What follows belongs to an exercise in optimizing a design on an open flow for small area, a short achievable clock period and few clock cycles; a production flow would make more cautious choices.
In this exercise RTL edits were held to simulation tests only and were not proved equivalent to the original.
The series may have gaps, and a smaller design here may also do less where the tests do not look.

## flow/design.v in outline (module list and top-level ports)
// module qadd: 44 lines
// module mfa: 4 lines
// module mha: 4 lines
// module mbenc: 5 lines
// module mbsel: 3 lines
// module mxor: 3 lines
// module sqcs: 388 lines
// module mulcs: 1520 lines
// module xnew: 197 lines
// module ynew: 54 lines
// module escape: 150 lines
// module escape_time_mdbrot: 214 lines
module escape_time_mdbrot(input logic clk, input logic rst, input logic start,
                          input logic [12:0] max_iter, input logic [31:0] xmin, input logic [31:0] xmax, input logic [31:0] ymin, input logic [31:0] ymax, input logic [31:0] Xscale, input logic [31:0] Yscale,
                          output logic [7:0] vga_x, output logic [6:0] vga_y, output logic [2:0] vga_colour, output logic vga_plot,
                          output logic ready);
  // ...
==> flow/flow/run.sh <==
#!/bin/bash
# The standard layout, with the port buffers that buffer_ports inserts made
# plain buf_2 cells instead of the library's default pick (a delay buffer).
set -euo pipefail
export BUFFER_PORTS_ARGS="-buffer_cell sky130_fd_sc_hd__buf_2"
bash standard.sh > standard.log 2>&1
==> flow/standard.sh <==
#!/bin/bash
# synth_recipe.tcl (not shown) runs the flow's synth.tcl, then flattens the netlist and writes it again
# the make line also repeats each setting of config.mk as NAME=value (left out here)
make -C /OpenROAD-flow-scripts/flow DESIGN_CONFIG=/design/flow/config.mk WORK_HOME=/design/flow/orfs CLKGATE_MAP_FILE= SYNTH_SCRIPT=/design/flow/synth_recipe.tcl "${@:-finish}"
==> flow/config.mk <==
export PLATFORM = sky130hd
export DESIGN_NAME = escape_time_mdbrot
export DESIGN_NICKNAME = escape_time_mdbrot
export VERILOG_FILES = /design/flow/design.v
export SDC_FILE = /design/flow/constraint.sdc
export NUM_CORES = 4
export LEC_CHECK = 0
export CAP_MARGIN = 20
export CORE_MARGIN = 2
export CORE_UTILIZATION = 65
export PLACE_DENSITY = 0.75
export SLEW_MARGIN = 20
export SYNTH_HIERARCHICAL = 1
==> flow/constraint.sdc <==
create_clock -name core_clock -period 20.0 [get_ports {clk}]
set_input_delay 4.0000 -clock core_clock [delete_from_list [all_inputs] [get_ports {clk}]]
set_output_delay 4.0000 -clock core_clock [all_outputs]
set_load 0.01 [all_outputs]
==> run_1/power_grid.png <==
Bar = 100 um. Pins as bars on the die edge. Tap cells in grey.
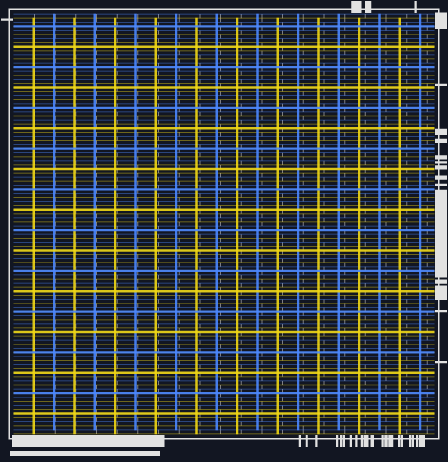
[yellow] VSS
[blue] VDD
signal pins: 228
met4 straps: 20
tap cells: 1050
rows: 103

==> run_1/clk_routes.png <==
Bar = 100 um.
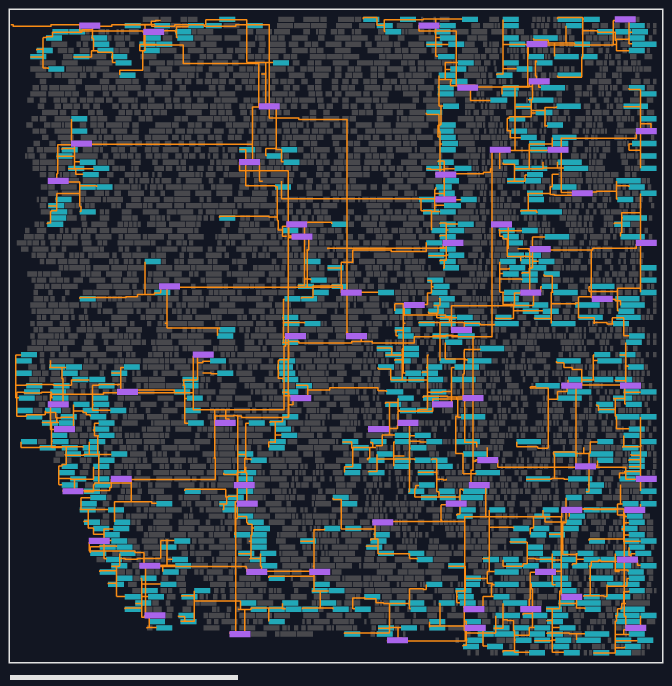
[cyan] flip-flops | count: 605
[orange] clock wires | length: 8010 um
[purple] clock drivers | count: 69
flops lie: all over the die
routed clock nets: 70

==> run_1/layout.png <==
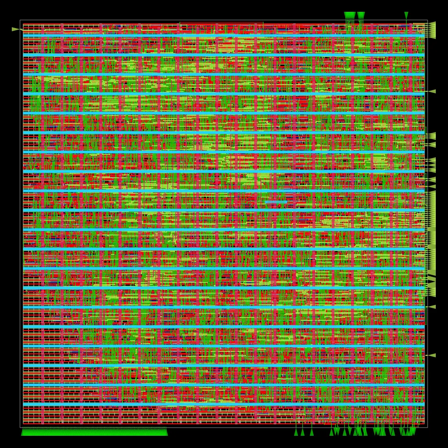
Final Util: 69.4%
cell area after layout: 54600 sq um

==> results.sh, run 1 <==
export IMPL_antenna_found_initial=3
export IMPL_cp_start_kind="flip-flop"
export IMPL_wl_per_cell_um=22.9
export IMPL_die_w_um=286
export IMPL_tightest_slew_ns=0.899
export IMPL_cts_resized=0
export IMPL_yosys_top_cells_area="fa_1 (27%), dfxtp_1 (21%), ha_1 (7.2%), xor2_1 (6.0%), and2_1 (5.2%)"
export IMPL_mostFrequentLayoutCell="fa_1"
export IMPL_ys_seq_elements=605
export IMPL_syn_inst=4737
export IMPL_synthAdderAreaFrac_pct=34.5
export IMPL_hp_class="flip-flop to flip-flop"
export IMPL_worstPathCellList="buf_4, buf_4, nand2b_1, o22ai_2, buf_4, a22o_1, xor2_1, fa_1, fa_1, fa_1, fa_1, fa_1"
export IMPL_grt_usage_pct=33.1
export IMPL_met2WireLength_mm=59.4
export IMPL_synth_edf_count=66
export IMPL_synth_top_area_share_pct=27.3
export IMPL_required_ns=20.53
export IMPL_rsz0062_at_grt="no"
export IMPL_ctsHoldBuffers=0
export IMPL_clockBufferDepth=3
export IMPL_slowest_delay_ns=0.55
export IMPL_yosysMostFrequentCell="fa_1"
export IMPL_coreArea_sq_um=78700
export IMPL_areaGrowthSynthToFinish_pct=6.00
export IMPL_filler_cell_count=5856
export IMPL_synth_avg_cell_area_sq_um=10.9
export IMPL_initial_core_util_pct=65.5
export IMPL_synth_area_sq_um=51600
export IMPL_finalMaxSlewViolations=0
export IMPL_grt_pass1_vias=37400
export IMPL_io_pins=228
export IMPL_status="finished clean"
export IMPL_layout_nets=5881
export IMPL_grt_overflow_total=0
export IMPL_die_height_um=286
export IMPL_cts_tree="done"
export IMPL_antenna_cells=0
export IMPL_drc=0
export IMPL_ys_warn_count=7
export IMPL_fin_skew_ns=0.0601
export IMPL_synth_top_area_cell="fa_1"
export IMPL_synth_xor_area_share_pct=8.00
export IMPL_port_buffers=117
export IMPL_drt_wl_total_mm=133
export IMPL_synthMuxAreaShare_pct=3.10
export IMPL_path_delay_family="adder cells"
export IMPL_fp_dieArea_sq_um=81600
export IMPL_crit_slowest_cell="fa_1"
export IMPL_maxCapViolCount=0
export IMPL_final_hold_viol_count=0
export IMPL_cts_htree_levels=3
export IMPL_tns_ns=0
export IMPL_async_flop_share_pct=0
export IMPL_drt_initial_drc_count=3000
export IMPL_finalCritPeriodShare_pct=26.0
export IMPL_synthSimpleGateAreaFrac_pct=12.1
export IMPL_cts_buffers=69
export IMPL_setup_viol=0
export IMPL_drive_above_1_share_pct=11.1
export IMPL_synthDistinctLibCells=107
export IMPL_vias=36000
export IMPL_synth_compound_area_share_pct=12.6
export IMPL_worst_setup_path_type="flip-flop to flip-flop"
export IMPL_crit_fanout=33
export IMPL_worst_path_buf_inv=3
export IMPL_gp_congestion=0.924
export IMPL_postCtsSetupRepairBufs=0
export IMPL_cts_root_buffer="clkbuf_16"
export IMPL_viasPerCell=6.23
export IMPL_num_rows=103
export IMPL_clkSinkCount=605
export IMPL_wl_met1_mm=55.9
export IMPL_path_depth=12
export IMPL_whs_path_depth=0
export IMPL_fin_crit_ns=5.20
export IMPL_grt_pass1_wl_mm=211
export IMPL_yosys_top_cells_count="fa_1 (702), dfxtp_1 (539), and2_1 (427)"
export IMPL_clock_latency_ns=0.65
export IMPL_grt_max_degree=65
export IMPL_ant_nets=0
export IMPL_cp_end_kind="flip-flop"
export IMPL_synthFlopType="dfxtp_1"
export IMPL_r2r_slack_ns=14.80
export IMPL_final_cell_mix="fa_1 (702), dfxtp_1 (522), and2_1 (427), xor2_1 (356), ha_1 (297)"
export IMPL_dpl_hpwl_mm=90.1
export IMPL_synth_top_family_by_area="adder cells"
export IMPL_met3_length_mm=13.8
export IMPL_slew_headroom_pct=40.1
export IMPL_reg2regPathDepth=12
export IMPL_clkSlewWorstSetupHoldPaths_ns=0.07
export IMPL_highest_layer="met5"
export IMPL_ys_seq_area_share_pct=24.8
export IMPL_worst_ep_arrival_time_ns=5.72
export IMPL_crit_top_cell="fa_1"
export IMPL_timing_fmax_mhz=192
export IMPL_drt_first_pass_iters=5
Testbench counts for the RTL of run 1, summed over its fixed seeds: cycles 2,373,874.
## run 1: through the flow
step	instances	setup slack, ns	hold WS (ns)	instance area [sq um]
2_1_floorplan	4765	15.33	0.310	51700
3_5_place_dp	5653	14.91	0.312	52200
6_report	5780	14.80	0.312	54600
5_1_grt	5780	14.68	0.327	54600
4_1_cts	5780	14.83	0.314	54600
3_3_place_gp	5653	14.94	0.310	52200
## run 1: final cells by class
cell class                 instances  area (sq um)  share of cell area (%)
clock buffer                      86          1870                    3.43
clock inverter                    41           583                    1.07
inverter                         105           394                   0.721
multi-input combinational       3678         36400                    66.5
sequential                       605         12800                    23.4
tap                             1050          1310                    2.40
timing repair buffer             215          1320                    2.42
## run 1: per-layer routing
metal	vias up	GRT usage [%]
met3	255	7.55
met2	1816	51.0
met4	2	10.2
li1	15900	-
met1	18000	46.8
met5	-	0
==> run_1/wires.png <==
Bar = 100 um. Only two layers are drawn.
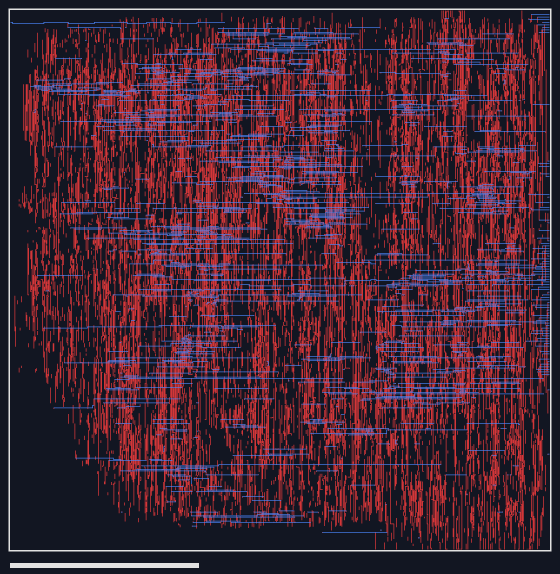

--- run 2 (diff from run 1) ---
--- a/flow/design.v
+++ b/flow/design.v
@@ -52,9 +52,4 @@
 assign co = a & b;
 endmodule
-module mbenc(input y1, input y0, input ym, output one, output two, output neg);
-assign one = y0 ^ ym;
-assign two = (y1 & ~y0 & ~ym) | (~y1 & y0 & ym);
-assign neg = y1;
-endmodule
 module mbsel(input one, input two, input a, input b, output p);
 assign p = (one & a) | (two & b);
@@ -451,7 +446,8 @@
 assign hb = {1'b0, x[21], sq_c189, sq_c188, sq_c187, sq_c186, sq_c185, sq_c184, sq_c183, sq_c182, sq_c181, sq_c180, sq_c179, sq_c178, sq_c177, sq_c176, sq_c175, sq_c174, sq_c173, sq_c172, sq_c171, sq_c170, sq_c169, sq_c168};
 endmodule
-module mulcs(input [21:0] x, input [21:0] y, input neg, output [23:0] ha, output [23:0] hb, output [19:0] la, output [19:0] lb);
-wire bo0, bt0, bn0;
-mbenc u_benc0(.y1(y[1]), .y0(y[0]), .ym(1'b0), .one(bo0), .two(bt0), .neg(bn0));
+module mulcs(input [21:0] x, input [21:0] y, input [10:0] one, input [10:0] two, input neg, output [23:0] ha, output [23:0] hb, output [19:0] la, output [19:0] lb);
+wire bo0 = one[0];
+wire bt0 = two[0];
+wire bn0 = y[1];
 wire bp0_0;
 wire bp0_0s;
@@ -546,6 +542,7 @@
 mbsel u_bsel0_22(.one(bo0), .two(bt0), .a(x[21]), .b(x[21]), .p(bp0_22s));
 mxor u_bxor0_22(.a(bp0_22s), .b(bn0), .p(bp0_22));
-wire bo1, bt1, bn1;
-mbenc u_benc1(.y1(y[3]), .y0(y[2]), .ym(y[1]), .one(bo1), .two(bt1), .neg(bn1));
+wire bo1 = one[1];
+wire bt1 = two[1];
+wire bn1 = y[3];
 wire bp1_0;
 wire bp1_0s;
@@ -640,6 +637,7 @@
 mbsel u_bsel1_22(.one(bo1), .two(bt1), .a(x[21]), .b(x[21]), .p(bp1_22s));
 mxor u_bxor1_22(.a(bp1_22s), .b(bn1), .p(bp1_22));
-wire bo2, bt2, bn2;
-mbenc u_benc2(.y1(y[5]), .y0(y[4]), .ym(y[3]), .one(bo2), .two(bt2), .neg(bn2));
+wire bo2 = one[2];
+wire bt2 = two[2];
+wire bn2 = y[5];
 wire bp2_0;
 wire bp2_0s;
@@ -734,6 +732,7 @@
 mbsel u_bsel2_22(.one(bo2), .two(bt2), .a(x[21]), .b(x[21]), .p(bp2_22s));
 mxor u_bxor2_22(.a(bp2_22s), .b(bn2), .p(bp2_22));
-wire bo3, bt3, bn3;
-mbenc u_benc3(.y1(y[7]), .y0(y[6]), .ym(y[5]), .one(bo3), .two(bt3), .neg(bn3));
+wire bo3 = one[3];
+wire bt3 = two[3];
+wire bn3 = y[7];
 wire bp3_0;
 wire bp3_0s;
@@ -828,6 +827,7 @@
 mbsel u_bsel3_22(.one(bo3), .two(bt3), .a(x[21]), .b(x[21]), .p(bp3_22s));
 mxor u_bxor3_22(.a(bp3_22s), .b(bn3), .p(bp3_22));
-wire bo4, bt4, bn4;
-mbenc u_benc4(.y1(y[9]), .y0(y[8]), .ym(y[7]), .one(bo4), .two(bt4), .neg(bn4));
+wire bo4 = one[4];
+wire bt4 = two[4];
+wire bn4 = y[9];
 wire bp4_0;
 wire bp4_0s;
@@ -922,6 +922,7 @@
 mbsel u_bsel4_22(.one(bo4), .two(bt4), .a(x[21]), .b(x[21]), .p(bp4_22s));
 mxor u_bxor4_22(.a(bp4_22s), .b(bn4), .p(bp4_22));
-wire bo5, bt5, bn5;
-mbenc u_benc5(.y1(y[11]), .y0(y[10]), .ym(y[9]), .one(bo5), .two(bt5), .neg(bn5));
+wire bo5 = one[5];
+wire bt5 = two[5];
+wire bn5 = y[11];
 wire bp5_0;
 wire bp5_0s;
@@ -1016,6 +1017,7 @@
 mbsel u_bsel5_22(.one(bo5), .two(bt5), .a(x[21]), .b(x[21]), .p(bp5_22s));
 mxor u_bxor5_22(.a(bp5_22s), .b(bn5), .p(bp5_22));
-wire bo6, bt6, bn6;
-mbenc u_benc6(.y1(y[13]), .y0(y[12]), .ym(y[11]), .one(bo6), .two(bt6), .neg(bn6));
+wire bo6 = one[6];
+wire bt6 = two[6];
+wire bn6 = y[13];
 wire bp6_0;
 wire bp6_0s;
@@ -1110,6 +1112,7 @@
 mbsel u_bsel6_22(.one(bo6), .two(bt6), .a(x[21]), .b(x[21]), .p(bp6_22s));
 mxor u_bxor6_22(.a(bp6_22s), .b(bn6), .p(bp6_22));
-wire bo7, bt7, bn7;
-mbenc u_benc7(.y1(y[15]), .y0(y[14]), .ym(y[13]), .one(bo7), .two(bt7), .neg(bn7));
+wire bo7 = one[7];
+wire bt7 = two[7];
+wire bn7 = y[15];
 wire bp7_0;
 wire bp7_0s;
@@ -1204,6 +1207,7 @@
 mbsel u_bsel7_22(.one(bo7), .two(bt7), .a(x[21]), .b(x[21]), .p(bp7_22s));
 mxor u_bxor7_22(.a(bp7_22s), .b(bn7), .p(bp7_22));
-wire bo8, bt8, bn8;
-mbenc u_benc8(.y1(y[17]), .y0(y[16]), .ym(y[15]), .one(bo8), .two(bt8), .neg(bn8));
+wire bo8 = one[8];
+wire bt8 = two[8];
+wire bn8 = y[17];
 wire bp8_0;
 wire bp8_0s;
@@ -1298,6 +1302,7 @@
 mbsel u_bsel8_22(.one(bo8), .two(bt8), .a(x[21]), .b(x[21]), .p(bp8_22s));
 mxor u_bxor8_22(.a(bp8_22s), .b(bn8), .p(bp8_22));
-wire bo9, bt9, bn9;
-mbenc u_benc9(.y1(y[19]), .y0(y[18]), .ym(y[17]), .one(bo9), .two(bt9), .neg(bn9));
+wire bo9 = one[9];
+wire bt9 = two[9];
+wire bn9 = y[19];
 wire bp9_0;
 wire bp9_0s;
@@ -1392,6 +1397,7 @@
 mbsel u_bsel9_22(.one(bo9), .two(bt9), .a(x[21]), .b(x[21]), .p(bp9_22s));
 mxor u_bxor9_22(.a(bp9_22s), .b(bn9), .p(bp9_22));
-wire bo10, bt10, bn10;
-mbenc u_benc10(.y1(y[21]), .y0(y[20]), .ym(y[19]), .one(bo10), .two(bt10), .neg(bn10));
+wire bo10 = one[10];
+wire bt10 = two[10];
+wire bn10 = y[21];
 wire bp10_0;
 wire bp10_0s;
@@ -2393,4 +2399,5 @@
 logic        v1, fresh1, fin1, last1, neg1;
 logic [21:0] x1, y1;
+logic [10:0] one1, two1;           
 logic [21:0] xs1, ys1;             
 logic [12:0] rem1;                 
@@ -2434,5 +2441,5 @@
 sqcs  sq_x   (.x(x1), .ha(xxa), .hb(xxb), .c(xxc));
 sqcs  sq_y   (.x(y1), .ha(yya), .hb(yyb), .c(yyc));
-mulcs mul_xy (.x(x1), .y(y1), .neg(neg1), .ha(xya), .hb(xyb), .la(xyla), .lb(xylb));
+mulcs mul_xy (.x(x1), .y(y1), .one(one1), .two(two1), .neg(neg1), .ha(xya), .hb(xyb), .la(xyla), .lb(xylb));
 logic match, save;
 assign match = ~fresh1 & (x1 == xs1) & (y1 == ys1);
@@ -2480,13 +2487,16 @@
 logic [2:0] col;
 assign col = mi_r[2:0] - rem2[2:0];
+logic [21:0] x1d, y1d;
+logic [22:0] yb;
+assign x1d = take ? (fresh1 ? gcx_nx[21:0] : gcx[21:0]) : xn[21:0];
+assign y1d = take ? (fresh1 ? gcy_nx[21:0] : gcy[21:0]) : yn[21:0];
+assign yb = {y1d, 1'b0};
 always_ff @(posedge clk) begin
-     if (take) begin
-          x1   <= fresh1 ? gcx_nx[21:0] : gcx[21:0];
-          y1   <= fresh1 ? gcy_nx[21:0] : gcy[21:0];
-          neg1 <= fresh1 ? (gcx_nx[21] ^ gcy_nx[21]) : (gcx[21] ^ gcy[21]);
-     end else begin
-          x1   <= xn[21:0];
-          y1   <= yn[21:0];
-          neg1 <= xn[21] ^ yn[21];
+     x1   <= x1d;
+     y1   <= y1d;
+     neg1 <= x1d[21] ^ y1d[21];
+     for (int k = 0; k < 11; k++) begin
+          one1[k] <= yb[2*k+1] ^ yb[2*k];
+          two1[k] <= (yb[2*k+2] & ~yb[2*k+1] & ~yb[2*k]) | (~yb[2*k+2] & yb[2*k+1] & yb[2*k]);
      end
      rem1       <= esc ? rem2 : rem2 - 13'd1;
==> run_2/wires.png <==
Bar = 100 um. Only two layers are drawn.
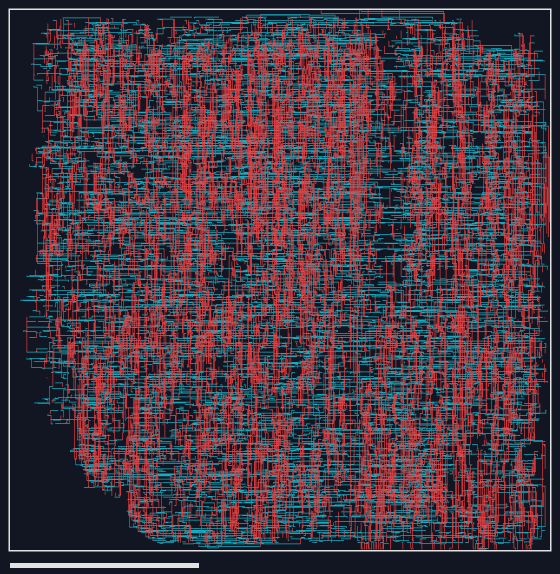
[cyan] metal 1 | wire length: 55.4 mm
[red] metal 2 | wire length: 61.5 mm

==> run_2/placement_by_type.png <==
Bar = 100 um. Fill, decap, tap and diode cells in grey.
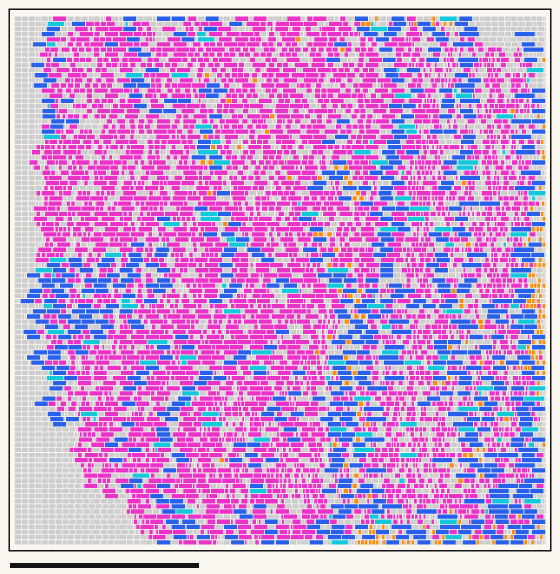
[magenta] combinational and other logic | cells: 3733
[cyan] clock drivers and dummy loads | cells: 128
[orange] other buffers and delay cells | cells: 193
[blue] flops | cells: 626

==> run 2 against run 1 <==
- first-iteration DRC count fell by 8.0%
- die area grew 0.38%
- flip-flop and latch count grew 21
- count of clock-buffer cells in the layout is 10 higher
- fmax fell by 0.48%
- non-clock buffer count is 22 lower
- critical path depth is 3 higher
- via count down 0.79%
- utilization up 0.082 points
- wire length is 1.4% higher
- design area rose by 0.28%
- worst hold slack lost 0.012 ns
- critical path type unchanged
==> results.sh, run 2 <==
export IMPL_ys_warn_count=7
export IMPL_setup_viol=0
export IMPL_num_rows=103
export IMPL_seq_area_sq_um=13200
export IMPL_viasPerCell=6.23
export IMPL_ys_seq_area_share_pct=25.5
export IMPL_slowest_delay_ns=0.74
export IMPL_worst_ep_arrival_time_ns=5.80
export IMPL_crit_fanout=8
export IMPL_clockBufferDepth=3
export IMPL_synth_area_sq_um=51800
export IMPL_required_ns=20.58
export IMPL_antenna_found_initial=6
export IMPL_yosys_top_cells_count="fa_1 (702), dfxtp_1 (560), and2_1 (429)"
export IMPL_finalMaxSlewViolations=0
export IMPL_filler_cell_count=5846
export IMPL_rsz0062_at_grt="no"
export IMPL_tns_ns=0
export IMPL_synthDistinctLibCells=111
export IMPL_hp_class="flip-flop to flip-flop"
export IMPL_synth_edf_count=66
export IMPL_synth_top_area_cell="fa_1"
export IMPL_worst_setup_path_type="flip-flop to flip-flop"
export IMPL_gp_congestion=0.927
export IMPL_clkSinkCount=626
export IMPL_drt_first_pass_iters=7
export IMPL_cts_tree="done"
export IMPL_grt_pass1_vias=37600
export IMPL_synth_avg_cell_area_sq_um=11.0
export IMPL_final_hold_viol_count=0
export IMPL_cts_htree_levels=3
export IMPL_clkSlewWorstSetupHoldPaths_ns=0.06
export IMPL_place_area_sq_um=52300
export IMPL_postCtsSetupRepairBufs=0
export IMPL_clock_latency_ns=0.65
export IMPL_initial_core_util_pct=65.6
export IMPL_cts_root_buffer="clkbuf_16"
export IMPL_grt_max_degree=71
export IMPL_place_ws_ns=14.81
export IMPL_die_height_um=286
export IMPL_port_buffers=117
export IMPL_path_depth=15
export IMPL_io_pins=228
export IMPL_yosys_top_cells_area="fa_1 (27%), dfxtp_1 (22%), ha_1 (7.2%), xor2_1 (6.0%), and2_1 (5.2%)"
export IMPL_fin_crit_ns=5.22
export IMPL_coreArea_sq_um=78900
export IMPL_cp_start_kind="flip-flop"
export IMPL_areaGrowthSynthToFinish_pct=5.89
export IMPL_fp_dieArea_sq_um=81900
export IMPL_whs_path_depth=0
export IMPL_holdWs_ns=0.300
export IMPL_cp_end_kind="flip-flop"
export IMPL_dp_cells=5602
export IMPL_slew_headroom_pct=23.9
export IMPL_final_cells=5733
export IMPL_wl_per_cell_um=23.5
export IMPL_path_delay_family="adder cells"
export IMPL_drc=0
export IMPL_crit_top_cell="fa_1"
export IMPL_cts_resized=0
export IMPL_r2r_slack_ns=14.78
export IMPL_ys_seq_elements=626
export IMPL_layout_nets=5832
export IMPL_worst_path_buf_inv=0
export IMPL_synth_top_area_share_pct=27.2
export IMPL_ctsHoldBuffers=0
export IMPL_async_flop_share_pct=0
export IMPL_synthFlopType="dfxtp_1"
export IMPL_multi_input_area_sq_um=36200
export IMPL_final_cell_mix="fa_1 (702), dfxtp_1 (530), and2_1 (429), xor2_1 (354), ha_1 (297)"
export IMPL_worstPathCellList="fa_1, fa_1, fa_1, ha_1, a21o_1, a21oi_1, o21ai_2, a41o_1, a21oi_2, xor2_1, nand3_1, nor4b_1, nand2_1, nor4_1, xor2_1"
export IMPL_reg2regPathDepth=15
export IMPL_mostFrequentLayoutCell="fa_1"
export IMPL_grt_usage_pct=33.5
export IMPL_maxCapViolCount=0
export IMPL_crit_slowest_cell="nor4b_1"
export IMPL_setup_ws_ns=14.78
export IMPL_syn_inst=4701
export IMPL_status="finished clean"
export IMPL_grt_overflow_total=0
export IMPL_cts_buffers=71
export IMPL_finalCritPeriodShare_pct=26.1
export IMPL_dpl_hpwl_mm=89.5
export IMPL_drive_above_1_share_pct=11.1
export IMPL_drt_initial_drc_count=2759
export IMPL_grt_pass1_wl_mm=213
export IMPL_ant_nets=0
Testbench counts for the RTL of run 2, summed over its fixed seeds: cycles 2,373,874.
==> run_2/layout.png <==
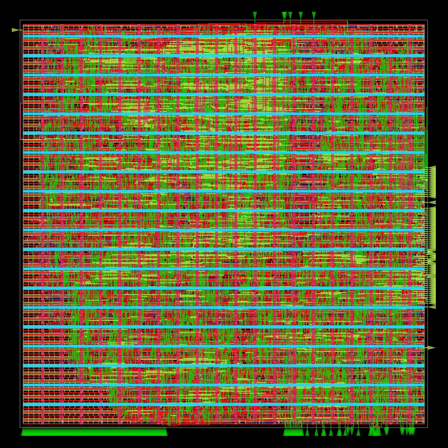
cell area after layout: 54800 sq um
Final Util: 69.5%
final WL: 135 mm

run 2: cell types whose count changed after synthesis, sizes merged, moves of 7 or more:
cell     change
nand3        -9
inv         +13
nand2b       -9
o2bb2ai      -7
o21ai       +10
a21o        +12
dfxtp       +21
nor2        -24
buf         -11
a21oi       -22
mux2i       +22
nand2        -8
run 2: per-layer routing:
metal  part of all wire, %  vias to the layer above  GRT usage [%]
met4                   3.4                        0           12.1
met3                   9.7                      309           6.76
met1                    41                    17900           46.3
li1                      -                    15700              -
met2                    46                     1757           52.8
met5                     0                        -              0
run 2: cell families (layout without fill, tap and decap cells):
logic type	Yosys count	in the layout	synth area share, %
AO/OA/AOI/OAI	845	845	12.1
XOR/XNOR	475	475	8.05
adder cells (fa/ha/maj)	999	999	34.3
buffers and inverters	483	437	4.89
flip-flops	626	626	25.5
multiplexers	169	169	3.54
other	5	33	0.0363
AND/OR/NAND/NOR	1099	1099	11.6
run 2: cell type report:
class,instances,area share [%]
timing repair buffer,193,2.11
tap,1050,2.40
inverter,116,0.795
antenna,3,0.0137
sequential,626,24.2
clock inverter,32,0.856
clock buffer,96,3.67
multi-input combinational,3617,66.0
==> run_2/clk_routes.png <==
Bar = 100 um.
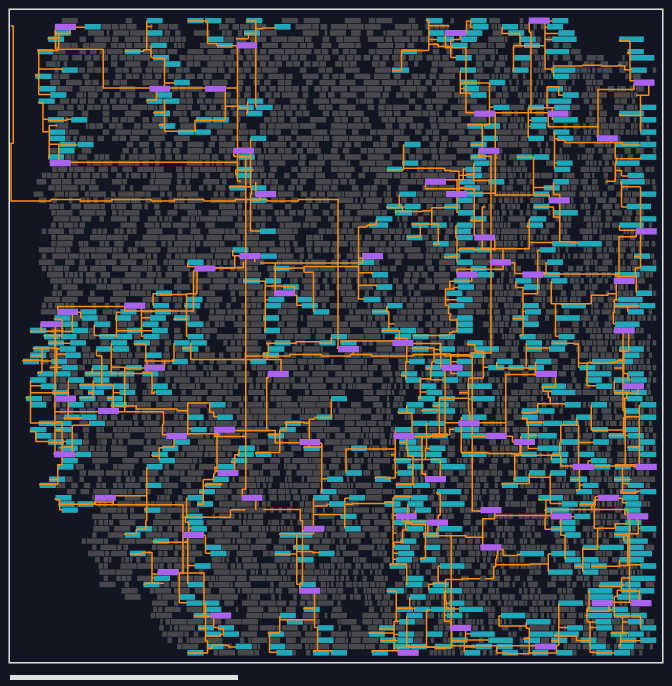

--- run 3 (diff from run 2) ---
--- a/flow/config.mk
+++ b/flow/config.mk
@@ -9,4 +9,6 @@
 export CORE_MARGIN = 2
 export CORE_UTILIZATION = 65
+export CTS_CLUSTER_DIAMETER = 100
+export CTS_CLUSTER_SIZE = 22
 export PLACE_DENSITY = 0.75
 export SLEW_MARGIN = 20
==> run_3/clk_routes.png <==
Bar = 100 um.
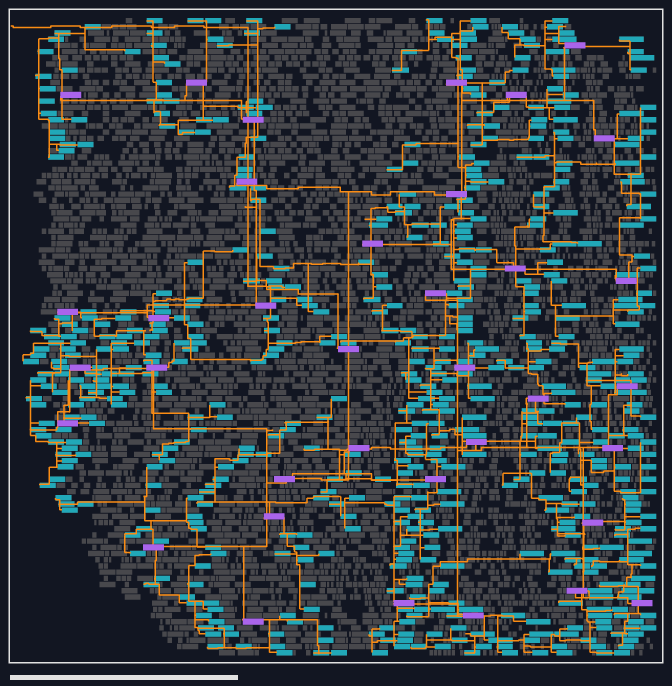
[cyan] flip-flops | count: 626
[orange] clock wires | length: 7580 um
[purple] clock drivers | count: 36
routed clock nets: 37
flops lie: all over the die

==> run_3/power_grid.png <==
Bar = 100 um. Pins as bars on the die edge. Tap cells in grey.
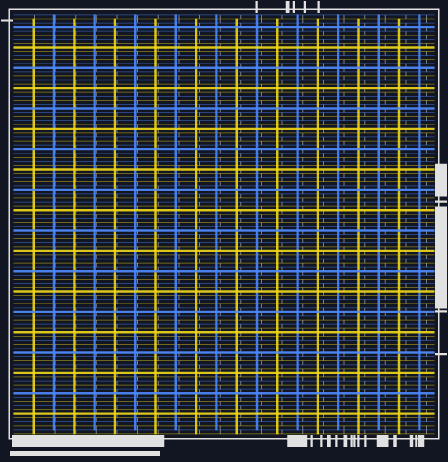
[yellow] VSS
[blue] VDD
met5 straps: 20
signal pins: 228
tap cells: 1050
met1 rails: 104
met4 straps: 20

==> run_3/placement_by_type.png <==
Bar = 100 um. Fill, decap, tap and diode cells in grey.
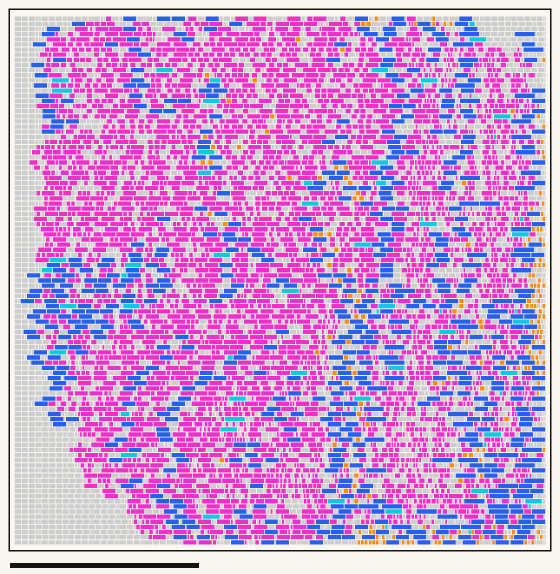
Final Util: 67.8%
cell area after layout: 53500 sq um
fraction of area in registers: 24.8%
core area: 78900 sq um

==> run 3 against run 2 <==
- flip-flop and latch count is the same
- wire length shrank 1.5%
- die area is the same
- critical path type unchanged
- largest cell class unchanged
- highest routed layer is now met5
==> results.sh, run 3 <==
export IMPL_dpl_hpwl_mm=89.5
export IMPL_rsz0062_at_grt="no"
export IMPL_crit_fanout=8
export IMPL_wl_per_cell_um=23.4
export IMPL_num_rows=103
export IMPL_port_buffers=117
export IMPL_grt_busiest_layer="met2"
export IMPL_grt_usage_pct=32.9
export IMPL_ant_nets=0
export IMPL_ys_seq_area_share_pct=25.5
export IMPL_grt_max_degree=71
export IMPL_status="finished clean"
export IMPL_yosys_top_cells_area="fa_1 (27%), dfxtp_1 (22%), ha_1 (7.2%), xor2_1 (6.0%), and2_1 (5.2%)"
export IMPL_grt_pass1_vias=36900
export IMPL_syn_inst=4701
export IMPL_met2WireLength_mm=60.7
export IMPL_cts_buffers=36
export IMPL_highest_layer="met5"
export IMPL_clkSlewWorstSetupHoldPaths_ns=0.09
export IMPL_drive_above_1_share_pct=9.80
export IMPL_synth_top_area_share_pct=27.2
export IMPL_dp_cells=5602
export IMPL_viasPerCell=6.22
export IMPL_drt_initial_drc_count=2956
export IMPL_setup_viol=0
export IMPL_cts_resized=0
export IMPL_setup_ws_ns=14.68
export IMPL_filler_cell_count=6052
export IMPL_timing_fmax_mhz=188
export IMPL_postCtsSetupRepairBufs=0
export IMPL_reg2regPathDepth=15
export IMPL_fin_crit_ns=5.32
export IMPL_yosys_top_cells_count="fa_1 (702), dfxtp_1 (560), and2_1 (429)"
export IMPL_layout_nets=5797
export IMPL_drt_first_pass_iters=5
export IMPL_areaGrowthSynthToFinish_pct=3.30
export IMPL_met1_usage_pct=46.2
export IMPL_yosysMostFrequentCell="fa_1"
export IMPL_synth_top_area_cell="fa_1"
export IMPL_wl_met1_mm=55.6
export IMPL_holdWs_ns=0.313
export IMPL_tns_ns=0
export IMPL_synth_edf_count=66
export IMPL_synthDistinctLibCells=111
export IMPL_ys_warn_count=7
export IMPL_place_ws_ns=14.81
export IMPL_clkSinkCount=626
export IMPL_die_height_um=286
export IMPL_r2r_slack_ns=14.68
export IMPL_cts_tree="done"
export IMPL_finalCritPeriodShare_pct=26.6
export IMPL_maxCapViolCount=0
export IMPL_worst_ep_arrival_time_ns=5.87
export IMPL_mostFrequentLayoutCell="fa_1"
export IMPL_cp_end_kind="flip-flop"
export IMPL_ys_seq_elements=626
export IMPL_cts_root_buffer="clkbuf_16"
export IMPL_seq_area_sq_um=13200
export IMPL_final_cell_mix="fa_1 (702), dfxtp_1 (530), and2_1 (429), xor2_1 (354), ha_1 (297)"
export IMPL_grt_use_met3_pct=6.26
export IMPL_async_flop_share_pct=0
export IMPL_io_pins=228
export IMPL_hp_class="flip-flop to flip-flop"
export IMPL_synth_avg_cell_area_sq_um=11.0
export IMPL_synth_area_sq_um=51800
export IMPL_synthFlopType="dfxtp_1"
export IMPL_gp_congestion=0.927
export IMPL_met3_length_mm=12.3
export IMPL_grt_pass1_wl_mm=210
export IMPL_initial_core_util_pct=65.6
export IMPL_grt_overflow_total=0
export IMPL_final_hold_viol_count=0
export IMPL_drt_wl_total_mm=133
export IMPL_cp_start_kind="flip-flop"
export IMPL_ctsHoldBuffers=0
export IMPL_final_cells=5666
export IMPL_finalMaxSlewViolations=0
export IMPL_drc=0
export IMPL_required_ns=20.56
export IMPL_clock_latency_ns=0.63
export IMPL_fp_dieArea_sq_um=81900
export IMPL_whs_path_depth=0
export IMPL_cts_htree_levels=2
export IMPL_multi_input_area_sq_um=36200
export IMPL_worst_setup_path_type="flip-flop to flip-flop"
export IMPL_place_area_sq_um=52300
export IMPL_vias=35300
export IMPL_antenna_found_initial=9
export IMPL_slew_headroom_pct=23.3
export IMPL_gr_usage_met2_pct=51.9
export IMPL_clockBufferDepth=3
run 3: cell counts after synthesis:
No cell type changed its count.
run 3: layout make-up:
type,instances,share of cell area [%]
antenna,4,0.0187
clock buffer,50,1.82
clock inverter,10,0.302
inverter,116,0.814
multi-input combinational,3617,67.7
sequential,626,24.8
tap,1050,2.46
timing repair buffer,193,2.16
run 3: worst max-delay path: stages, from the launching register on:
cell	delay (ns)
dfxtp_1	0.37
fa_1	0.53
fa_1	0.53
fa_1	0.44
ha_1	0.32
a21o_1	0.18
a21oi_1	0.34
o21ai_2	0.12
a21oi_1	0.27
o211ai_2	0.15
xnor2_1	0.15
nand3_1	0.45
nor4b_1	0.76
nand2_1	0.20
nor4_1	0.28
xor2_1	0.16
run 3: cell families (layout without fill, tap and decap cells):
group,Yosys count,after routing,share of synthesized area [%]
buffers and inverters,483,369,4.89
muxes,169,169,3.54
other,5,34,0.0363
DFF,626,626,25.5
and+or+nand+nor,1099,1099,11.6
adders and majority gates,999,999,34.3
AOI/OAI and AO/OA,845,845,12.1
xor gates and xnor gates,475,475,8.05
==> run_3/layout.png <==
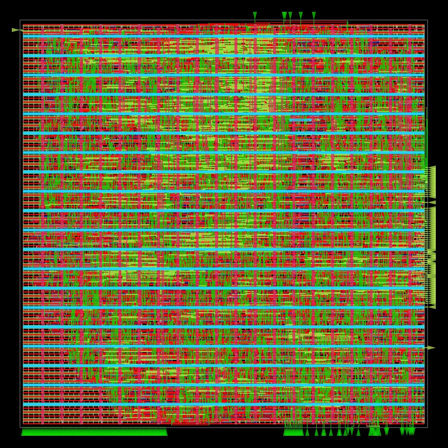

==> run 4: too many edits to list; what changed since run 3 <==
flow/design.v: 2597 -> 2551 lines; modules unchanged: 5
  sqcs: edited, 388 -> 388 lines
  mulcs: edited, 1531 -> 1533 lines
  xnew: edited, 197 -> 197 lines
  ynew: edited, 54 -> 52 lines
  escape: edited, 150 -> 100 lines
  escape_time_mdbrot: edited, 218 -> 222 lines
==> module xnew as of run 4 <==
module xnew(input [23:0] xa, input [23:0] xb, input xc, input [23:0] ya, input [23:0] yb, input yc, input [24:0] cx, output [24:0] q);
wire xn_s0, xn_c0;
mfa u_xn_1(.a(xa[0]), .b(xb[0]), .c(~ya[0]), .s(xn_s0), .co(xn_c0));
wire xn_s1, xn_c1;
mfa u_xn_2(.a(xa[1]), .b(xb[1]), .c(~ya[1]), .s(xn_s1), .co(xn_c1));
wire xn_s2, xn_c2;
mha u_xn_3(.a(~yb[1]), .b(cx[1]), .s(xn_s2), .co(xn_c2));
wire xn_s3, xn_c3;
mfa u_xn_4(.a(xa[2]), .b(xb[2]), .c(~ya[2]), .s(xn_s3), .co(xn_c3));
wire xn_s4, xn_c4;
mha u_xn_5(.a(~yb[2]), .b(cx[2]), .s(xn_s4), .co(xn_c4));
wire xn_s5, xn_c5;
mfa u_xn_6(.a(xa[3]), .b(xb[3]), .c(~ya[3]), .s(xn_s5), .co(xn_c5));
wire xn_s6, xn_c6;
mha u_xn_7(.a(~yb[3]), .b(cx[3]), .s(xn_s6), .co(xn_c6));
wire xn_s7, xn_c7;
mfa u_xn_8(.a(xa[4]), .b(xb[4]), .c(~ya[4]), .s(xn_s7), .co(xn_c7));
wire xn_s8, xn_c8;
mha u_xn_9(.a(~yb[4]), .b(cx[4]), .s(xn_s8), .co(xn_c8));
wire xn_s9, xn_c9;
mfa u_xn_10(.a(xa[5]), .b(xb[5]), .c(~ya[5]), .s(xn_s9), .co(xn_c9));
wire xn_s10, xn_c10;
mha u_xn_11(.a(~yb[5]), .b(cx[5]), .s(xn_s10), .co(xn_c10));
wire xn_s11, xn_c11;
mfa u_xn_12(.a(xa[6]), .b(xb[6]), .c(~ya[6]), .s(xn_s11), .co(xn_c11));
wire xn_s12, xn_c12;
mha u_xn_13(.a(~yb[6]), .b(cx[6]), .s(xn_s12), .co(xn_c12));
wire xn_s13, xn_c13;
mfa u_xn_14(.a(xa[7]), .b(xb[7]), .c(~ya[7]), .s(xn_s13), .co(xn_c13));
wire xn_s14, xn_c14;
mha u_xn_15(.a(~yb[7]), .b(cx[7]), .s(xn_s14), .co(xn_c14));
wire xn_s15, xn_c15;
mfa u_xn_16(.a(xa[8]), .b(xb[8]), .c(~ya[8]), .s(xn_s15), .co(xn_c15));
wire xn_s16, xn_c16;
mha u_xn_17(.a(~yb[8]), .b(cx[8]), .s(xn_s16), .co(xn_c16));
wire xn_s17, xn_c17;
mfa u_xn_18(.a(xa[9]), .b(xb[9]), .c(~ya[9]), .s(xn_s17), .co(xn_c17));
wire xn_s18, xn_c18;
mha u_xn_19(.a(~yb[9]), .b(cx[9]), .s(xn_s18), .co(xn_c18));
wire xn_s19, xn_c19;
mfa u_xn_20(.a(xa[10]), .b(xb[10]), .c(~ya[10]), .s(xn_s19), .co(xn_c19));
wire xn_s20, xn_c20;
mha u_xn_21(.a(~yb[10]), .b(cx[10]), .s(xn_s20), .co(xn_c20));
wire xn_s21, xn_c21;
mfa u_xn_22(.a(xa[11]), .b(xb[11]), .c(~ya[11]), .s(xn_s21), .co(xn_c21));
wire xn_s22, xn_c22;
mha u_xn_23(.a(~yb[11]), .b(cx[11]), .s(xn_s22), .co(xn_c22));
wire xn_s23, xn_c23;
mfa u_xn_24(.a(xa[12]), .b(xb[12]), .c(~ya[12]), .s(xn_s23), .co(xn_c23));
wire xn_s24, xn_c24;
mha u_xn_25(.a(~yb[12]), .b(cx[12]), .s(xn_s24), .co(xn_c24));
wire xn_s25, xn_c25;
mfa u_xn_26(.a(xa[13]), .b(xb[13]), .c(~ya[13]), .s(xn_s25), .co(xn_c25));
wire xn_s26, xn_c26;
mha u_xn_27(.a(~yb[13]), .b(cx[13]), .s(xn_s26), .co(xn_c26));
wire xn_s27, xn_c27;
mfa u_xn_28(.a(xa[14]), .b(xb[14]), .c(~ya[14]), .s(xn_s27), .co(xn_c27));
wire xn_s28, xn_c28;
mha u_xn_29(.a(~yb[14]), .b(cx[14]), .s(xn_s28), .co(xn_c28));
wire xn_s29, xn_c29;
mfa u_xn_30(.a(xa[15]), .b(xb[15]), .c(~ya[15]), .s(xn_s29), .co(xn_c29));
wire xn_s30, xn_c30;
mha u_xn_31(.a(~yb[15]), .b(cx[15]), .s(xn_s30), .co(xn_c30));
wire xn_s31, xn_c31;
mfa u_xn_32(.a(xa[16]), .b(xb[16]), .c(~ya[16]), .s(xn_s31), .co(xn_c31));
wire xn_s32, xn_c32;
mha u_xn_33(.a(~yb[16]), .b(cx[16]), .s(xn_s32), .co(xn_c32));
wire xn_s33, xn_c33;
mfa u_xn_34(.a(xa[17]), .b(xb[17]), .c(~ya[17]), .s(xn_s33), .co(xn_c33));
wire xn_s34, xn_c34;
mha u_xn_35(.a(~yb[17]), .b(cx[17]), .s(xn_s34), .co(xn_c34));
wire xn_s35, xn_c35;
mfa u_xn_36(.a(xa[18]), .b(xb[18]), .c(~ya[18]), .s(xn_s35), .co(xn_c35));
wire xn_s36, xn_c36;
mha u_xn_37(.a(~yb[18]), .b(cx[18]), .s(xn_s36), .co(xn_c36));
wire xn_s37, xn_c37;
mfa u_xn_38(.a(xa[19]), .b(xb[19]), .c(~ya[19]), .s(xn_s37), .co(xn_c37));
wire xn_s38, xn_c38;
mha u_xn_39(.a(~yb[19]), .b(cx[19]), .s(xn_s38), .co(xn_c38));
wire xn_s39, xn_c39;
mfa u_xn_40(.a(xa[20]), .b(xb[20]), .c(~ya[20]), .s(xn_s39), .co(xn_c39));
wire xn_s40, xn_c40;
mha u_xn_41(.a(~yb[20]), .b(cx[20]), .s(xn_s40), .co(xn_c40));
wire xn_s41, xn_c41;
mfa u_xn_42(.a(xa[21]), .b(xb[21]), .c(~ya[21]), .s(xn_s41), .co(xn_c41));
wire xn_s42, xn_c42;
mha u_xn_43(.a(~yb[21]), .b(cx[21]), .s(xn_s42), .co(xn_c42));
wire xn_s43, xn_c43;
mfa u_xn_44(.a(xa[22]), .b(xb[22]), .c(~ya[22]), .s(xn_s43), .co(xn_c43));
wire xn_s44, xn_c44;
mha u_xn_45(.a(~yb[22]), .b(cx[22]), .s(xn_s44), .co(xn_c44));
wire xn_s45, xn_c45;
mfa u_xn_46(.a(xa[23]), .b(xb[23]), .c(~ya[23]), .s(xn_s45), .co(xn_c45));
wire xn_s46, xn_c46;
mha u_xn_47(.a(~yb[23]), .b(cx[23]), .s(xn_s46), .co(xn_c46));
wire xn_s47, xn_c47;
mha u_xn_48(.a(xn_s0), .b(~yb[0]), .s(xn_s47), .co(xn_c47));
wire xn_s48, xn_c48;
mfa u_xn_49(.a(xn_s1), .b(xn_s2), .c(~yc), .s(xn_s48), .co(xn_c48));
wire xn_s49, xn_c49;
mfa u_xn_50(.a(xn_s3), .b(xn_s4), .c(xn_c1), .s(xn_s49), .co(xn_c49));
wire xn_s50, xn_c50;
mfa u_xn_51(.a(xn_s5), .b(xn_s6), .c(xn_c3), .s(xn_s50), .co(xn_c50));
wire xn_s51, xn_c51;
mfa u_xn_52(.a(xn_s7), .b(xn_s8), .c(xn_c5), .s(xn_s51), .co(xn_c51));
wire xn_s52, xn_c52;
mfa u_xn_53(.a(xn_s9), .b(xn_s10), .c(xn_c7), .s(xn_s52), .co(xn_c52));
wire xn_s53, xn_c53;
mfa u_xn_54(.a(xn_s11), .b(xn_s12), .c(xn_c9), .s(xn_s53), .co(xn_c53));
wire xn_s54, xn_c54;
mfa u_xn_55(.a(xn_s13), .b(xn_s14), .c(xn_c11), .s(xn_s54), .co(xn_c54));
wire xn_s55, xn_c55;
mfa u_xn_56(.a(xn_s15), .b(xn_s16), .c(xn_c13), .s(xn_s55), .co(xn_c55));
wire xn_s56, xn_c56;
mfa u_xn_57(.a(xn_s17), .b(xn_s18), .c(xn_c15), .s(xn_s56), .co(xn_c56));
wire xn_s57, xn_c57;
mfa u_xn_58(.a(xn_s19), .b(xn_s20), .c(xn_c17), .s(xn_s57), .co(xn_c57));
wire xn_s58, xn_c58;
mfa u_xn_59(.a(xn_s21), .b(xn_s22), .c(xn_c19), .s(xn_s58), .co(xn_c58));
wire xn_s59, xn_c59;
mfa u_xn_60(.a(xn_s23), .b(xn_s24), .c(xn_c21), .s(xn_s59), .co(xn_c59));
wire xn_s60, xn_c60;
mfa u_xn_61(.a(xn_s25), .b(xn_s26), .c(xn_c23), .s(xn_s60), .co(xn_c60));
wire xn_s61, xn_c61;
mfa u_xn_62(.a(xn_s27), .b(xn_s28), .c(xn_c25), .s(xn_s61), .co(xn_c61));
wire xn_s62, xn_c62;
mfa u_xn_63(.a(xn_s29), .b(xn_s30), .c(xn_c27), .s(xn_s62), .co(xn_c62));
wire xn_s63, xn_c63;
mfa u_xn_64(.a(xn_s31), .b(xn_s32), .c(xn_c29), .s(xn_s63), .co(xn_c63));
wire xn_s64, xn_c64;
mfa u_xn_65(.a(xn_s33), .b(xn_s34), .c(xn_c31), .s(xn_s64), .co(xn_c64));
wire xn_s65, xn_c65;
mfa u_xn_66(.a(xn_s35), .b(xn_s36), .c(xn_c33), .s(xn_s65), .co(xn_c65));
wire xn_s66, xn_c66;
mfa u_xn_67(.a(xn_s37), .b(xn_s38), .c(xn_c35), .s(xn_s66), .co(xn_c66));
wire xn_s67, xn_c67;
mfa u_xn_68(.a(xn_s39), .b(xn_s40), .c(xn_c37), .s(xn_s67), .co(xn_c67));
wire xn_s68, xn_c68;
mfa u_xn_69(.a(xn_s41), .b(xn_s42), .c(xn_c39), .s(xn_s68), .co(xn_c68));
wire xn_s69, xn_c69;
mfa u_xn_70(.a(xn_s43), .b(xn_s44), .c(xn_c41), .s(xn_s69), .co(xn_c69));
wire xn_s70, xn_c70;
mfa u_xn_71(.a(xn_s45), .b(xn_s46), .c(xn_c43), .s(xn_s70), .co(xn_c70));
wire xn_s71, xn_c71;
mha u_xn_72(.a(cx[24]), .b(xn_c45), .s(xn_s71), .co(xn_c71));
wire xn_s72, xn_c72;
mfa u_xn_73(.a(xn_s47), .b(cx[0]), .c(yc), .s(xn_s72), .co(xn_c72));
wire xn_s73, xn_c73;
mfa u_xn_74(.a(xn_s48), .b(xn_c0), .c(xn_c47), .s(xn_s73), .co(xn_c73));
wire xn_s74, xn_c74;
mfa u_xn_75(.a(xn_s49), .b(xn_c2), .c(xn_c48), .s(xn_s74), .co(xn_c74));
wire xn_s75, xn_c75;
mfa u_xn_76(.a(xn_s50), .b(xn_c4), .c(xn_c49), .s(xn_s75), .co(xn_c75));
wire xn_s76, xn_c76;
mfa u_xn_77(.a(xn_s51), .b(xn_c6), .c(xn_c50), .s(xn_s76), .co(xn_c76));
wire xn_s77, xn_c77;
mfa u_xn_78(.a(xn_s52), .b(xn_c8), .c(xn_c51), .s(xn_s77), .co(xn_c77));
wire xn_s78, xn_c78;
mfa u_xn_79(.a(xn_s53), .b(xn_c10), .c(xn_c52), .s(xn_s78), .co(xn_c78));
wire xn_s79, xn_c79;
mfa u_xn_80(.a(xn_s54), .b(xn_c12), .c(xn_c53), .s(xn_s79), .co(xn_c79));
wire xn_s80, xn_c80;
mfa u_xn_81(.a(xn_s55), .b(xn_c14), .c(xn_c54), .s(xn_s80), .co(xn_c80));
wire xn_s81, xn_c81;
mfa u_xn_82(.a(xn_s56), .b(xn_c16), .c(xn_c55), .s(xn_s81), .co(xn_c81));
wire xn_s82, xn_c82;
mfa u_xn_83(.a(xn_s57), .b(xn_c18), .c(xn_c56), .s(xn_s82), .co(xn_c82));
wire xn_s83, xn_c83;
mfa u_xn_84(.a(xn_s58), .b(xn_c20), .c(xn_c57), .s(xn_s83), .co(xn_c83));
wire xn_s84, xn_c84;
mfa u_xn_85(.a(xn_s59), .b(xn_c22), .c(xn_c58), .s(xn_s84), .co(xn_c84));
wire xn_s85, xn_c85;
mfa u_xn_86(.a(xn_s60), .b(xn_c24), .c(xn_c59), .s(xn_s85), .co(xn_c85));
wire xn_s86, xn_c86;
mfa u_xn_87(.a(xn_s61), .b(xn_c26), .c(xn_c60), .s(xn_s86), .co(xn_c86));
wire xn_s87, xn_c87;
mfa u_xn_88(.a(xn_s62), .b(xn_c28), .c(xn_c61), .s(xn_s87), .co(xn_c87));
wire xn_s88, xn_c88;
mfa u_xn_89(.a(xn_s63), .b(xn_c30), .c(xn_c62), .s(xn_s88), .co(xn_c88));
wire xn_s89, xn_c89;
mfa u_xn_90(.a(xn_s64), .b(xn_c32), .c(xn_c63), .s(xn_s89), .co(xn_c89));
wire xn_s90, xn_c90;
mfa u_xn_91(.a(xn_s65), .b(xn_c34), .c(xn_c64), .s(xn_s90), .co(xn_c90));
wire xn_s91, xn_c91;
mfa u_xn_92(.a(xn_s66), .b(xn_c36), .c(xn_c65), .s(xn_s91), .co(xn_c91));
wire xn_s92, xn_c92;
mfa u_xn_93(.a(xn_s67), .b(xn_c38), .c(xn_c66), .s(xn_s92), .co(xn_c92));
wire xn_s93, xn_c93;
mfa u_xn_94(.a(xn_s68), .b(xn_c40), .c(xn_c67), .s(xn_s93), .co(xn_c93));
wire xn_s94, xn_c94;
mfa u_xn_95(.a(xn_s69), .b(xn_c42), .c(xn_c68), .s(xn_s94), .co(xn_c94));
wire xn_s95, xn_c95;
mfa u_xn_96(.a(xn_s70), .b(xn_c44), .c(xn_c69), .s(xn_s95), .co(xn_c95));
wire xn_s96, xn_c96;
mfa u_xn_97(.a(xn_s71), .b(xn_c46), .c(xn_c70), .s(xn_s96), .co(xn_c96));
assign q = {xn_s96, xn_s95, xn_s94, xn_s93, xn_s92, xn_s91, xn_s90, xn_s89, xn_s88, xn_s87, xn_s86, xn_s85, xn_s84, xn_s83, xn_s82, xn_s81, xn_s80, xn_s79, xn_s78, xn_s77, xn_s76, xn_s75, xn_s74, xn_s73, xn_s72} + {xn_c95, xn_c94, xn_c93, xn_c92, xn_c91, xn_c90, xn_c89, xn_c88, xn_c87, xn_c86, xn_c85, xn_c84, xn_c83, xn_c82, xn_c81, xn_c80, xn_c79, xn_c78, xn_c77, xn_c76, xn_c75, xn_c74, xn_c73, xn_c72, 1'b0} + {24'd0, xc};
endmodule
--- a/flow/config.mk
+++ b/flow/config.mk
@@ -9,6 +9,4 @@
 export CORE_MARGIN = 2
 export CORE_UTILIZATION = 65
-export CTS_CLUSTER_DIAMETER = 100
-export CTS_CLUSTER_SIZE = 22
 export PLACE_DENSITY = 0.75
 export SLEW_MARGIN = 20
==> run_4/layout.png <==
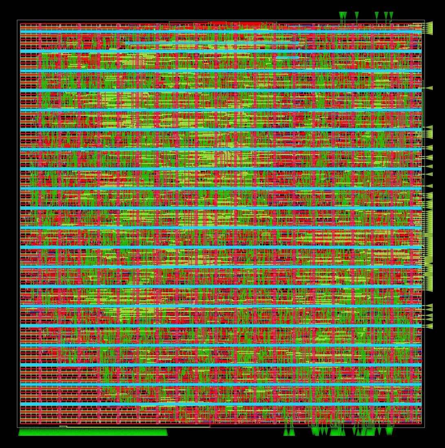
Die Y: 283 um
die area: 80000 sq um
die span in x: 283 um
final WL: 132 mm
IO Count: 228

==> run_4/wires.png <==
Bar = 100 um. Only two layers are drawn.
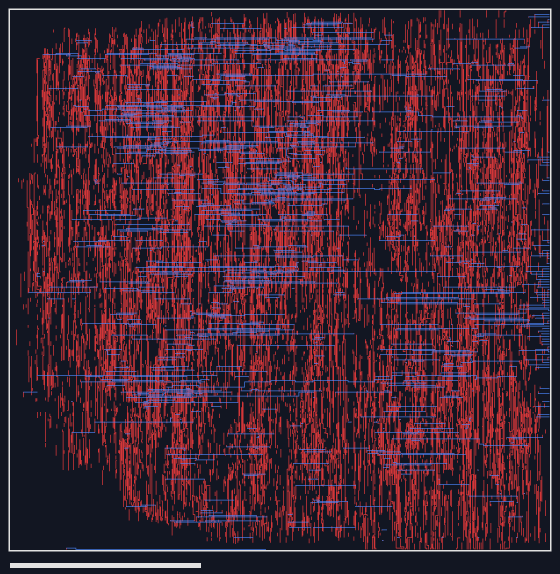
GRT Util Overall: 33.6%
total vias in the final route: 35400
drt wl/cell: 23.1 um

==> run_4/placement_by_type.png <==
Bar = 100 um. Fill, decap, tap and diode cells in grey.
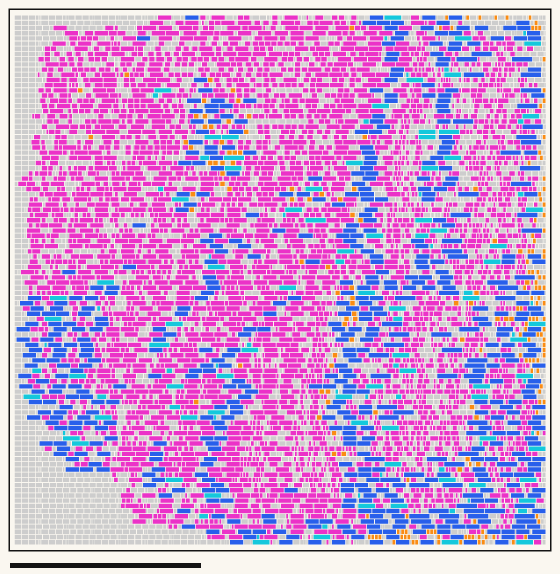
row count: 102
Final Util: 69.4%

==> run 4 against run 3 <==
- non-clock buffer count up 2
- synthesized area decreased by 2.4%
- still clean
==> results.sh, run 4 <==
export IMPL_cts_tree="done"
export IMPL_initial_core_util_pct=65.4
export IMPL_cts_buffers=67
export IMPL_rsz0062_at_grt="no"
export IMPL_timing_fmax_mhz=176
export IMPL_synth_top_family_by_area="adder cells"
export IMPL_synth_top_area_share_pct=27.9
export IMPL_slowest_delay_ns=0.78
export IMPL_met1_usage_pct=46.4
export IMPL_status="finished clean"
export IMPL_synthMuxAreaShare_pct=3.52
export IMPL_ys_seq_area_share_pct=24.6
export IMPL_drive_above_1_share_pct=11.1
export IMPL_yosysMostFrequentCell="fa_1"
export IMPL_ant_nets=0
export IMPL_gr_usage_met2_pct=52.1
export IMPL_hp_class="flip-flop to flip-flop"
export IMPL_syn_inst=4642
export IMPL_crit_fanout=54
export IMPL_multi_input_area_sq_um=36000
export IMPL_required_ns=20.50
export IMPL_synthDistinctLibCells=108
export IMPL_coreArea_sq_um=77200
export IMPL_met2WireLength_mm=58.7
export IMPL_grt_busiest_layer="met2"
export IMPL_ys_warn_count=7
export IMPL_met3_length_mm=12.4
export IMPL_clkSinkCount=589
export IMPL_async_flop_share_pct=0
export IMPL_reg2regPathDepth=13
export IMPL_mostFrequentLayoutCell="fa_1"
export IMPL_place_area_sq_um=51300
export IMPL_postCtsSetupRepairBufs=0
export IMPL_yosys_top_cells_area="fa_1 (28%), dfxtp_1 (21%), ha_1 (6.7%), xor2_1 (6.5%), and2_1 (5.3%)"
export IMPL_cts_root_buffer="clkbuf_16"
export IMPL_grt_pass1_vias=36500
export IMPL_finalMaxSlewViolations=0
export IMPL_final_cells=5698
export IMPL_dpl_hpwl_mm=90.7
export IMPL_setup_viol=0
export IMPL_worst_path_buf_inv=1
export IMPL_filler_cell_count=5754
export IMPL_synthAdderAreaFrac_pct=34.6
export IMPL_synth_edf_count=66
export IMPL_drt_initial_drc_count=2863
export IMPL_final_cell_mix="fa_1 (704), dfxtp_1 (504), and2_1 (428), xor2_1 (375), ha_1 (271)"
export IMPL_path_depth=13
export IMPL_finalCritPeriodShare_pct=28.4
export IMPL_ctsHoldBuffers=0
export IMPL_r2r_slack_ns=14.32
export IMPL_whs_path_depth=0
export IMPL_design_area_sq_um=53600
export IMPL_synth_top_area_cell="fa_1"
export IMPL_drt_first_pass_iters=5
export IMPL_path_delay_family="compound AO/OA/AOI/OAI gates"
export IMPL_cp_start_kind="flip-flop"
export IMPL_synth_area_sq_um=50500
export IMPL_yosys_top_cells_count="fa_1 (704), dfxtp_1 (523), and2_1 (428)"
export IMPL_fin_skew_ns=0.0347
export IMPL_synth_xor_area_share_pct=8.18
export IMPL_synthSimpleGateAreaFrac_pct=12.4
export IMPL_synth_avg_cell_area_sq_um=10.9
export IMPL_port_buffers=117
export IMPL_layout_nets=5788
export IMPL_synthFlopType="dfxtp_1"
export IMPL_worst_ep_arrival_time_ns=6.18
export IMPL_highest_layer="met5"
export IMPL_clockBufferDepth=3
export IMPL_antenna_found_initial=3
export IMPL_clkSlewWorstSetupHoldPaths_ns=0.06
export IMPL_grt_overflow_total=0
export IMPL_maxCapViolCount=0
export IMPL_worstPathCellList="buf_4, nor2b_1, a21o_1, xor2_1, ha_1, a21oi_1, o21ai_1, a311oi_1, nand2_1, a31oi_1, o2111ai_1, nand3_1, xor2_1"
export IMPL_dp_cells=5576
export IMPL_grt_use_met3_pct=7.57
export IMPL_ys_seq_elements=589
export IMPL_tns_ns=0
export IMPL_clock_latency_ns=0.63
export IMPL_viasPerCell=6.21
export IMPL_fin_crit_ns=5.68
export IMPL_crit_top_cell="xor2_1"
export IMPL_drc=0
export IMPL_cts_htree_levels=3
export IMPL_synth_compound_area_share_pct=12.1
export IMPL_tightest_slew_ns=1.23
export IMPL_cp_end_kind="flip-flop"
export IMPL_holdWs_ns=0.325
export IMPL_worst_setup_path_type="flip-flop to flip-flop"
export IMPL_cts_resized=0
export IMPL_seq_area_sq_um=12500
export IMPL_wl_met1_mm=55.8
export IMPL_grt_pass1_wl_mm=207
export IMPL_gp_congestion=0.929
export IMPL_slew_headroom_pct=17.1
export IMPL_final_hold_viol_count=0
export IMPL_grt_max_degree=68
export IMPL_areaGrowthSynthToFinish_pct=6.09
export IMPL_crit_slowest_cell="dfxtp_4"
Testbench counts for the RTL of run 4, summed over its fixed seeds: cycles 2,373,874.
==> run 4: cells by family after synthesis <==
logic type | after synthesis
other cells | 6
xor+xnor | 471
mux | 164
flops | 589
buf+inv | 435
simple gates | 1159
compound gates | 843
fa+ha+maj | 975
==> run 4: cell type report <==
| type | instances | area share (%) |
|---|---|---|
| sequential | 589 | 23.3 |
| antenna | 1 | 0.00467 |
| multi-input combinational | 3642 | 67.1 |
| inverter | 110 | 0.770 |
| timing repair buffer | 195 | 2.18 |
| clock buffer | 87 | 3.58 |
| clock inverter | 34 | 0.635 |
| tap | 1040 | 2.43 |
==> run 4: through the flow <==
step,utilization [%],setup slack [ns]
after floorplan,-,15.23
after global placement,66.5,14.62
after detailed placement,66.5,14.55
after CTS,69.4,14.50
after global routing,69.4,14.09
final,69.4,14.32
==> run_4/clk_routes.png <==
Bar = 100 um.
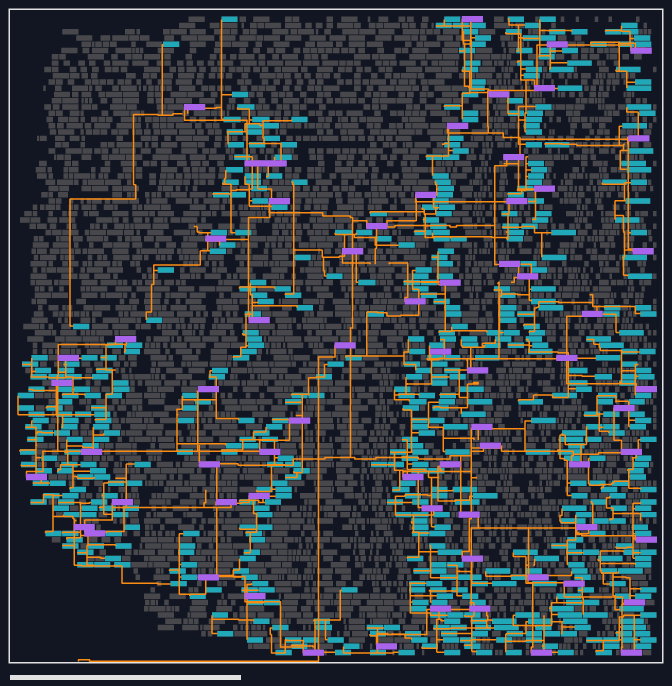

--- run 5 (diff from run 4) ---
--- a/flow/config.mk
+++ b/flow/config.mk
@@ -9,4 +9,6 @@
 export CORE_MARGIN = 2
 export CORE_UTILIZATION = 65
+export CTS_CLUSTER_DIAMETER = 100
+export CTS_CLUSTER_SIZE = 22
 export PLACE_DENSITY = 0.75
 export SLEW_MARGIN = 20
==> run_5/clk_routes.png <==
Bar = 100 um.
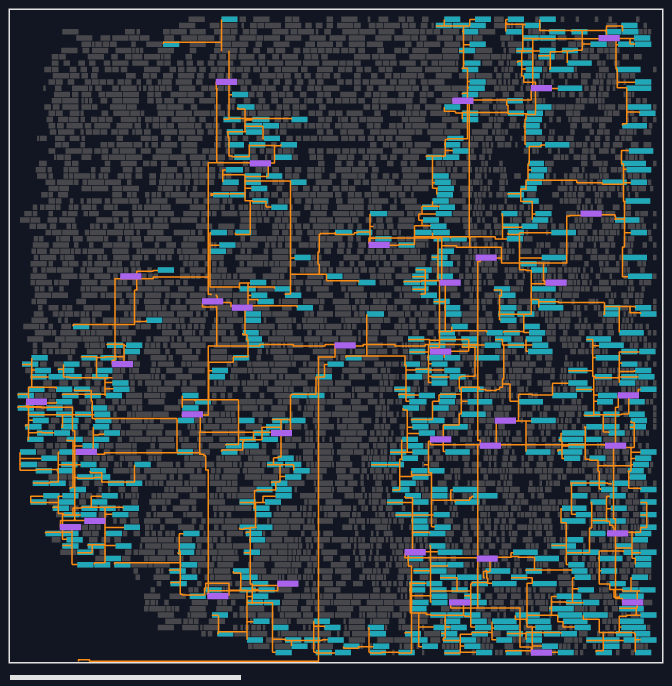
[cyan] flip-flops | count: 589
[orange] clock wires | length: 6660 um
[purple] clock drivers | count: 35
flops lie: all over the die

==> run_5/layout.png <==
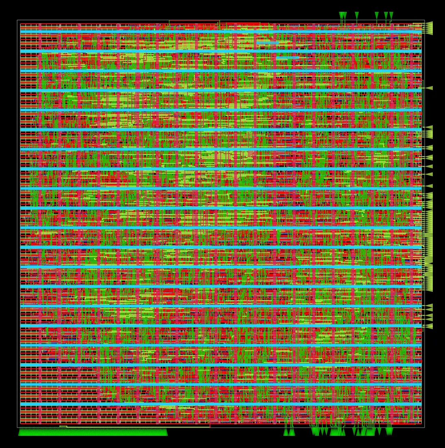
Final Util: 67.9%
final WL: 130 mm
Non-Filler Instances: 5634
cell area after layout: 52500 sq um

==> run 5 against run 4 <==
- still clean on timing, DRC and antenna
- worst setup slack lost 0.0029 ns
- synthesized area unchanged
- register-to-register slack hardly changed
- critical path depth unchanged
- via count shrank 1.1%
- fmax about the same
- cell count shrank 1.1%
- critical path type unchanged
- critical endpoint unchanged
==> results.sh, run 5 <==
export IMPL_status="finished clean"
export IMPL_fp_dieArea_sq_um=80000
export IMPL_grt_pass1_vias=36000
export IMPL_port_buffers=117
export IMPL_met2WireLength_mm=58.0
export IMPL_hp_class="flip-flop to flip-flop"
export IMPL_timing_fmax_mhz=176
export IMPL_ant_nets=0
export IMPL_ys_seq_area_share_pct=24.6
export IMPL_cp_start_kind="flip-flop"
export IMPL_worst_ep_arrival_time_ns=6.15
export IMPL_tightest_slew_ns=1.22
export IMPL_grt_overflow_total=0
export IMPL_synth_edf_count=66
export IMPL_synthFlopType="dfxtp_1"
export IMPL_antenna_found_initial=2
export IMPL_synth_area_sq_um=50500
export IMPL_slew_headroom_pct=18.0
export IMPL_setup_viol=0
export IMPL_highest_layer="met5"
export IMPL_fin_skew_ns=0.0396
export IMPL_filler_cell_count=5905
export IMPL_num_rows=102
export IMPL_synth_top_family_by_area="adder cells"
export IMPL_ys_warn_count=7
export IMPL_maxCapViolCount=0
export IMPL_met3_length_mm=11.9
export IMPL_syn_inst=4642
export IMPL_wl_met1_mm=55.9
export IMPL_vias=35000
export IMPL_finalCritPeriodShare_pct=28.4
export IMPL_cts_htree_levels=2
export IMPL_die_w_um=283
export IMPL_fin_crit_ns=5.68
export IMPL_cts_root_buffer="clkbuf_16"
export IMPL_final_hold_viol_count=0
export IMPL_synth_top_area_share_pct=27.9
export IMPL_drive_above_1_share_pct=9.84
export IMPL_reg2regPathDepth=13
export IMPL_finalMaxSlewViolations=0
export IMPL_gp_congestion=0.929
export IMPL_cts_resized=0
export IMPL_clock_latency_ns=0.60
export IMPL_r2r_slack_ns=14.32
export IMPL_synthMuxAreaShare_pct=3.52
export IMPL_yosysMostFrequentCell="fa_1"
export IMPL_synth_xor_area_share_pct=8.18
export IMPL_grt_max_degree=68
export IMPL_holdWs_ns=0.310
export IMPL_synthSimpleGateAreaFrac_pct=12.4
export IMPL_ctsHoldBuffers=0
export IMPL_initial_core_util_pct=65.4
export IMPL_grt_usage_pct=33.1
export IMPL_clockBufferDepth=3
export IMPL_dpl_hpwl_mm=90.7
export IMPL_cp_end_kind="flip-flop"
export IMPL_async_flop_share_pct=0
export IMPL_synth_compound_area_share_pct=12.1
export IMPL_required_ns=20.47
export IMPL_cts_buffers=35
export IMPL_place_ws_ns=14.55
export IMPL_yosys_top_cells_area="fa_1 (28%), dfxtp_1 (21%), ha_1 (6.7%), xor2_1 (6.5%), and2_1 (5.3%)"
export IMPL_wl_per_cell_um=23.0
export IMPL_areaGrowthSynthToFinish_pct=3.83
export IMPL_rsz0062_at_grt="no"
export IMPL_whs_path_depth=0
export IMPL_multi_input_area_sq_um=36000
export IMPL_grt_pass1_wl_mm=204
export IMPL_tns_ns=0
export IMPL_postCtsSetupRepairBufs=0
export IMPL_cts_tree="done"
export IMPL_drt_first_pass_iters=5
export IMPL_yosys_top_cells_count="fa_1 (704), dfxtp_1 (523), and2_1 (428)"
export IMPL_synth_top_area_cell="fa_1"
export IMPL_viasPerCell=6.21
export IMPL_clkSlewWorstSetupHoldPaths_ns=0.09
export IMPL_dp_cells=5576
export IMPL_final_cell_mix="fa_1 (704), dfxtp_1 (504), and2_1 (428), xor2_1 (375), ha_1 (271)"
export IMPL_crit_fanout=54
==> run_5/power_grid.png <==
Bar = 100 um. Pins as bars on the die edge. Tap cells in grey.
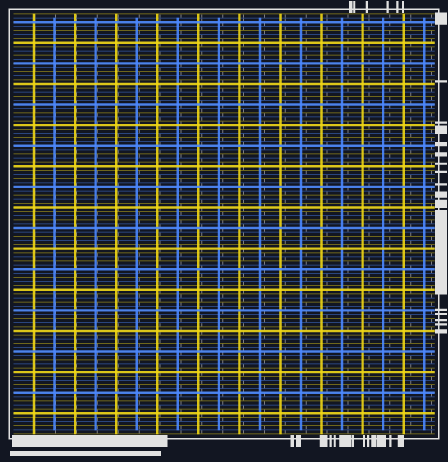
[blue] VDD
[yellow] VSS
tap cells: 1040
met4 straps: 20

run 5: cell counts after synthesis:
No cell type changed its count.
run 5: critical path, cell delays in order (launching register included):
cell       delay (ns)
dfxtp_4          0.79
buf_4            0.66
nor2b_1          0.35
a21o_1           0.55
xor2_1           0.30
ha_1             0.40
a21oi_1          0.41
o21ai_1          0.20
a311oi_1         0.61
nand2_1          0.15
a31oi_1          0.28
o2111ai_1        0.16
nand3_1          0.32
xor2_1           0.34
run 5: metal layers:
layer | track usage, % | vias to the layer above
met5 | 0 | -
met4 | 10.1 | 4
met3 | 6.69 | 245
met2 | 51.9 | 1602
met1 | 46.5 | 17600
li1 | - | 15600
run 5: kinds of logic after synthesis:
| family | count (synthesis) |
|---|---|
| buf+inv | 435 |
| other cells | 6 |
| mux | 164 |
| xor+xnor | 471 |
| fa+ha+maj | 975 |
| flops | 589 |
| simple gates | 1159 |
| compound gates | 843 |
run 5: area by class of cell:
cell class	instances	area share, %
Multi-Input combinational cell	3642	68.6
Sequential cell	589	23.8
Tap cell	1040	2.48
Timing Repair Buffer	195	2.23
Clock buffer	49	1.85
Inverter	110	0.787
Clock inverter	8	0.286
Antenna cell	1	0.00477
==> run_5/wires.png <==
Bar = 100 um. Only two layers are drawn.
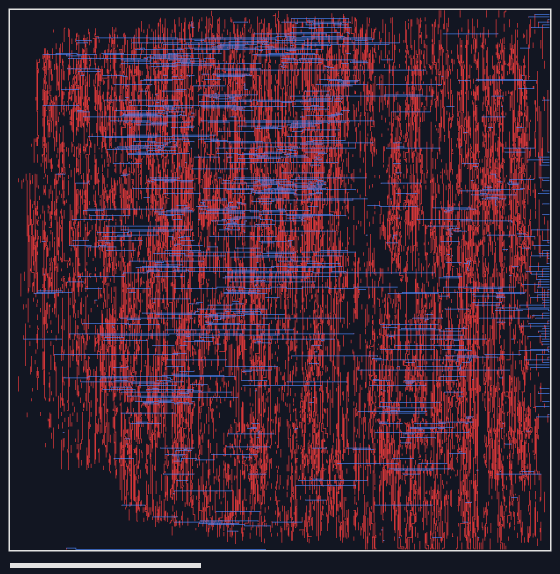

## Run 6: large edit since run 5, in outline
flow/design.v: 2551 -> 2543 lines; modules unchanged: 8
  xnew: edited, 197 -> 194 lines
  ynew: edited, 52 -> 50 lines
  escape_time_mdbrot: edited, 222 -> 219 lines
==> module ynew as of run 6 <==
module ynew(input [21:0] cy, input [23:0] pa, input [23:0] pb, input pc, output [23:0] q);
wire [22:0] cyh = {{2{cy[21]}}, cy[21:1]};
wire yn_s0, yn_c0;
mfa u_yn_1(.a(cyh[0]), .b(pa[0]), .c(pb[0]), .s(yn_s0), .co(yn_c0));
wire yn_s1, yn_c1;
mfa u_yn_2(.a(cyh[1]), .b(pa[1]), .c(pb[1]), .s(yn_s1), .co(yn_c1));
wire yn_s2, yn_c2;
mfa u_yn_3(.a(cyh[2]), .b(pa[2]), .c(pb[2]), .s(yn_s2), .co(yn_c2));
wire yn_s3, yn_c3;
mfa u_yn_4(.a(cyh[3]), .b(pa[3]), .c(pb[3]), .s(yn_s3), .co(yn_c3));
wire yn_s4, yn_c4;
mfa u_yn_5(.a(cyh[4]), .b(pa[4]), .c(pb[4]), .s(yn_s4), .co(yn_c4));
wire yn_s5, yn_c5;
mfa u_yn_6(.a(cyh[5]), .b(pa[5]), .c(pb[5]), .s(yn_s5), .co(yn_c5));
wire yn_s6, yn_c6;
mfa u_yn_7(.a(cyh[6]), .b(pa[6]), .c(pb[6]), .s(yn_s6), .co(yn_c6));
wire yn_s7, yn_c7;
mfa u_yn_8(.a(cyh[7]), .b(pa[7]), .c(pb[7]), .s(yn_s7), .co(yn_c7));
wire yn_s8, yn_c8;
mfa u_yn_9(.a(cyh[8]), .b(pa[8]), .c(pb[8]), .s(yn_s8), .co(yn_c8));
wire yn_s9, yn_c9;
mfa u_yn_10(.a(cyh[9]), .b(pa[9]), .c(pb[9]), .s(yn_s9), .co(yn_c9));
wire yn_s10, yn_c10;
mfa u_yn_11(.a(cyh[10]), .b(pa[10]), .c(pb[10]), .s(yn_s10), .co(yn_c10));
wire yn_s11, yn_c11;
mfa u_yn_12(.a(cyh[11]), .b(pa[11]), .c(pb[11]), .s(yn_s11), .co(yn_c11));
wire yn_s12, yn_c12;
mfa u_yn_13(.a(cyh[12]), .b(pa[12]), .c(pb[12]), .s(yn_s12), .co(yn_c12));
wire yn_s13, yn_c13;
mfa u_yn_14(.a(cyh[13]), .b(pa[13]), .c(pb[13]), .s(yn_s13), .co(yn_c13));
wire yn_s14, yn_c14;
mfa u_yn_15(.a(cyh[14]), .b(pa[14]), .c(pb[14]), .s(yn_s14), .co(yn_c14));
wire yn_s15, yn_c15;
mfa u_yn_16(.a(cyh[15]), .b(pa[15]), .c(pb[15]), .s(yn_s15), .co(yn_c15));
wire yn_s16, yn_c16;
mfa u_yn_17(.a(cyh[16]), .b(pa[16]), .c(pb[16]), .s(yn_s16), .co(yn_c16));
wire yn_s17, yn_c17;
mfa u_yn_18(.a(cyh[17]), .b(pa[17]), .c(pb[17]), .s(yn_s17), .co(yn_c17));
wire yn_s18, yn_c18;
mfa u_yn_19(.a(cyh[18]), .b(pa[18]), .c(pb[18]), .s(yn_s18), .co(yn_c18));
wire yn_s19, yn_c19;
mfa u_yn_20(.a(cyh[19]), .b(pa[19]), .c(pb[19]), .s(yn_s19), .co(yn_c19));
wire yn_s20, yn_c20;
mfa u_yn_21(.a(cyh[20]), .b(pa[20]), .c(pb[20]), .s(yn_s20), .co(yn_c20));
wire yn_s21, yn_c21;
mfa u_yn_22(.a(cyh[21]), .b(pa[21]), .c(pb[21]), .s(yn_s21), .co(yn_c21));
wire yn_s22, yn_c22;
mfa u_yn_23(.a(cyh[22]), .b(pa[22]), .c(pb[22]), .s(yn_s22), .co(yn_c22));
assign q = {{yn_s22, yn_s21, yn_s20, yn_s19, yn_s18, yn_s17, yn_s16, yn_s15, yn_s14, yn_s13, yn_s12, yn_s11, yn_s10, yn_s9, yn_s8, yn_s7, yn_s6, yn_s5, yn_s4, yn_s3, yn_s2, yn_s1, yn_s0} + {yn_c21, yn_c20, yn_c19, yn_c18, yn_c17, yn_c16, yn_c15, yn_c14, yn_c13, yn_c12, yn_c11, yn_c10, yn_c9, yn_c8, yn_c7, yn_c6, yn_c5, yn_c4, yn_c3, yn_c2, yn_c1, yn_c0, 1'b0} + {22'd0, pc}, cy[0]};
endmodule
==> module escape_time_mdbrot as of run 6 <==
module escape_time_mdbrot(input logic clk, input logic rst, input logic start,
                          input logic [12:0] max_iter, input logic [31:0] xmin, input logic [31:0] xmax, input logic [31:0] ymin, input logic [31:0] ymax, input logic [31:0] Xscale, input logic [31:0] Yscale,
                          output logic [7:0] vga_x, output logic [6:0] vga_y, output logic [2:0] vga_colour, output logic vga_plot,
                          output logic ready);
localparam [1:0] S_IDLE = 2'd0;
localparam [1:0] S_INIT = 2'd1;
localparam [1:0] S_RUN  = 2'd2;
logic [1:0] state;
logic       init;                  
logic        xs_s, ys_s;           
logic [15:0] xs_m, ys_m;           
logic [12:0] mi_r;                 
logic        mi0, mi1, mi2;        
logic [12:0] mim1;                 
logic [24:0] gcx, gcy;             
logic [7:0]  gx;
logic [6:0]  gy;
logic        gdir;                 
logic        gval;                 
logic        v1, fresh1, fin1, last1, neg1;
logic        esc1;                 
logic [21:0] x1, y1;
logic [10:0] one1, two1;           
logic [21:0] xs1, ys1;             
logic [12:0] rem1;                 
logic [21:0] cx1, cy1;             
logic [7:0]  px1;
logic [6:0]  py1;
logic        v2, fin2, last2, per2;
logic        escd2;                
logic [21:0] xs2, ys2;
logic [23:0] xxa2, xxb2, yya2, yyb2;    
logic        xxc2, yyc2;
logic [23:0] xya2, xyb2;                
logic        xyc2;
logic [12:0] rem2;
logic [21:0] cx2, cy2;
logic [7:0]  px2;
logic [6:0]  py2;
function automatic logic big25(input logic [24:0] v);
     big25 = (v[24:21] != 4'b0000) && (v[24:21] != 4'b1111);
endfunction
function automatic logic big24(input logic [23:0] v);
     big24 = (v[23:21] != 3'b000) && (v[23:21] != 3'b111);
endfunction
logic        gwrap, glast, gys;
logic [24:0] gcx_sum, gcy_sum, gcx_nx, gcy_nx, gcx_cv, gcy_cv;
assign gwrap = gdir ? (gy == 7'd0) : (gy == 7'd119);
assign glast = gwrap & (gx == 8'd159);
assign gys = ys_s ^ gdir;
assign gcx_sum = gcx + ({25{xs_s}} ^ {9'd0, xs_m}) + 25'(xs_s);
assign gcy_sum = gcy + ({25{gys}} ^ {9'd0, ys_m}) + 25'(gys);
assign gcx_nx = gwrap ? gcx_sum : gcx;
assign gcy_nx = gwrap ? gcy : gcy_sum;
assign gcx_cv = ({25{gcx[24]}} ^ {2'd0, gcx[22:0]}) + 25'(gcx[24]);
assign gcy_cv = ({25{gcy[24]}} ^ {2'd0, gcy[22:0]}) + 25'(gcy[24]);
logic [23:0] xxa, xxb, yya, yyb;
logic        xxc, yyc;
logic [23:0] xya, xyb;
logic        xyc;
sqcs  sq_x   (.x(x1), .ha(xxa), .hb(xxb), .c(xxc));
sqcs  sq_y   (.x(y1), .ha(yya), .hb(yyb), .c(yyc));
mulcs mul_xy (.x(x1), .y(y1), .one(one1), .two(two1), .neg(neg1), .ha(xya), .hb(xyb), .c(xyc));
logic match, save;
assign match = ~fresh1 & (x1 == xs1) & (y1 == ys1);
assign save = fresh1 | (rem1[1:0] == 2'd0);
always_ff @(posedge clk) begin
     per2  <= match;
     xs2   <= save ? x1 : xs1;
     ys2   <= save ? y1 : ys1;
     xxa2  <= xxa;
     xxb2  <= xxb;
     xxc2  <= xxc;
     yya2  <= yya;
     yyb2  <= yyb;
     yyc2  <= yyc;
     xya2  <= xya;
     xyb2  <= xyb;
     xyc2  <= xyc;
     if (fresh1) begin
          fin2  <= mi0 | mi1 | big25(gcx) | big25(gcy);
          escd2 <= 1'b0;
          last2 <= mi2;
          rem2  <= mi0 ? 13'd0 : mim1;
          cx2   <= gcx[21:0];
          cy2   <= gcy[21:0];
          px2   <= gx;
          py2   <= gy;
     end else begin
          fin2  <= fin1 | esc1;
          escd2 <= esc1;
          last2 <= last1;
          rem2  <= rem1;
          cx2   <= cx1;
          cy2   <= cy1;
          px2   <= px1;
          py2   <= py1;
     end
end
logic        esc, stop, avail, take;
logic [23:0] xn, yn;
escape esc_t (.xa(xxa2), .xb(xxb2), .xc(xxc2), .ya(yya2), .yb(yyb2), .yc(yyc2), .esc(esc));
xnew   xn_a  (.xa(xxa2), .xb(xxb2), .xc(xxc2), .ya(yya2), .yb(yyb2), .yc(yyc2), .cx(cx2), .q(xn));
ynew   yn_a  (.cy(cy2), .pa(xya2), .pb(xyb2), .pc(xyc2), .q(yn));
assign stop = v2 & (fin2 | last2 | per2);
assign avail = (state == S_RUN) & gval & ~(fresh1 & glast);
assign take = avail & (~v2 | stop);
logic [2:0] col;
assign col = mi_r[2:0] - rem2[2:0] - {2'b00, escd2};
logic [21:0] x1d, y1d;
logic [22:0] yb;
assign x1d = take ? (fresh1 ? gcx_nx[21:0] : gcx[21:0]) : xn[21:0];
assign y1d = take ? (fresh1 ? gcy_nx[21:0] : gcy[21:0]) : yn[21:0];
assign yb = {y1d, 1'b0};
always_ff @(posedge clk) begin
     x1   <= x1d;
     y1   <= y1d;
     neg1 <= x1d[21] ^ y1d[21];
     for (int k = 0; k < 11; k++) begin
          one1[k] <= yb[2*k+1] ^ yb[2*k];
          two1[k] <= (yb[2*k+2] & ~yb[2*k+1] & ~yb[2*k]) | (~yb[2*k+2] & yb[2*k+1] & yb[2*k]);
     end
     rem1       <= rem2 - 13'd1;
     esc1       <= esc;
     fin1       <= big24(xn) | big24(yn);
     last1      <= (rem2 == 13'd2);
     xs1        <= xs2;
     ys1        <= ys2;
     cx1        <= cx2;
     cy1        <= cy2;
     px1        <= px2;
     py1        <= py2;
     vga_colour <= (escd2 | (fin2 & rem2 != 13'd0) | (~fin2 & esc)) ? col : 3'd0;
end
always_ff @(posedge clk) begin
     if (!rst) begin
          v1       <= 1'b0;
          v2       <= 1'b0;
          fresh1   <= 1'b0;
          vga_plot <= 1'b0;
     end else begin
          v1       <= take | (v2 & ~stop);
          v2       <= v1;
          fresh1   <= take;
          vga_plot <= stop;
     end
end
assign vga_x = px1;
assign vga_y = py1;
always_ff @(posedge clk) begin
     if (!rst) begin
          state <= S_IDLE;
          init  <= 1'b0;
          ready <= 1'b1;
          gval  <= 1'b0;
     end else begin
          case (state)
               S_IDLE: begin
                    gval <= 1'b0;
                    if (start) begin
                         state <= S_INIT;
                         init  <= 1'b1;
                         ready <= 1'b0;
                    end
               end
               S_INIT: begin
                    init  <= 1'b0;
                    gval  <= 1'b1;
                    state <= S_RUN;
               end
               default: begin
                    if (fresh1 && glast) gval <= 1'b0;
                    if (!gval && !v1 && !v2) begin
                         state <= S_IDLE;
                         ready <= 1'b1;
                    end
               end
          endcase
     end
end
assign mim1 = mi_r - 13'd1;
assign mi0 = (mi_r == 13'd0);
assign mi1 = (mi_r == 13'd1);
assign mi2 = (mi_r == 13'd2);
always_ff @(posedge clk) begin
     xs_s <= Xscale[31];
     xs_m <= Xscale[15:0];
     ys_s <= Yscale[31];
     ys_m <= Yscale[15:0];
     mi_r <= max_iter;
end
always_ff @(posedge clk) begin
     case (state)
          S_IDLE: begin
               gcx  <= {xmin[31], 1'b0, xmin[22:0]};
               gcy  <= {ymin[31], 1'b0, ymin[22:0]};
               gx   <= 8'd0;
               gy   <= 7'd0;
               gdir <= 1'b0;
          end
          S_INIT: begin
               gcx  <= gcx_cv;
               gcy  <= gcy_cv;
          end
          default: begin
               if (fresh1) begin
                    gcx <= gcx_nx;
                    gcy <= gcy_nx;
                    if (gwrap) begin
                         gx   <= gx + 8'd1;
                         gdir <= ~gdir;
                    end else begin
                         gy   <= gdir ? gy - 7'd1 : gy + 7'd1;
                    end
               end
          end
     endcase
end
endmodule
==> run_6/wires.png <==
Bar = 100 um. Only two layers are drawn.
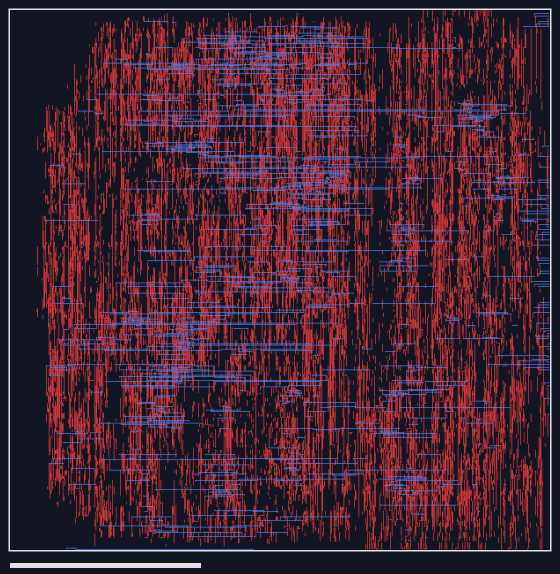
[blue] metal 3 | wire length: 11600 um
[red] metal 2 | wire length: 57.6 mm

==> run_6/clk_routes.png <==
Bar = 100 um.
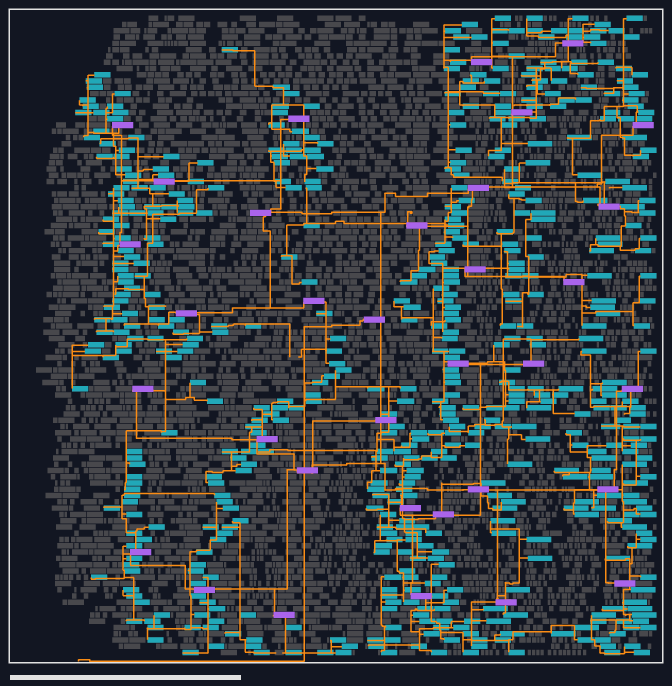
clk latency of the worst-skew pair: 0.60 ns
Worst Clk Skew: 0.0360 ns

==> run 6 against run 5 <==
- global-route usage decreased by 0.37 points
- synthesized cell count up 0.69%
- synthesized area fell by 0.30%
- non-clock buffer count down 2
- cell count grew 0.27%
- utilization is 0.13 points lower
- design area shrank 0.36%
- clock skew is 0.0036 ns lower
==> results.sh, run 6 <==
export IMPL_mostFrequentLayoutCell="fa_1"
export IMPL_timing_fmax_mhz=189
export IMPL_r2r_slack_ns=14.72
export IMPL_num_rows=102
export IMPL_num_nonclk_inverters=136
export IMPL_fp_dieArea_sq_um=79700
export IMPL_dpl_hpwl_mm=89.4
export IMPL_cts_buffers=34
export IMPL_multi_input_area_share_pct=68.9
export IMPL_numSequentialCells=574
export IMPL_clockBufferDepth=3
export IMPL_antenna_cells=3
export IMPL_setup_viol=0
export IMPL_worst_path_buf_inv=0
export IMPL_finalCritPeriodShare_pct=26.4
export IMPL_wl_per_cell_um=22.7
export IMPL_synth_avg_cell_area_sq_um=10.8
export IMPL_initial_core_util_pct=65.3
export IMPL_grt_usage_pct=32.7
export IMPL_seq_area_sq_um=12200
export IMPL_port_buffers=117
export IMPL_grt_max_degree=100
export IMPL_viasPerCell=6.22
export IMPL_ctsHoldBuffers=0
export IMPL_drt_initial_drc_count=2684
export IMPL_required_ns=20.47
export IMPL_gp_congestion=0.894
export IMPL_multi_input_area_sq_um=36000
export IMPL_clk_share_pct=2.11
export IMPL_drt_first_pass_iters=5
export IMPL_syn_inst=4674
export IMPL_drt_wl_total_mm=128
export IMPL_path_delay_family="adder cells"
export IMPL_grt_overflow_total=0
export IMPL_clkSinkCount=574
export IMPL_ant_nets=0
export IMPL_clkbuf_count=44
export IMPL_worst_setup_path_type="flip-flop to flip-flop"
export IMPL_seq_area_share_pct=23.3
export IMPL_tightest_slew_ns=1.21
export IMPL_maxCapViolCount=0
export IMPL_postLayoutCoreUtil_pct=67.8
export IMPL_final_hold_viol_count=0
export IMPL_slowest_delay_ns=1.05
export IMPL_grt_pass1_vias=35800
export IMPL_cp_start_kind="flip-flop"
export IMPL_postCtsSetupRepairBufs=0
export IMPL_antenna_found_initial=5
export IMPL_num_multi_input_gates=3648
export IMPL_cts_htree_levels=2
export IMPL_dominant_cells="multi-input gates"
export IMPL_slew_headroom_pct=19.0
export IMPL_status="finished clean"
export IMPL_path_depth=11
export IMPL_die_w_um=282
export IMPL_crit_slowest_cell="dfxtp_1"
export IMPL_fin_crit_ns=5.28
export IMPL_well_tap_count=1040
export IMPL_worstPathCellList="a22o_1, xor2_1, fa_1, fa_1, fa_1, fa_1, fa_1, ha_1, and4_1, a221oi_1, o21ai_1"
export IMPL_die_height_um=282
export IMPL_cp_end_kind="flip-flop"
export IMPL_ys_warn_count=7
export IMPL_cts_root_buffer="clkbuf_16"
export IMPL_finalMaxSlewViolations=0
export IMPL_layout_nets=5770
export IMPL_signal_buffers=193
export IMPL_signal_buffer_area_fraction_pct=2.21
export IMPL_cts_tree="done"
export IMPL_clkSlewWorstSetupHoldPaths_ns=0.09
export IMPL_crit_fanout=23
export IMPL_io_pins=228
export IMPL_rsz0062_at_grt="no"
export IMPL_areaGrowthSynthToFinish_pct=3.77
export IMPL_drive_above_1_share_pct=9.21
export IMPL_drc=0
export IMPL_worst_ep_arrival_time_ns=5.75
export IMPL_cts_resized=0
export IMPL_filler_cell_count=5964
export IMPL_vias=35200
export IMPL_synth_area_sq_um=50400
export IMPL_crit_top_cell="fa_1"
export IMPL_whs_path_depth=0
export IMPL_reg2regPathDepth=11
export IMPL_grt_pass1_wl_mm=201
export IMPL_tns_ns=0
export IMPL_coreArea_sq_um=77100
export IMPL_hp_class="flip-flop to flip-flop"
export IMPL_final_cell_mix="fa_1 (702), dfxtp_1 (481), and2_1 (422), xor2_1 (346), ha_1 (273)"
Testbench counts for the RTL of run 6, summed over its fixed seeds: cycles 2,373,874.
==> run_6/power_grid.png <==
Bar = 100 um. Pins as bars on the die edge. Tap cells in grey.
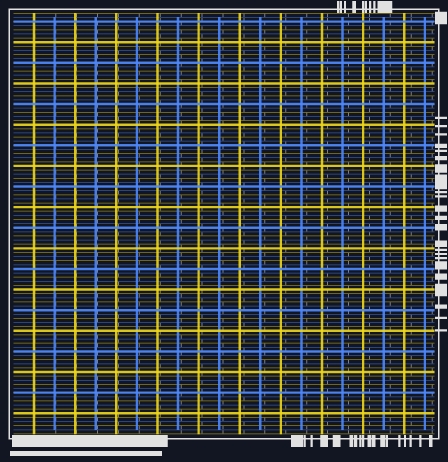
[yellow] VSS
[blue] VDD
tap cells: 1040
met1 rails: 103
met5 straps: 20
rows: 102
met4 straps: 20

==> run 6: stage by stage <==
step / setup slack [ns] / hold slack [ns] / instance area (sq um) / instances
final: 14.72 / 0.326 / 52300 / 5649
after global routing: 14.51 / 0.331 / 52300 / 5647
after CTS: 14.78 / 0.328 / 52300 / 5646
after detailed placement: 14.84 / 0.312 / 51200 / 5591
after global placement: 14.85 / 0.310 / 51200 / 5591
after floorplan: 15.15 / 0.310 / 50500 / 4696
==> run 6: layer usage <==
layer,wire length (um),global-route usage (%),vias up
li1,-,-,15700
met1,54200,45.1,17700
met2,57600,51.3,1520
met3,11600,6.62,303
met4,5060,12.2,4
met5,23,0,-
==> run_6/placement_by_type.png <==
Bar = 100 um. Fill, decap, tap and diode cells in grey.
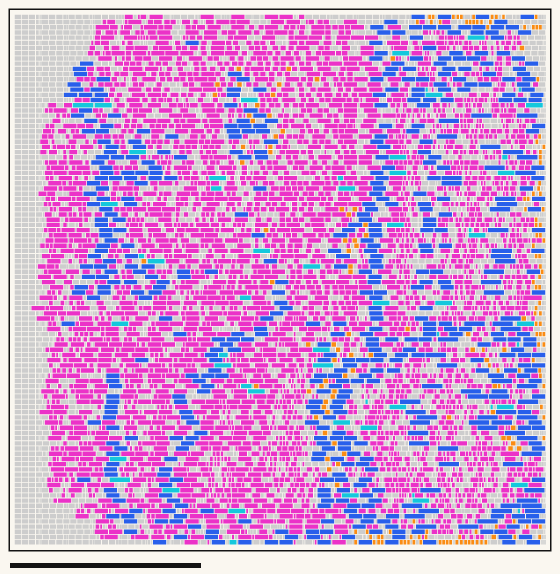

--- run 7 (diff from run 6) ---
--- a/flow/config.mk
+++ b/flow/config.mk
@@ -8,8 +8,8 @@
 export CAP_MARGIN = 20
 export CORE_MARGIN = 2
-export CORE_UTILIZATION = 65
+export CORE_UTILIZATION = 75
 export CTS_CLUSTER_DIAMETER = 100
 export CTS_CLUSTER_SIZE = 22
-export PLACE_DENSITY = 0.75
+export PLACE_DENSITY = 0.85
 export SLEW_MARGIN = 20
 export SYNTH_HIERARCHICAL = 1
==> run_7/placement_by_type.png <==
Bar = 100 um. Fill, decap, tap and diode cells in grey.
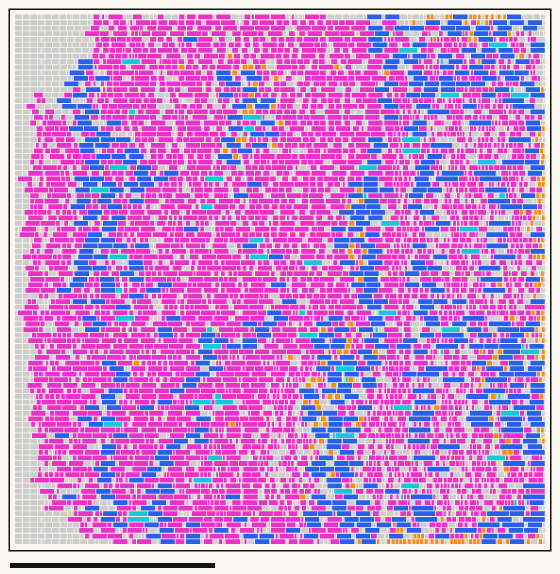
fraction of area in registers: 23.4%
core area: 66800 sq um

==> run_7/wires.png <==
Bar = 100 um. Only two layers are drawn.
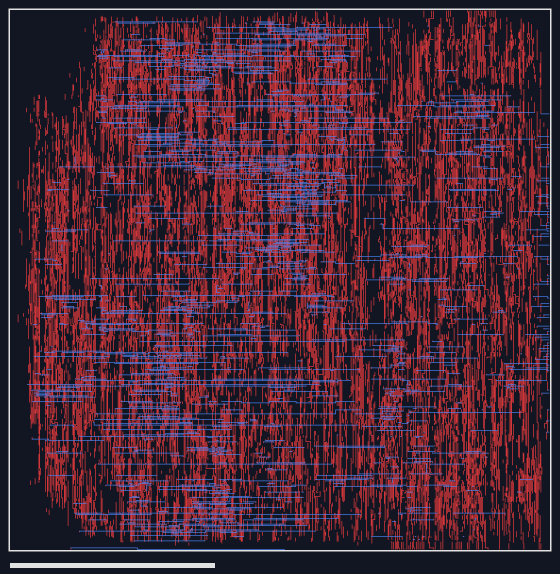
[blue] metal 3 | wire length: 13700 um
[red] metal 2 | wire length: 59.9 mm

==> run 7 against run 6 <==
- flip-flop and latch count did not move
- fmax grew 0.47%
- global-route usage rose by 5.4 points
- first-iteration DRC count grew 47%
- count of clock-buffer cells in the layout grew 3
- via count increased by 2.6%
- clock skew fell by 0.0051 ns
- wire length up 1.5%
- largest cell class unchanged
==> results.sh, run 7 <==
export IMPL_status="finished clean"
export IMPL_postCtsSetupRepairBufs=0
export IMPL_synth_area_sq_um=50400
export IMPL_clockBufferDepth=3
export IMPL_dp_cells=5427
export IMPL_port_buffers=117
export IMPL_ys_warn_count=7
export IMPL_place_ws_ns=14.84
export IMPL_timing_fmax_mhz=190
export IMPL_whs_path_depth=0
export IMPL_grt_overflow_total=0
export IMPL_grt_pass1_vias=37300
export IMPL_final_cells=5486
export IMPL_mostFrequentLayoutCell="fa_1"
export IMPL_io_pins=228
export IMPL_slew_headroom_pct=20.1
export IMPL_ctsHoldBuffers=0
export IMPL_grt_usage_pct=38.1
export IMPL_gp_congestion=0.958
export IMPL_crit_fanout=25
export IMPL_tightest_slew_ns=1.20
export IMPL_place_area_sq_um=51000
export IMPL_cts_htree_levels=2
export IMPL_layout_nets=5774
export IMPL_rsz0062_at_grt="no"
export IMPL_clkSinkCount=574
export IMPL_viasPerCell=6.57
export IMPL_postLayoutCoreUtil_pct=78.0
export IMPL_cp_end_kind="flip-flop"
export IMPL_filler_cell_count=4265
export IMPL_setup_ws_ns=14.74
export IMPL_syn_inst=4674
export IMPL_setup_viol=0
export IMPL_cts_root_buffer="clkbuf_16"
export IMPL_antenna_found_initial=4
export IMPL_grt_pass1_wl_mm=206
export IMPL_fin_skew_ns=0.0309
export IMPL_dpl_hpwl_mm=89.2
export IMPL_die_w_um=263
export IMPL_initial_core_util_pct=75.4
export IMPL_wl_per_cell_um=23.8
export IMPL_drt_wl_total_mm=130
export IMPL_drc=0
export IMPL_drt_initial_drc_count=3938
export IMPL_tns_ns=0
export IMPL_synth_avg_cell_area_sq_um=10.8
export IMPL_grt_max_degree=97
export IMPL_cp_start_kind="flip-flop"
export IMPL_holdWs_ns=0.322
export IMPL_vias=36100
export IMPL_required_ns=20.49
export IMPL_num_rows=95
export IMPL_antenna_cells=0
export IMPL_worst_setup_path_type="flip-flop to flip-flop"
export IMPL_areaGrowthSynthToFinish_pct=3.40
export IMPL_final_cell_mix="fa_1 (702), dfxtp_1 (488), and2_1 (422), xor2_1 (346), ha_1 (273)"
export IMPL_design_area_sq_um=52100
export IMPL_clkSlewWorstSetupHoldPaths_ns=0.09
export IMPL_worst_ep_arrival_time_ns=5.74
export IMPL_finalCritPeriodShare_pct=26.3
export IMPL_ant_nets=0
export IMPL_die_height_um=263
export IMPL_reg2regPathDepth=13
export IMPL_clock_latency_ns=0.61
export IMPL_drive_above_1_share_pct=9.17
export IMPL_cts_tree="done"
export IMPL_cts_resized=0
export IMPL_finalMaxSlewViolations=0
export IMPL_r2r_slack_ns=14.74
export IMPL_cts_buffers=35
export IMPL_fin_crit_ns=5.26
export IMPL_fp_dieArea_sq_um=69300
export IMPL_hp_class="flip-flop to flip-flop"
export IMPL_drt_first_pass_iters=9
export IMPL_final_hold_viol_count=0
export IMPL_maxCapViolCount=0
==> run_7/clk_routes.png <==
Bar = 100 um.
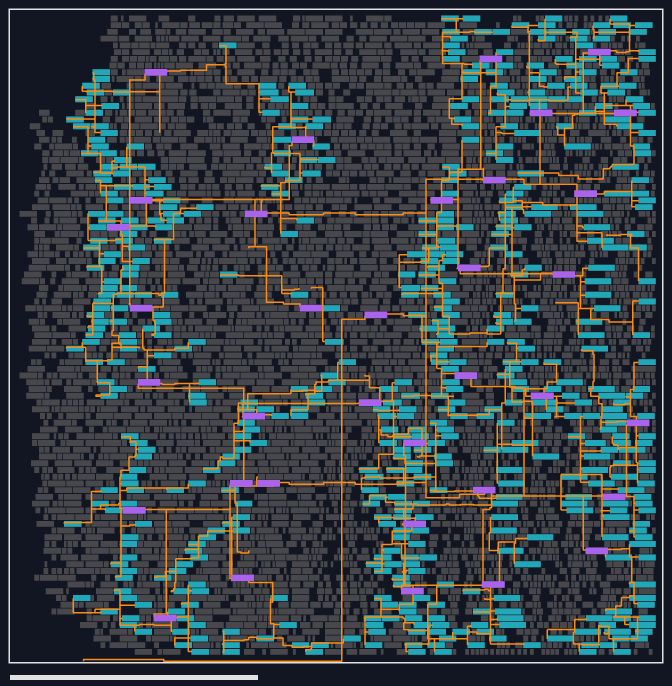
[purple] clock drivers | count: 35
[orange] clock wires | length: 6510 um
[cyan] flip-flops | count: 574
routed clock nets: 36
flops lie: all over the die

-- run 7: cell count changes in the layout (fill, tap and decap cells not counted), moves of 3 or more --
cell	previous run	this run
buf_4	76	79
diode_2	3	0
clkinv_4	1	4
dfxtp_1	481	488
dfxtp_2	24	17
-- run 7: worst max-delay path, stage by stage (launching register included) --
cell and delay, ns:
dfxtp_1 0.33, buf_4 0.34, buf_4 0.38, a22o_1 0.20, xor2_1 0.22, fa_1 0.51, fa_1 0.53, fa_1 0.54
fa_1 0.57, fa_1 0.62, ha_1 0.26, and4_1 0.23, a221oi_1 0.27, o21ai_1 0.10
-- run 7: cell type report --
type                            count  area (sq um)  area share [%]
Clock buffer                       47           973            1.87
Clock inverter                     12           149           0.286
Inverter                          136           510           0.980
Multi-Input combinational cell   3648         36000            69.1
Sequential cell                   574         12200            23.4
Tap cell                          873          1090            2.10
Timing Repair Buffer              196          1180            2.26
-- run 7: metal layers --
metal	GRT usage (%)	vias up	share of wire (%)
met5	0	-	0.019
met4	15.5	4	4.3
met3	8.59	398	11
met2	60.1	1996	46
met1	51.6	18000	39
li1	-	15700	-
==> run_7/layout.png <==
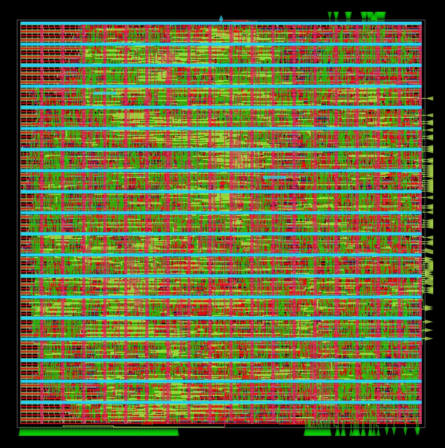

--- run 8 (diff from run 7) ---
--- a/flow/design.v
+++ b/flow/design.v
@@ -446,5 +446,5 @@
 assign hb = {1'b0, x[21], sq_c189, sq_c188, sq_c187, sq_c186, sq_c185, sq_c184, sq_c183, sq_c182, sq_c181, sq_c180, sq_c179, sq_c178, sq_c177, sq_c176, sq_c175, sq_c174, sq_c173, sq_c172, sq_c171, sq_c170, sq_c169, sq_c168};
 endmodule
-module mulcs(input [21:0] x, input [21:0] y, input [10:0] one, input [10:0] two, input neg, output [23:0] ha, output [23:0] hb, output c);
+module mulcs(input [21:0] x, input [21:0] y, input [10:0] one, input [10:0] two, input neg, output [23:0] ha, output [23:0] hb, output [3:0] g, output [2:0] p);
 wire bo0 = one[0];
 wire bt0 = two[0];
@@ -1974,6 +1974,15 @@
 wire [19:0] lo_a = {mul_s217, mul_s216, mul_s215, mul_s214, mul_s213, mul_s212, mul_s211, mul_s210, mul_s209, mul_s208, mul_s207, mul_s206, mul_s205, mul_s204, mul_s203, mul_s202, mul_s201, mul_s200, mul_s199, mul_s198};
 wire [19:0] lo_b = {mul_c216, mul_c215, mul_c214, mul_c213, mul_c212, mul_c211, mul_c210, mul_c209, mul_c208, mul_c207, mul_c206, mul_c205, mul_c204, mul_c203, mul_c202, mul_c201, mul_c200, mul_c199, mul_c198, 1'b0};
-wire [20:0] lo = {1'b0, lo_a} + {1'b0, lo_b};
-assign c = lo[20];
+wire [5:0] lo0 = {1'b0, lo_a[4:0]} + {1'b0, lo_b[4:0]};
+assign g[0] = lo0[5];
+wire [5:0] lo1 = {1'b0, lo_a[9:5]} + {1'b0, lo_b[9:5]};
+assign g[1] = lo1[5];
+assign p[0] = &(lo_a[9:5] ^ lo_b[9:5]);
+wire [5:0] lo2 = {1'b0, lo_a[14:10]} + {1'b0, lo_b[14:10]};
+assign g[2] = lo2[5];
+assign p[1] = &(lo_a[14:10] ^ lo_b[14:10]);
+wire [5:0] lo3 = {1'b0, lo_a[19:15]} + {1'b0, lo_b[19:15]};
+assign g[3] = lo3[5];
+assign p[2] = &(lo_a[19:15] ^ lo_b[19:15]);
 assign ha = {1'b1, ~bp10_22, mul_s239, mul_s238, mul_s237, mul_s236, mul_s235, mul_s234, mul_s233, mul_s232, mul_s231, mul_s230, mul_s229, mul_s228, mul_s227, mul_s226, mul_s225, mul_s224, mul_s223, mul_s222, mul_s221, mul_s220, mul_s219, mul_s218};
 assign hb = {1'b0, mul_c239, mul_c238, mul_c237, mul_c236, mul_c235, mul_c234, mul_c233, mul_c232, mul_c231, mul_c230, mul_c229, mul_c228, mul_c227, mul_c226, mul_c225, mul_c224, mul_c223, mul_c222, mul_c221, mul_c220, mul_c219, mul_c218, mul_c217};
@@ -2331,5 +2340,4 @@
 localparam [1:0] S_RUN  = 2'd2;
 logic [1:0] state;
-logic       init;                  
 logic        xs_s, ys_s;           
 logic [15:0] xs_m, ys_m;           
@@ -2357,5 +2365,6 @@
 logic        xxc2, yyc2;
 logic [23:0] xya2, xyb2;                
-logic        xyc2;
+logic [3:0]  xyg2;                      
+logic [2:0]  xyp2;                      
 logic [12:0] rem2;
 logic [21:0] cx2, cy2;
@@ -2382,8 +2391,9 @@
 logic        xxc, yyc;
 logic [23:0] xya, xyb;
-logic        xyc;
+logic [3:0]  xyg;
+logic [2:0]  xyp;
 sqcs  sq_x   (.x(x1), .ha(xxa), .hb(xxb), .c(xxc));
 sqcs  sq_y   (.x(y1), .ha(yya), .hb(yyb), .c(yyc));
-mulcs mul_xy (.x(x1), .y(y1), .one(one1), .two(two1), .neg(neg1), .ha(xya), .hb(xyb), .c(xyc));
+mulcs mul_xy (.x(x1), .y(y1), .one(one1), .two(two1), .neg(neg1), .ha(xya), .hb(xyb), .g(xyg), .p(xyp));
 logic match, save;
 assign match = ~fresh1 & (x1 == xs1) & (y1 == ys1);
@@ -2401,5 +2411,6 @@
      xya2  <= xya;
      xyb2  <= xyb;
-     xyc2  <= xyc;
+     xyg2  <= xyg;
+     xyp2  <= xyp;
      if (fresh1) begin
           fin2  <= mi0 | mi1 | big25(gcx) | big25(gcy);
@@ -2426,4 +2437,6 @@
 escape esc_t (.xa(xxa2), .xb(xxb2), .xc(xxc2), .ya(yya2), .yb(yyb2), .yc(yyc2), .esc(esc));
 xnew   xn_a  (.xa(xxa2), .xb(xxb2), .xc(xxc2), .ya(yya2), .yb(yyb2), .yc(yyc2), .cx(cx2), .q(xn));
+logic xyc2;
+assign xyc2 = xyg2[3] | (xyp2[2] & (xyg2[2] | (xyp2[1] & (xyg2[1] | (xyp2[0] & xyg2[0])))));
 ynew   yn_a  (.cy(cy2), .pa(xya2), .pb(xyb2), .pc(xyc2), .q(yn));
 assign stop = v2 & (fin2 | last2 | per2);
@@ -2475,5 +2488,4 @@
      if (!rst) begin
           state <= S_IDLE;
-          init  <= 1'b0;
           ready <= 1'b1;
           gval  <= 1'b0;
@@ -2484,10 +2496,8 @@
                     if (start) begin
                          state <= S_INIT;
-                         init  <= 1'b1;
                          ready <= 1'b0;
                     end
                end
                S_INIT: begin
-                    init  <= 1'b0;
                     gval  <= 1'b1;
                     state <= S_RUN;
--- a/flow/config.mk
+++ b/flow/config.mk
@@ -8,8 +8,8 @@
 export CAP_MARGIN = 20
 export CORE_MARGIN = 2
-export CORE_UTILIZATION = 75
+export CORE_UTILIZATION = 65
 export CTS_CLUSTER_DIAMETER = 100
 export CTS_CLUSTER_SIZE = 22
-export PLACE_DENSITY = 0.85
+export PLACE_DENSITY = 0.75
 export SLEW_MARGIN = 20
 export SYNTH_HIERARCHICAL = 1
==> run_8/layout.png <==
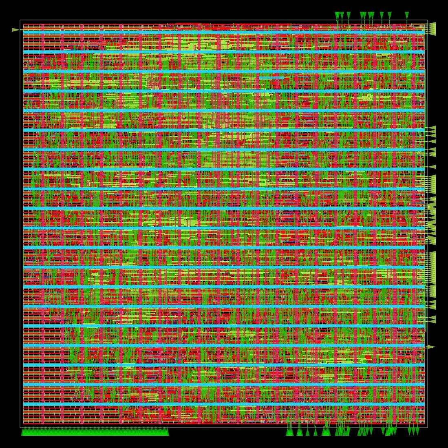
die span in x: 283 um
final WL: 133 mm
cell area after layout: 52600 sq um

==> run_8/placement_by_type.png <==
Bar = 100 um. Fill, decap, tap and diode cells in grey.
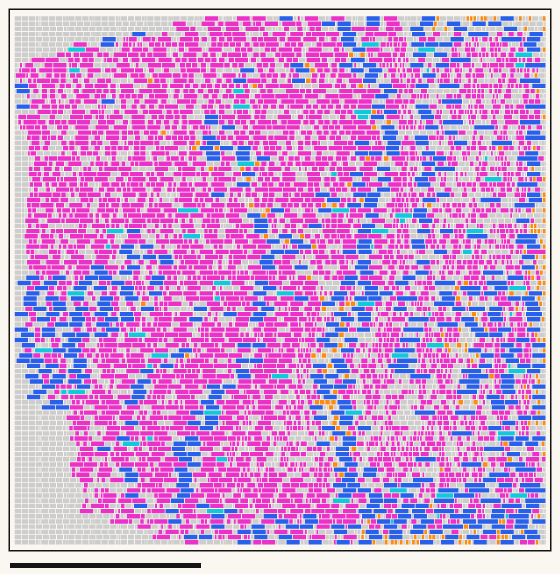
core area: 77300 sq um
fraction of area in registers: 23.4%
Final Util: 68.0%

==> run 8 against run 7 <==
- largest cell class unchanged
- clock skew rose by 0.0073 ns
- still clean on timing, DRC and antenna
- design area rose by 0.98%
- highest routed layer unchanged
- via count fell by 0.92%
- die area rose by 16%
- critical path type is now flip-flop to output pin
- global-route usage fell by 4.7 points
- flip-flop and latch count rose by 6
- utilization fell by 10 points
- sequential share of layout area barely moved
- cell count rose by 3.9%
==> results.sh, run 8 <==
export IMPL_mostFrequentLayoutCell="fa_1"
export IMPL_dpl_hpwl_mm=91.5
export IMPL_port_buffers=117
export IMPL_cp_end_kind="output pin"
export IMPL_fp_dieArea_sq_um=80200
export IMPL_required_ns=16.00
export IMPL_cts_htree_levels=2
export IMPL_cts_buffers=36
export IMPL_highest_layer="met5"
export IMPL_synth_avg_cell_area_sq_um=10.7
export IMPL_synth_area_sq_um=50700
export IMPL_drc=0
export IMPL_clockBufferDepth=3
export IMPL_met3_length_mm=12.1
export IMPL_hp_class="flip-flop to flip-flop"
export IMPL_worst_path_buf_inv=1
export IMPL_ant_nets=0
export IMPL_gr_usage_met2_pct=52.6
export IMPL_cts_tree="done"
export IMPL_filler_cell_count=6024
export IMPL_setup_viol=0
export IMPL_tns_ns=0
export IMPL_clkSinkCount=580
export IMPL_cts_resized=0
export IMPL_worst_ep_arrival_time_ns=1.10
export IMPL_reg2regPathDepth=14
export IMPL_grt_max_degree=76
export IMPL_initial_core_util_pct=65.5
export IMPL_met1_usage_pct=46.4
export IMPL_grt_pass1_vias=37200
export IMPL_timing_fmax_mhz=196
export IMPL_vias=35700
export IMPL_maxCapViolCount=0
export IMPL_grt_busiest_layer="met2"
export IMPL_whs_path_depth=0
export IMPL_syn_inst=4721
export IMPL_place_ws_ns=15.09
export IMPL_wl_met1_mm=56.0
export IMPL_fin_crit_ns=5.10
export IMPL_num_rows=102
export IMPL_gp_congestion=0.948
export IMPL_postCtsSetupRepairBufs=0
export IMPL_holdWs_ns=0.321
export IMPL_final_cell_mix="fa_1 (702), dfxtp_1 (498), and2_1 (425), xor2_1 (353), ha_1 (273)"
export IMPL_io_pins=228
export IMPL_grt_usage_pct=33.4
export IMPL_place_area_sq_um=51500
export IMPL_path_depth=1
export IMPL_finalCritPeriodShare_pct=25.5
export IMPL_tightest_slew_ns=1.19
export IMPL_slew_headroom_pct=19.9
export IMPL_cp_start_kind="flip-flop"
export IMPL_drive_above_1_share_pct=9.00
export IMPL_status="finished clean"
export IMPL_grt_pass1_wl_mm=211
export IMPL_viasPerCell=6.27
export IMPL_areaGrowthSynthToFinish_pct=3.75
export IMPL_cts_root_buffer="clkbuf_16"
export IMPL_worst_setup_path_type="flip-flop to output pin"
export IMPL_dp_cells=5635
export IMPL_worstPathCellList="buf_2"
export IMPL_drt_initial_drc_count=2892
export IMPL_fin_skew_ns=0.0382
export IMPL_slowest_delay_ns=0.36
export IMPL_r2r_slack_ns=14.98
Testbench counts for the RTL of run 8, summed over its fixed seeds: cycles 2,373,874.
==> run_8/clk_routes.png <==
Bar = 100 um.
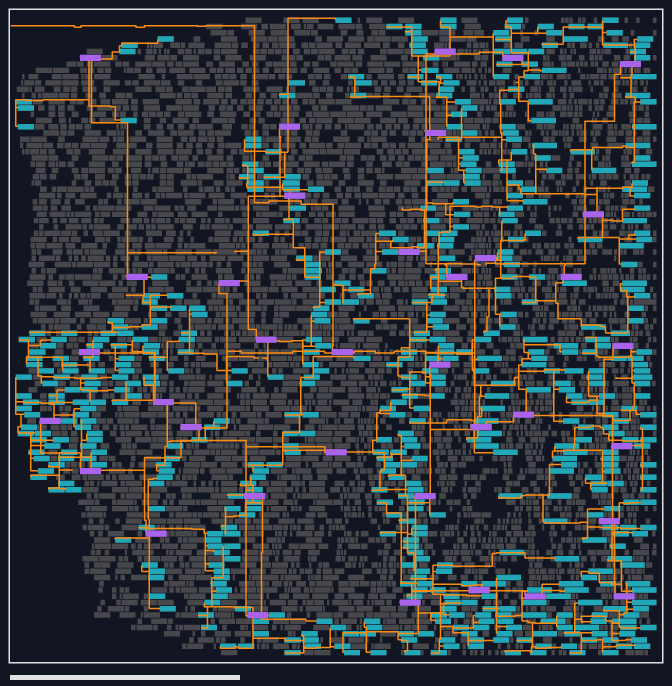
[orange] clock wires | length: 7120 um
[purple] clock drivers | count: 36
[cyan] flip-flops | count: 580
flops lie: all over the die
routed clock nets: 37

## run 8: worst reg2reg max path, stage by stage (launching register included)
cell	delay, ns
dfxtp_1	0.37
inv_1	0.07
fa_1	0.47
fa_1	0.52
fa_1	0.51
ha_1	0.40
a21o_1	0.20
a21oi_1	0.14
o21ai_1	0.18
a311oi_1	0.36
o41ai_1	0.13
a211oi_1	0.90
xor2_1	0.15
nand2_1	0.11
o211ai_1	0.27
## run 8: area by class of cell
cell class / count / area (sq um) / area share [%]
clock inverters: 14 / 165 / 0.314
diodes: 4 / 10.0 / 0.0190
inverters: 133 / 499 / 0.949
multi-input cells: 3686 / 36200 / 68.8
repair buffers: 196 / 1180 / 2.24
clock buffers: 46 / 958 / 1.82
well taps: 1040 / 1300 / 2.47
flip-flops and latches: 580 / 12300 / 23.4

==> what the ideal ports hide <==
The results above use ideal ports. As a check the final layouts listed here were re-extracted and re-timed, cells and wires unchanged.
Step 1 (the two cells are an assumption about what drives the block):
set clk [get_ports {clk}]
set_driving_cell -lib_cell sky130_fd_sc_hd__clkbuf_16 $clk
set_driving_cell -lib_cell sky130_fd_sc_hd__buf_2 [delete_from_list [all_inputs] $clk]
Step 2 moves the port delays by t, midway between the first and last clock arrival at a register: inputs arrive t later, outputs are due t later. That takes back most of the time a late clock gives input paths.
a / b / c = ideal / step 1 / step 2; a / b = the first two.
run	t, ns	setup slack, ns	hold slack, ns	slew at the worst register clock pin (ns)	cell pins on the clock port's net
run 1	0.696	14.802 / 14.797 / 14.802	0.312 / 0.312 / 0.312	0.07 / 0.07	1
run 2	0.694	14.777 / 14.747 / 14.777	0.300 / 0.300 / 0.300	0.07 / 0.07	1
run 3	0.671	14.681 / 14.681 / 14.681	0.313 / 0.313 / 0.313	0.10 / 0.10	1
run 4	0.670	14.322 / 14.322 / 14.322	0.325 / 0.325 / 0.325	0.08 / 0.08	1
run 5	0.639	14.319 / 14.319 / 14.319	0.310 / 0.310 / 0.310	0.10 / 0.10	1
run 6	0.649	14.717 / 14.717 / 14.717	0.326 / 0.326 / 0.326	0.10 / 0.10	1
run 7	0.654	14.742 / 14.742 / 14.742	0.322 / 0.322 / 0.322	0.10 / 0.10	1
run 8	0.663	14.896 / 14.824 / 14.975	0.321 / 0.321 / 0.321	0.10 / 0.10	1
After both steps every run listed still meets setup and hold.
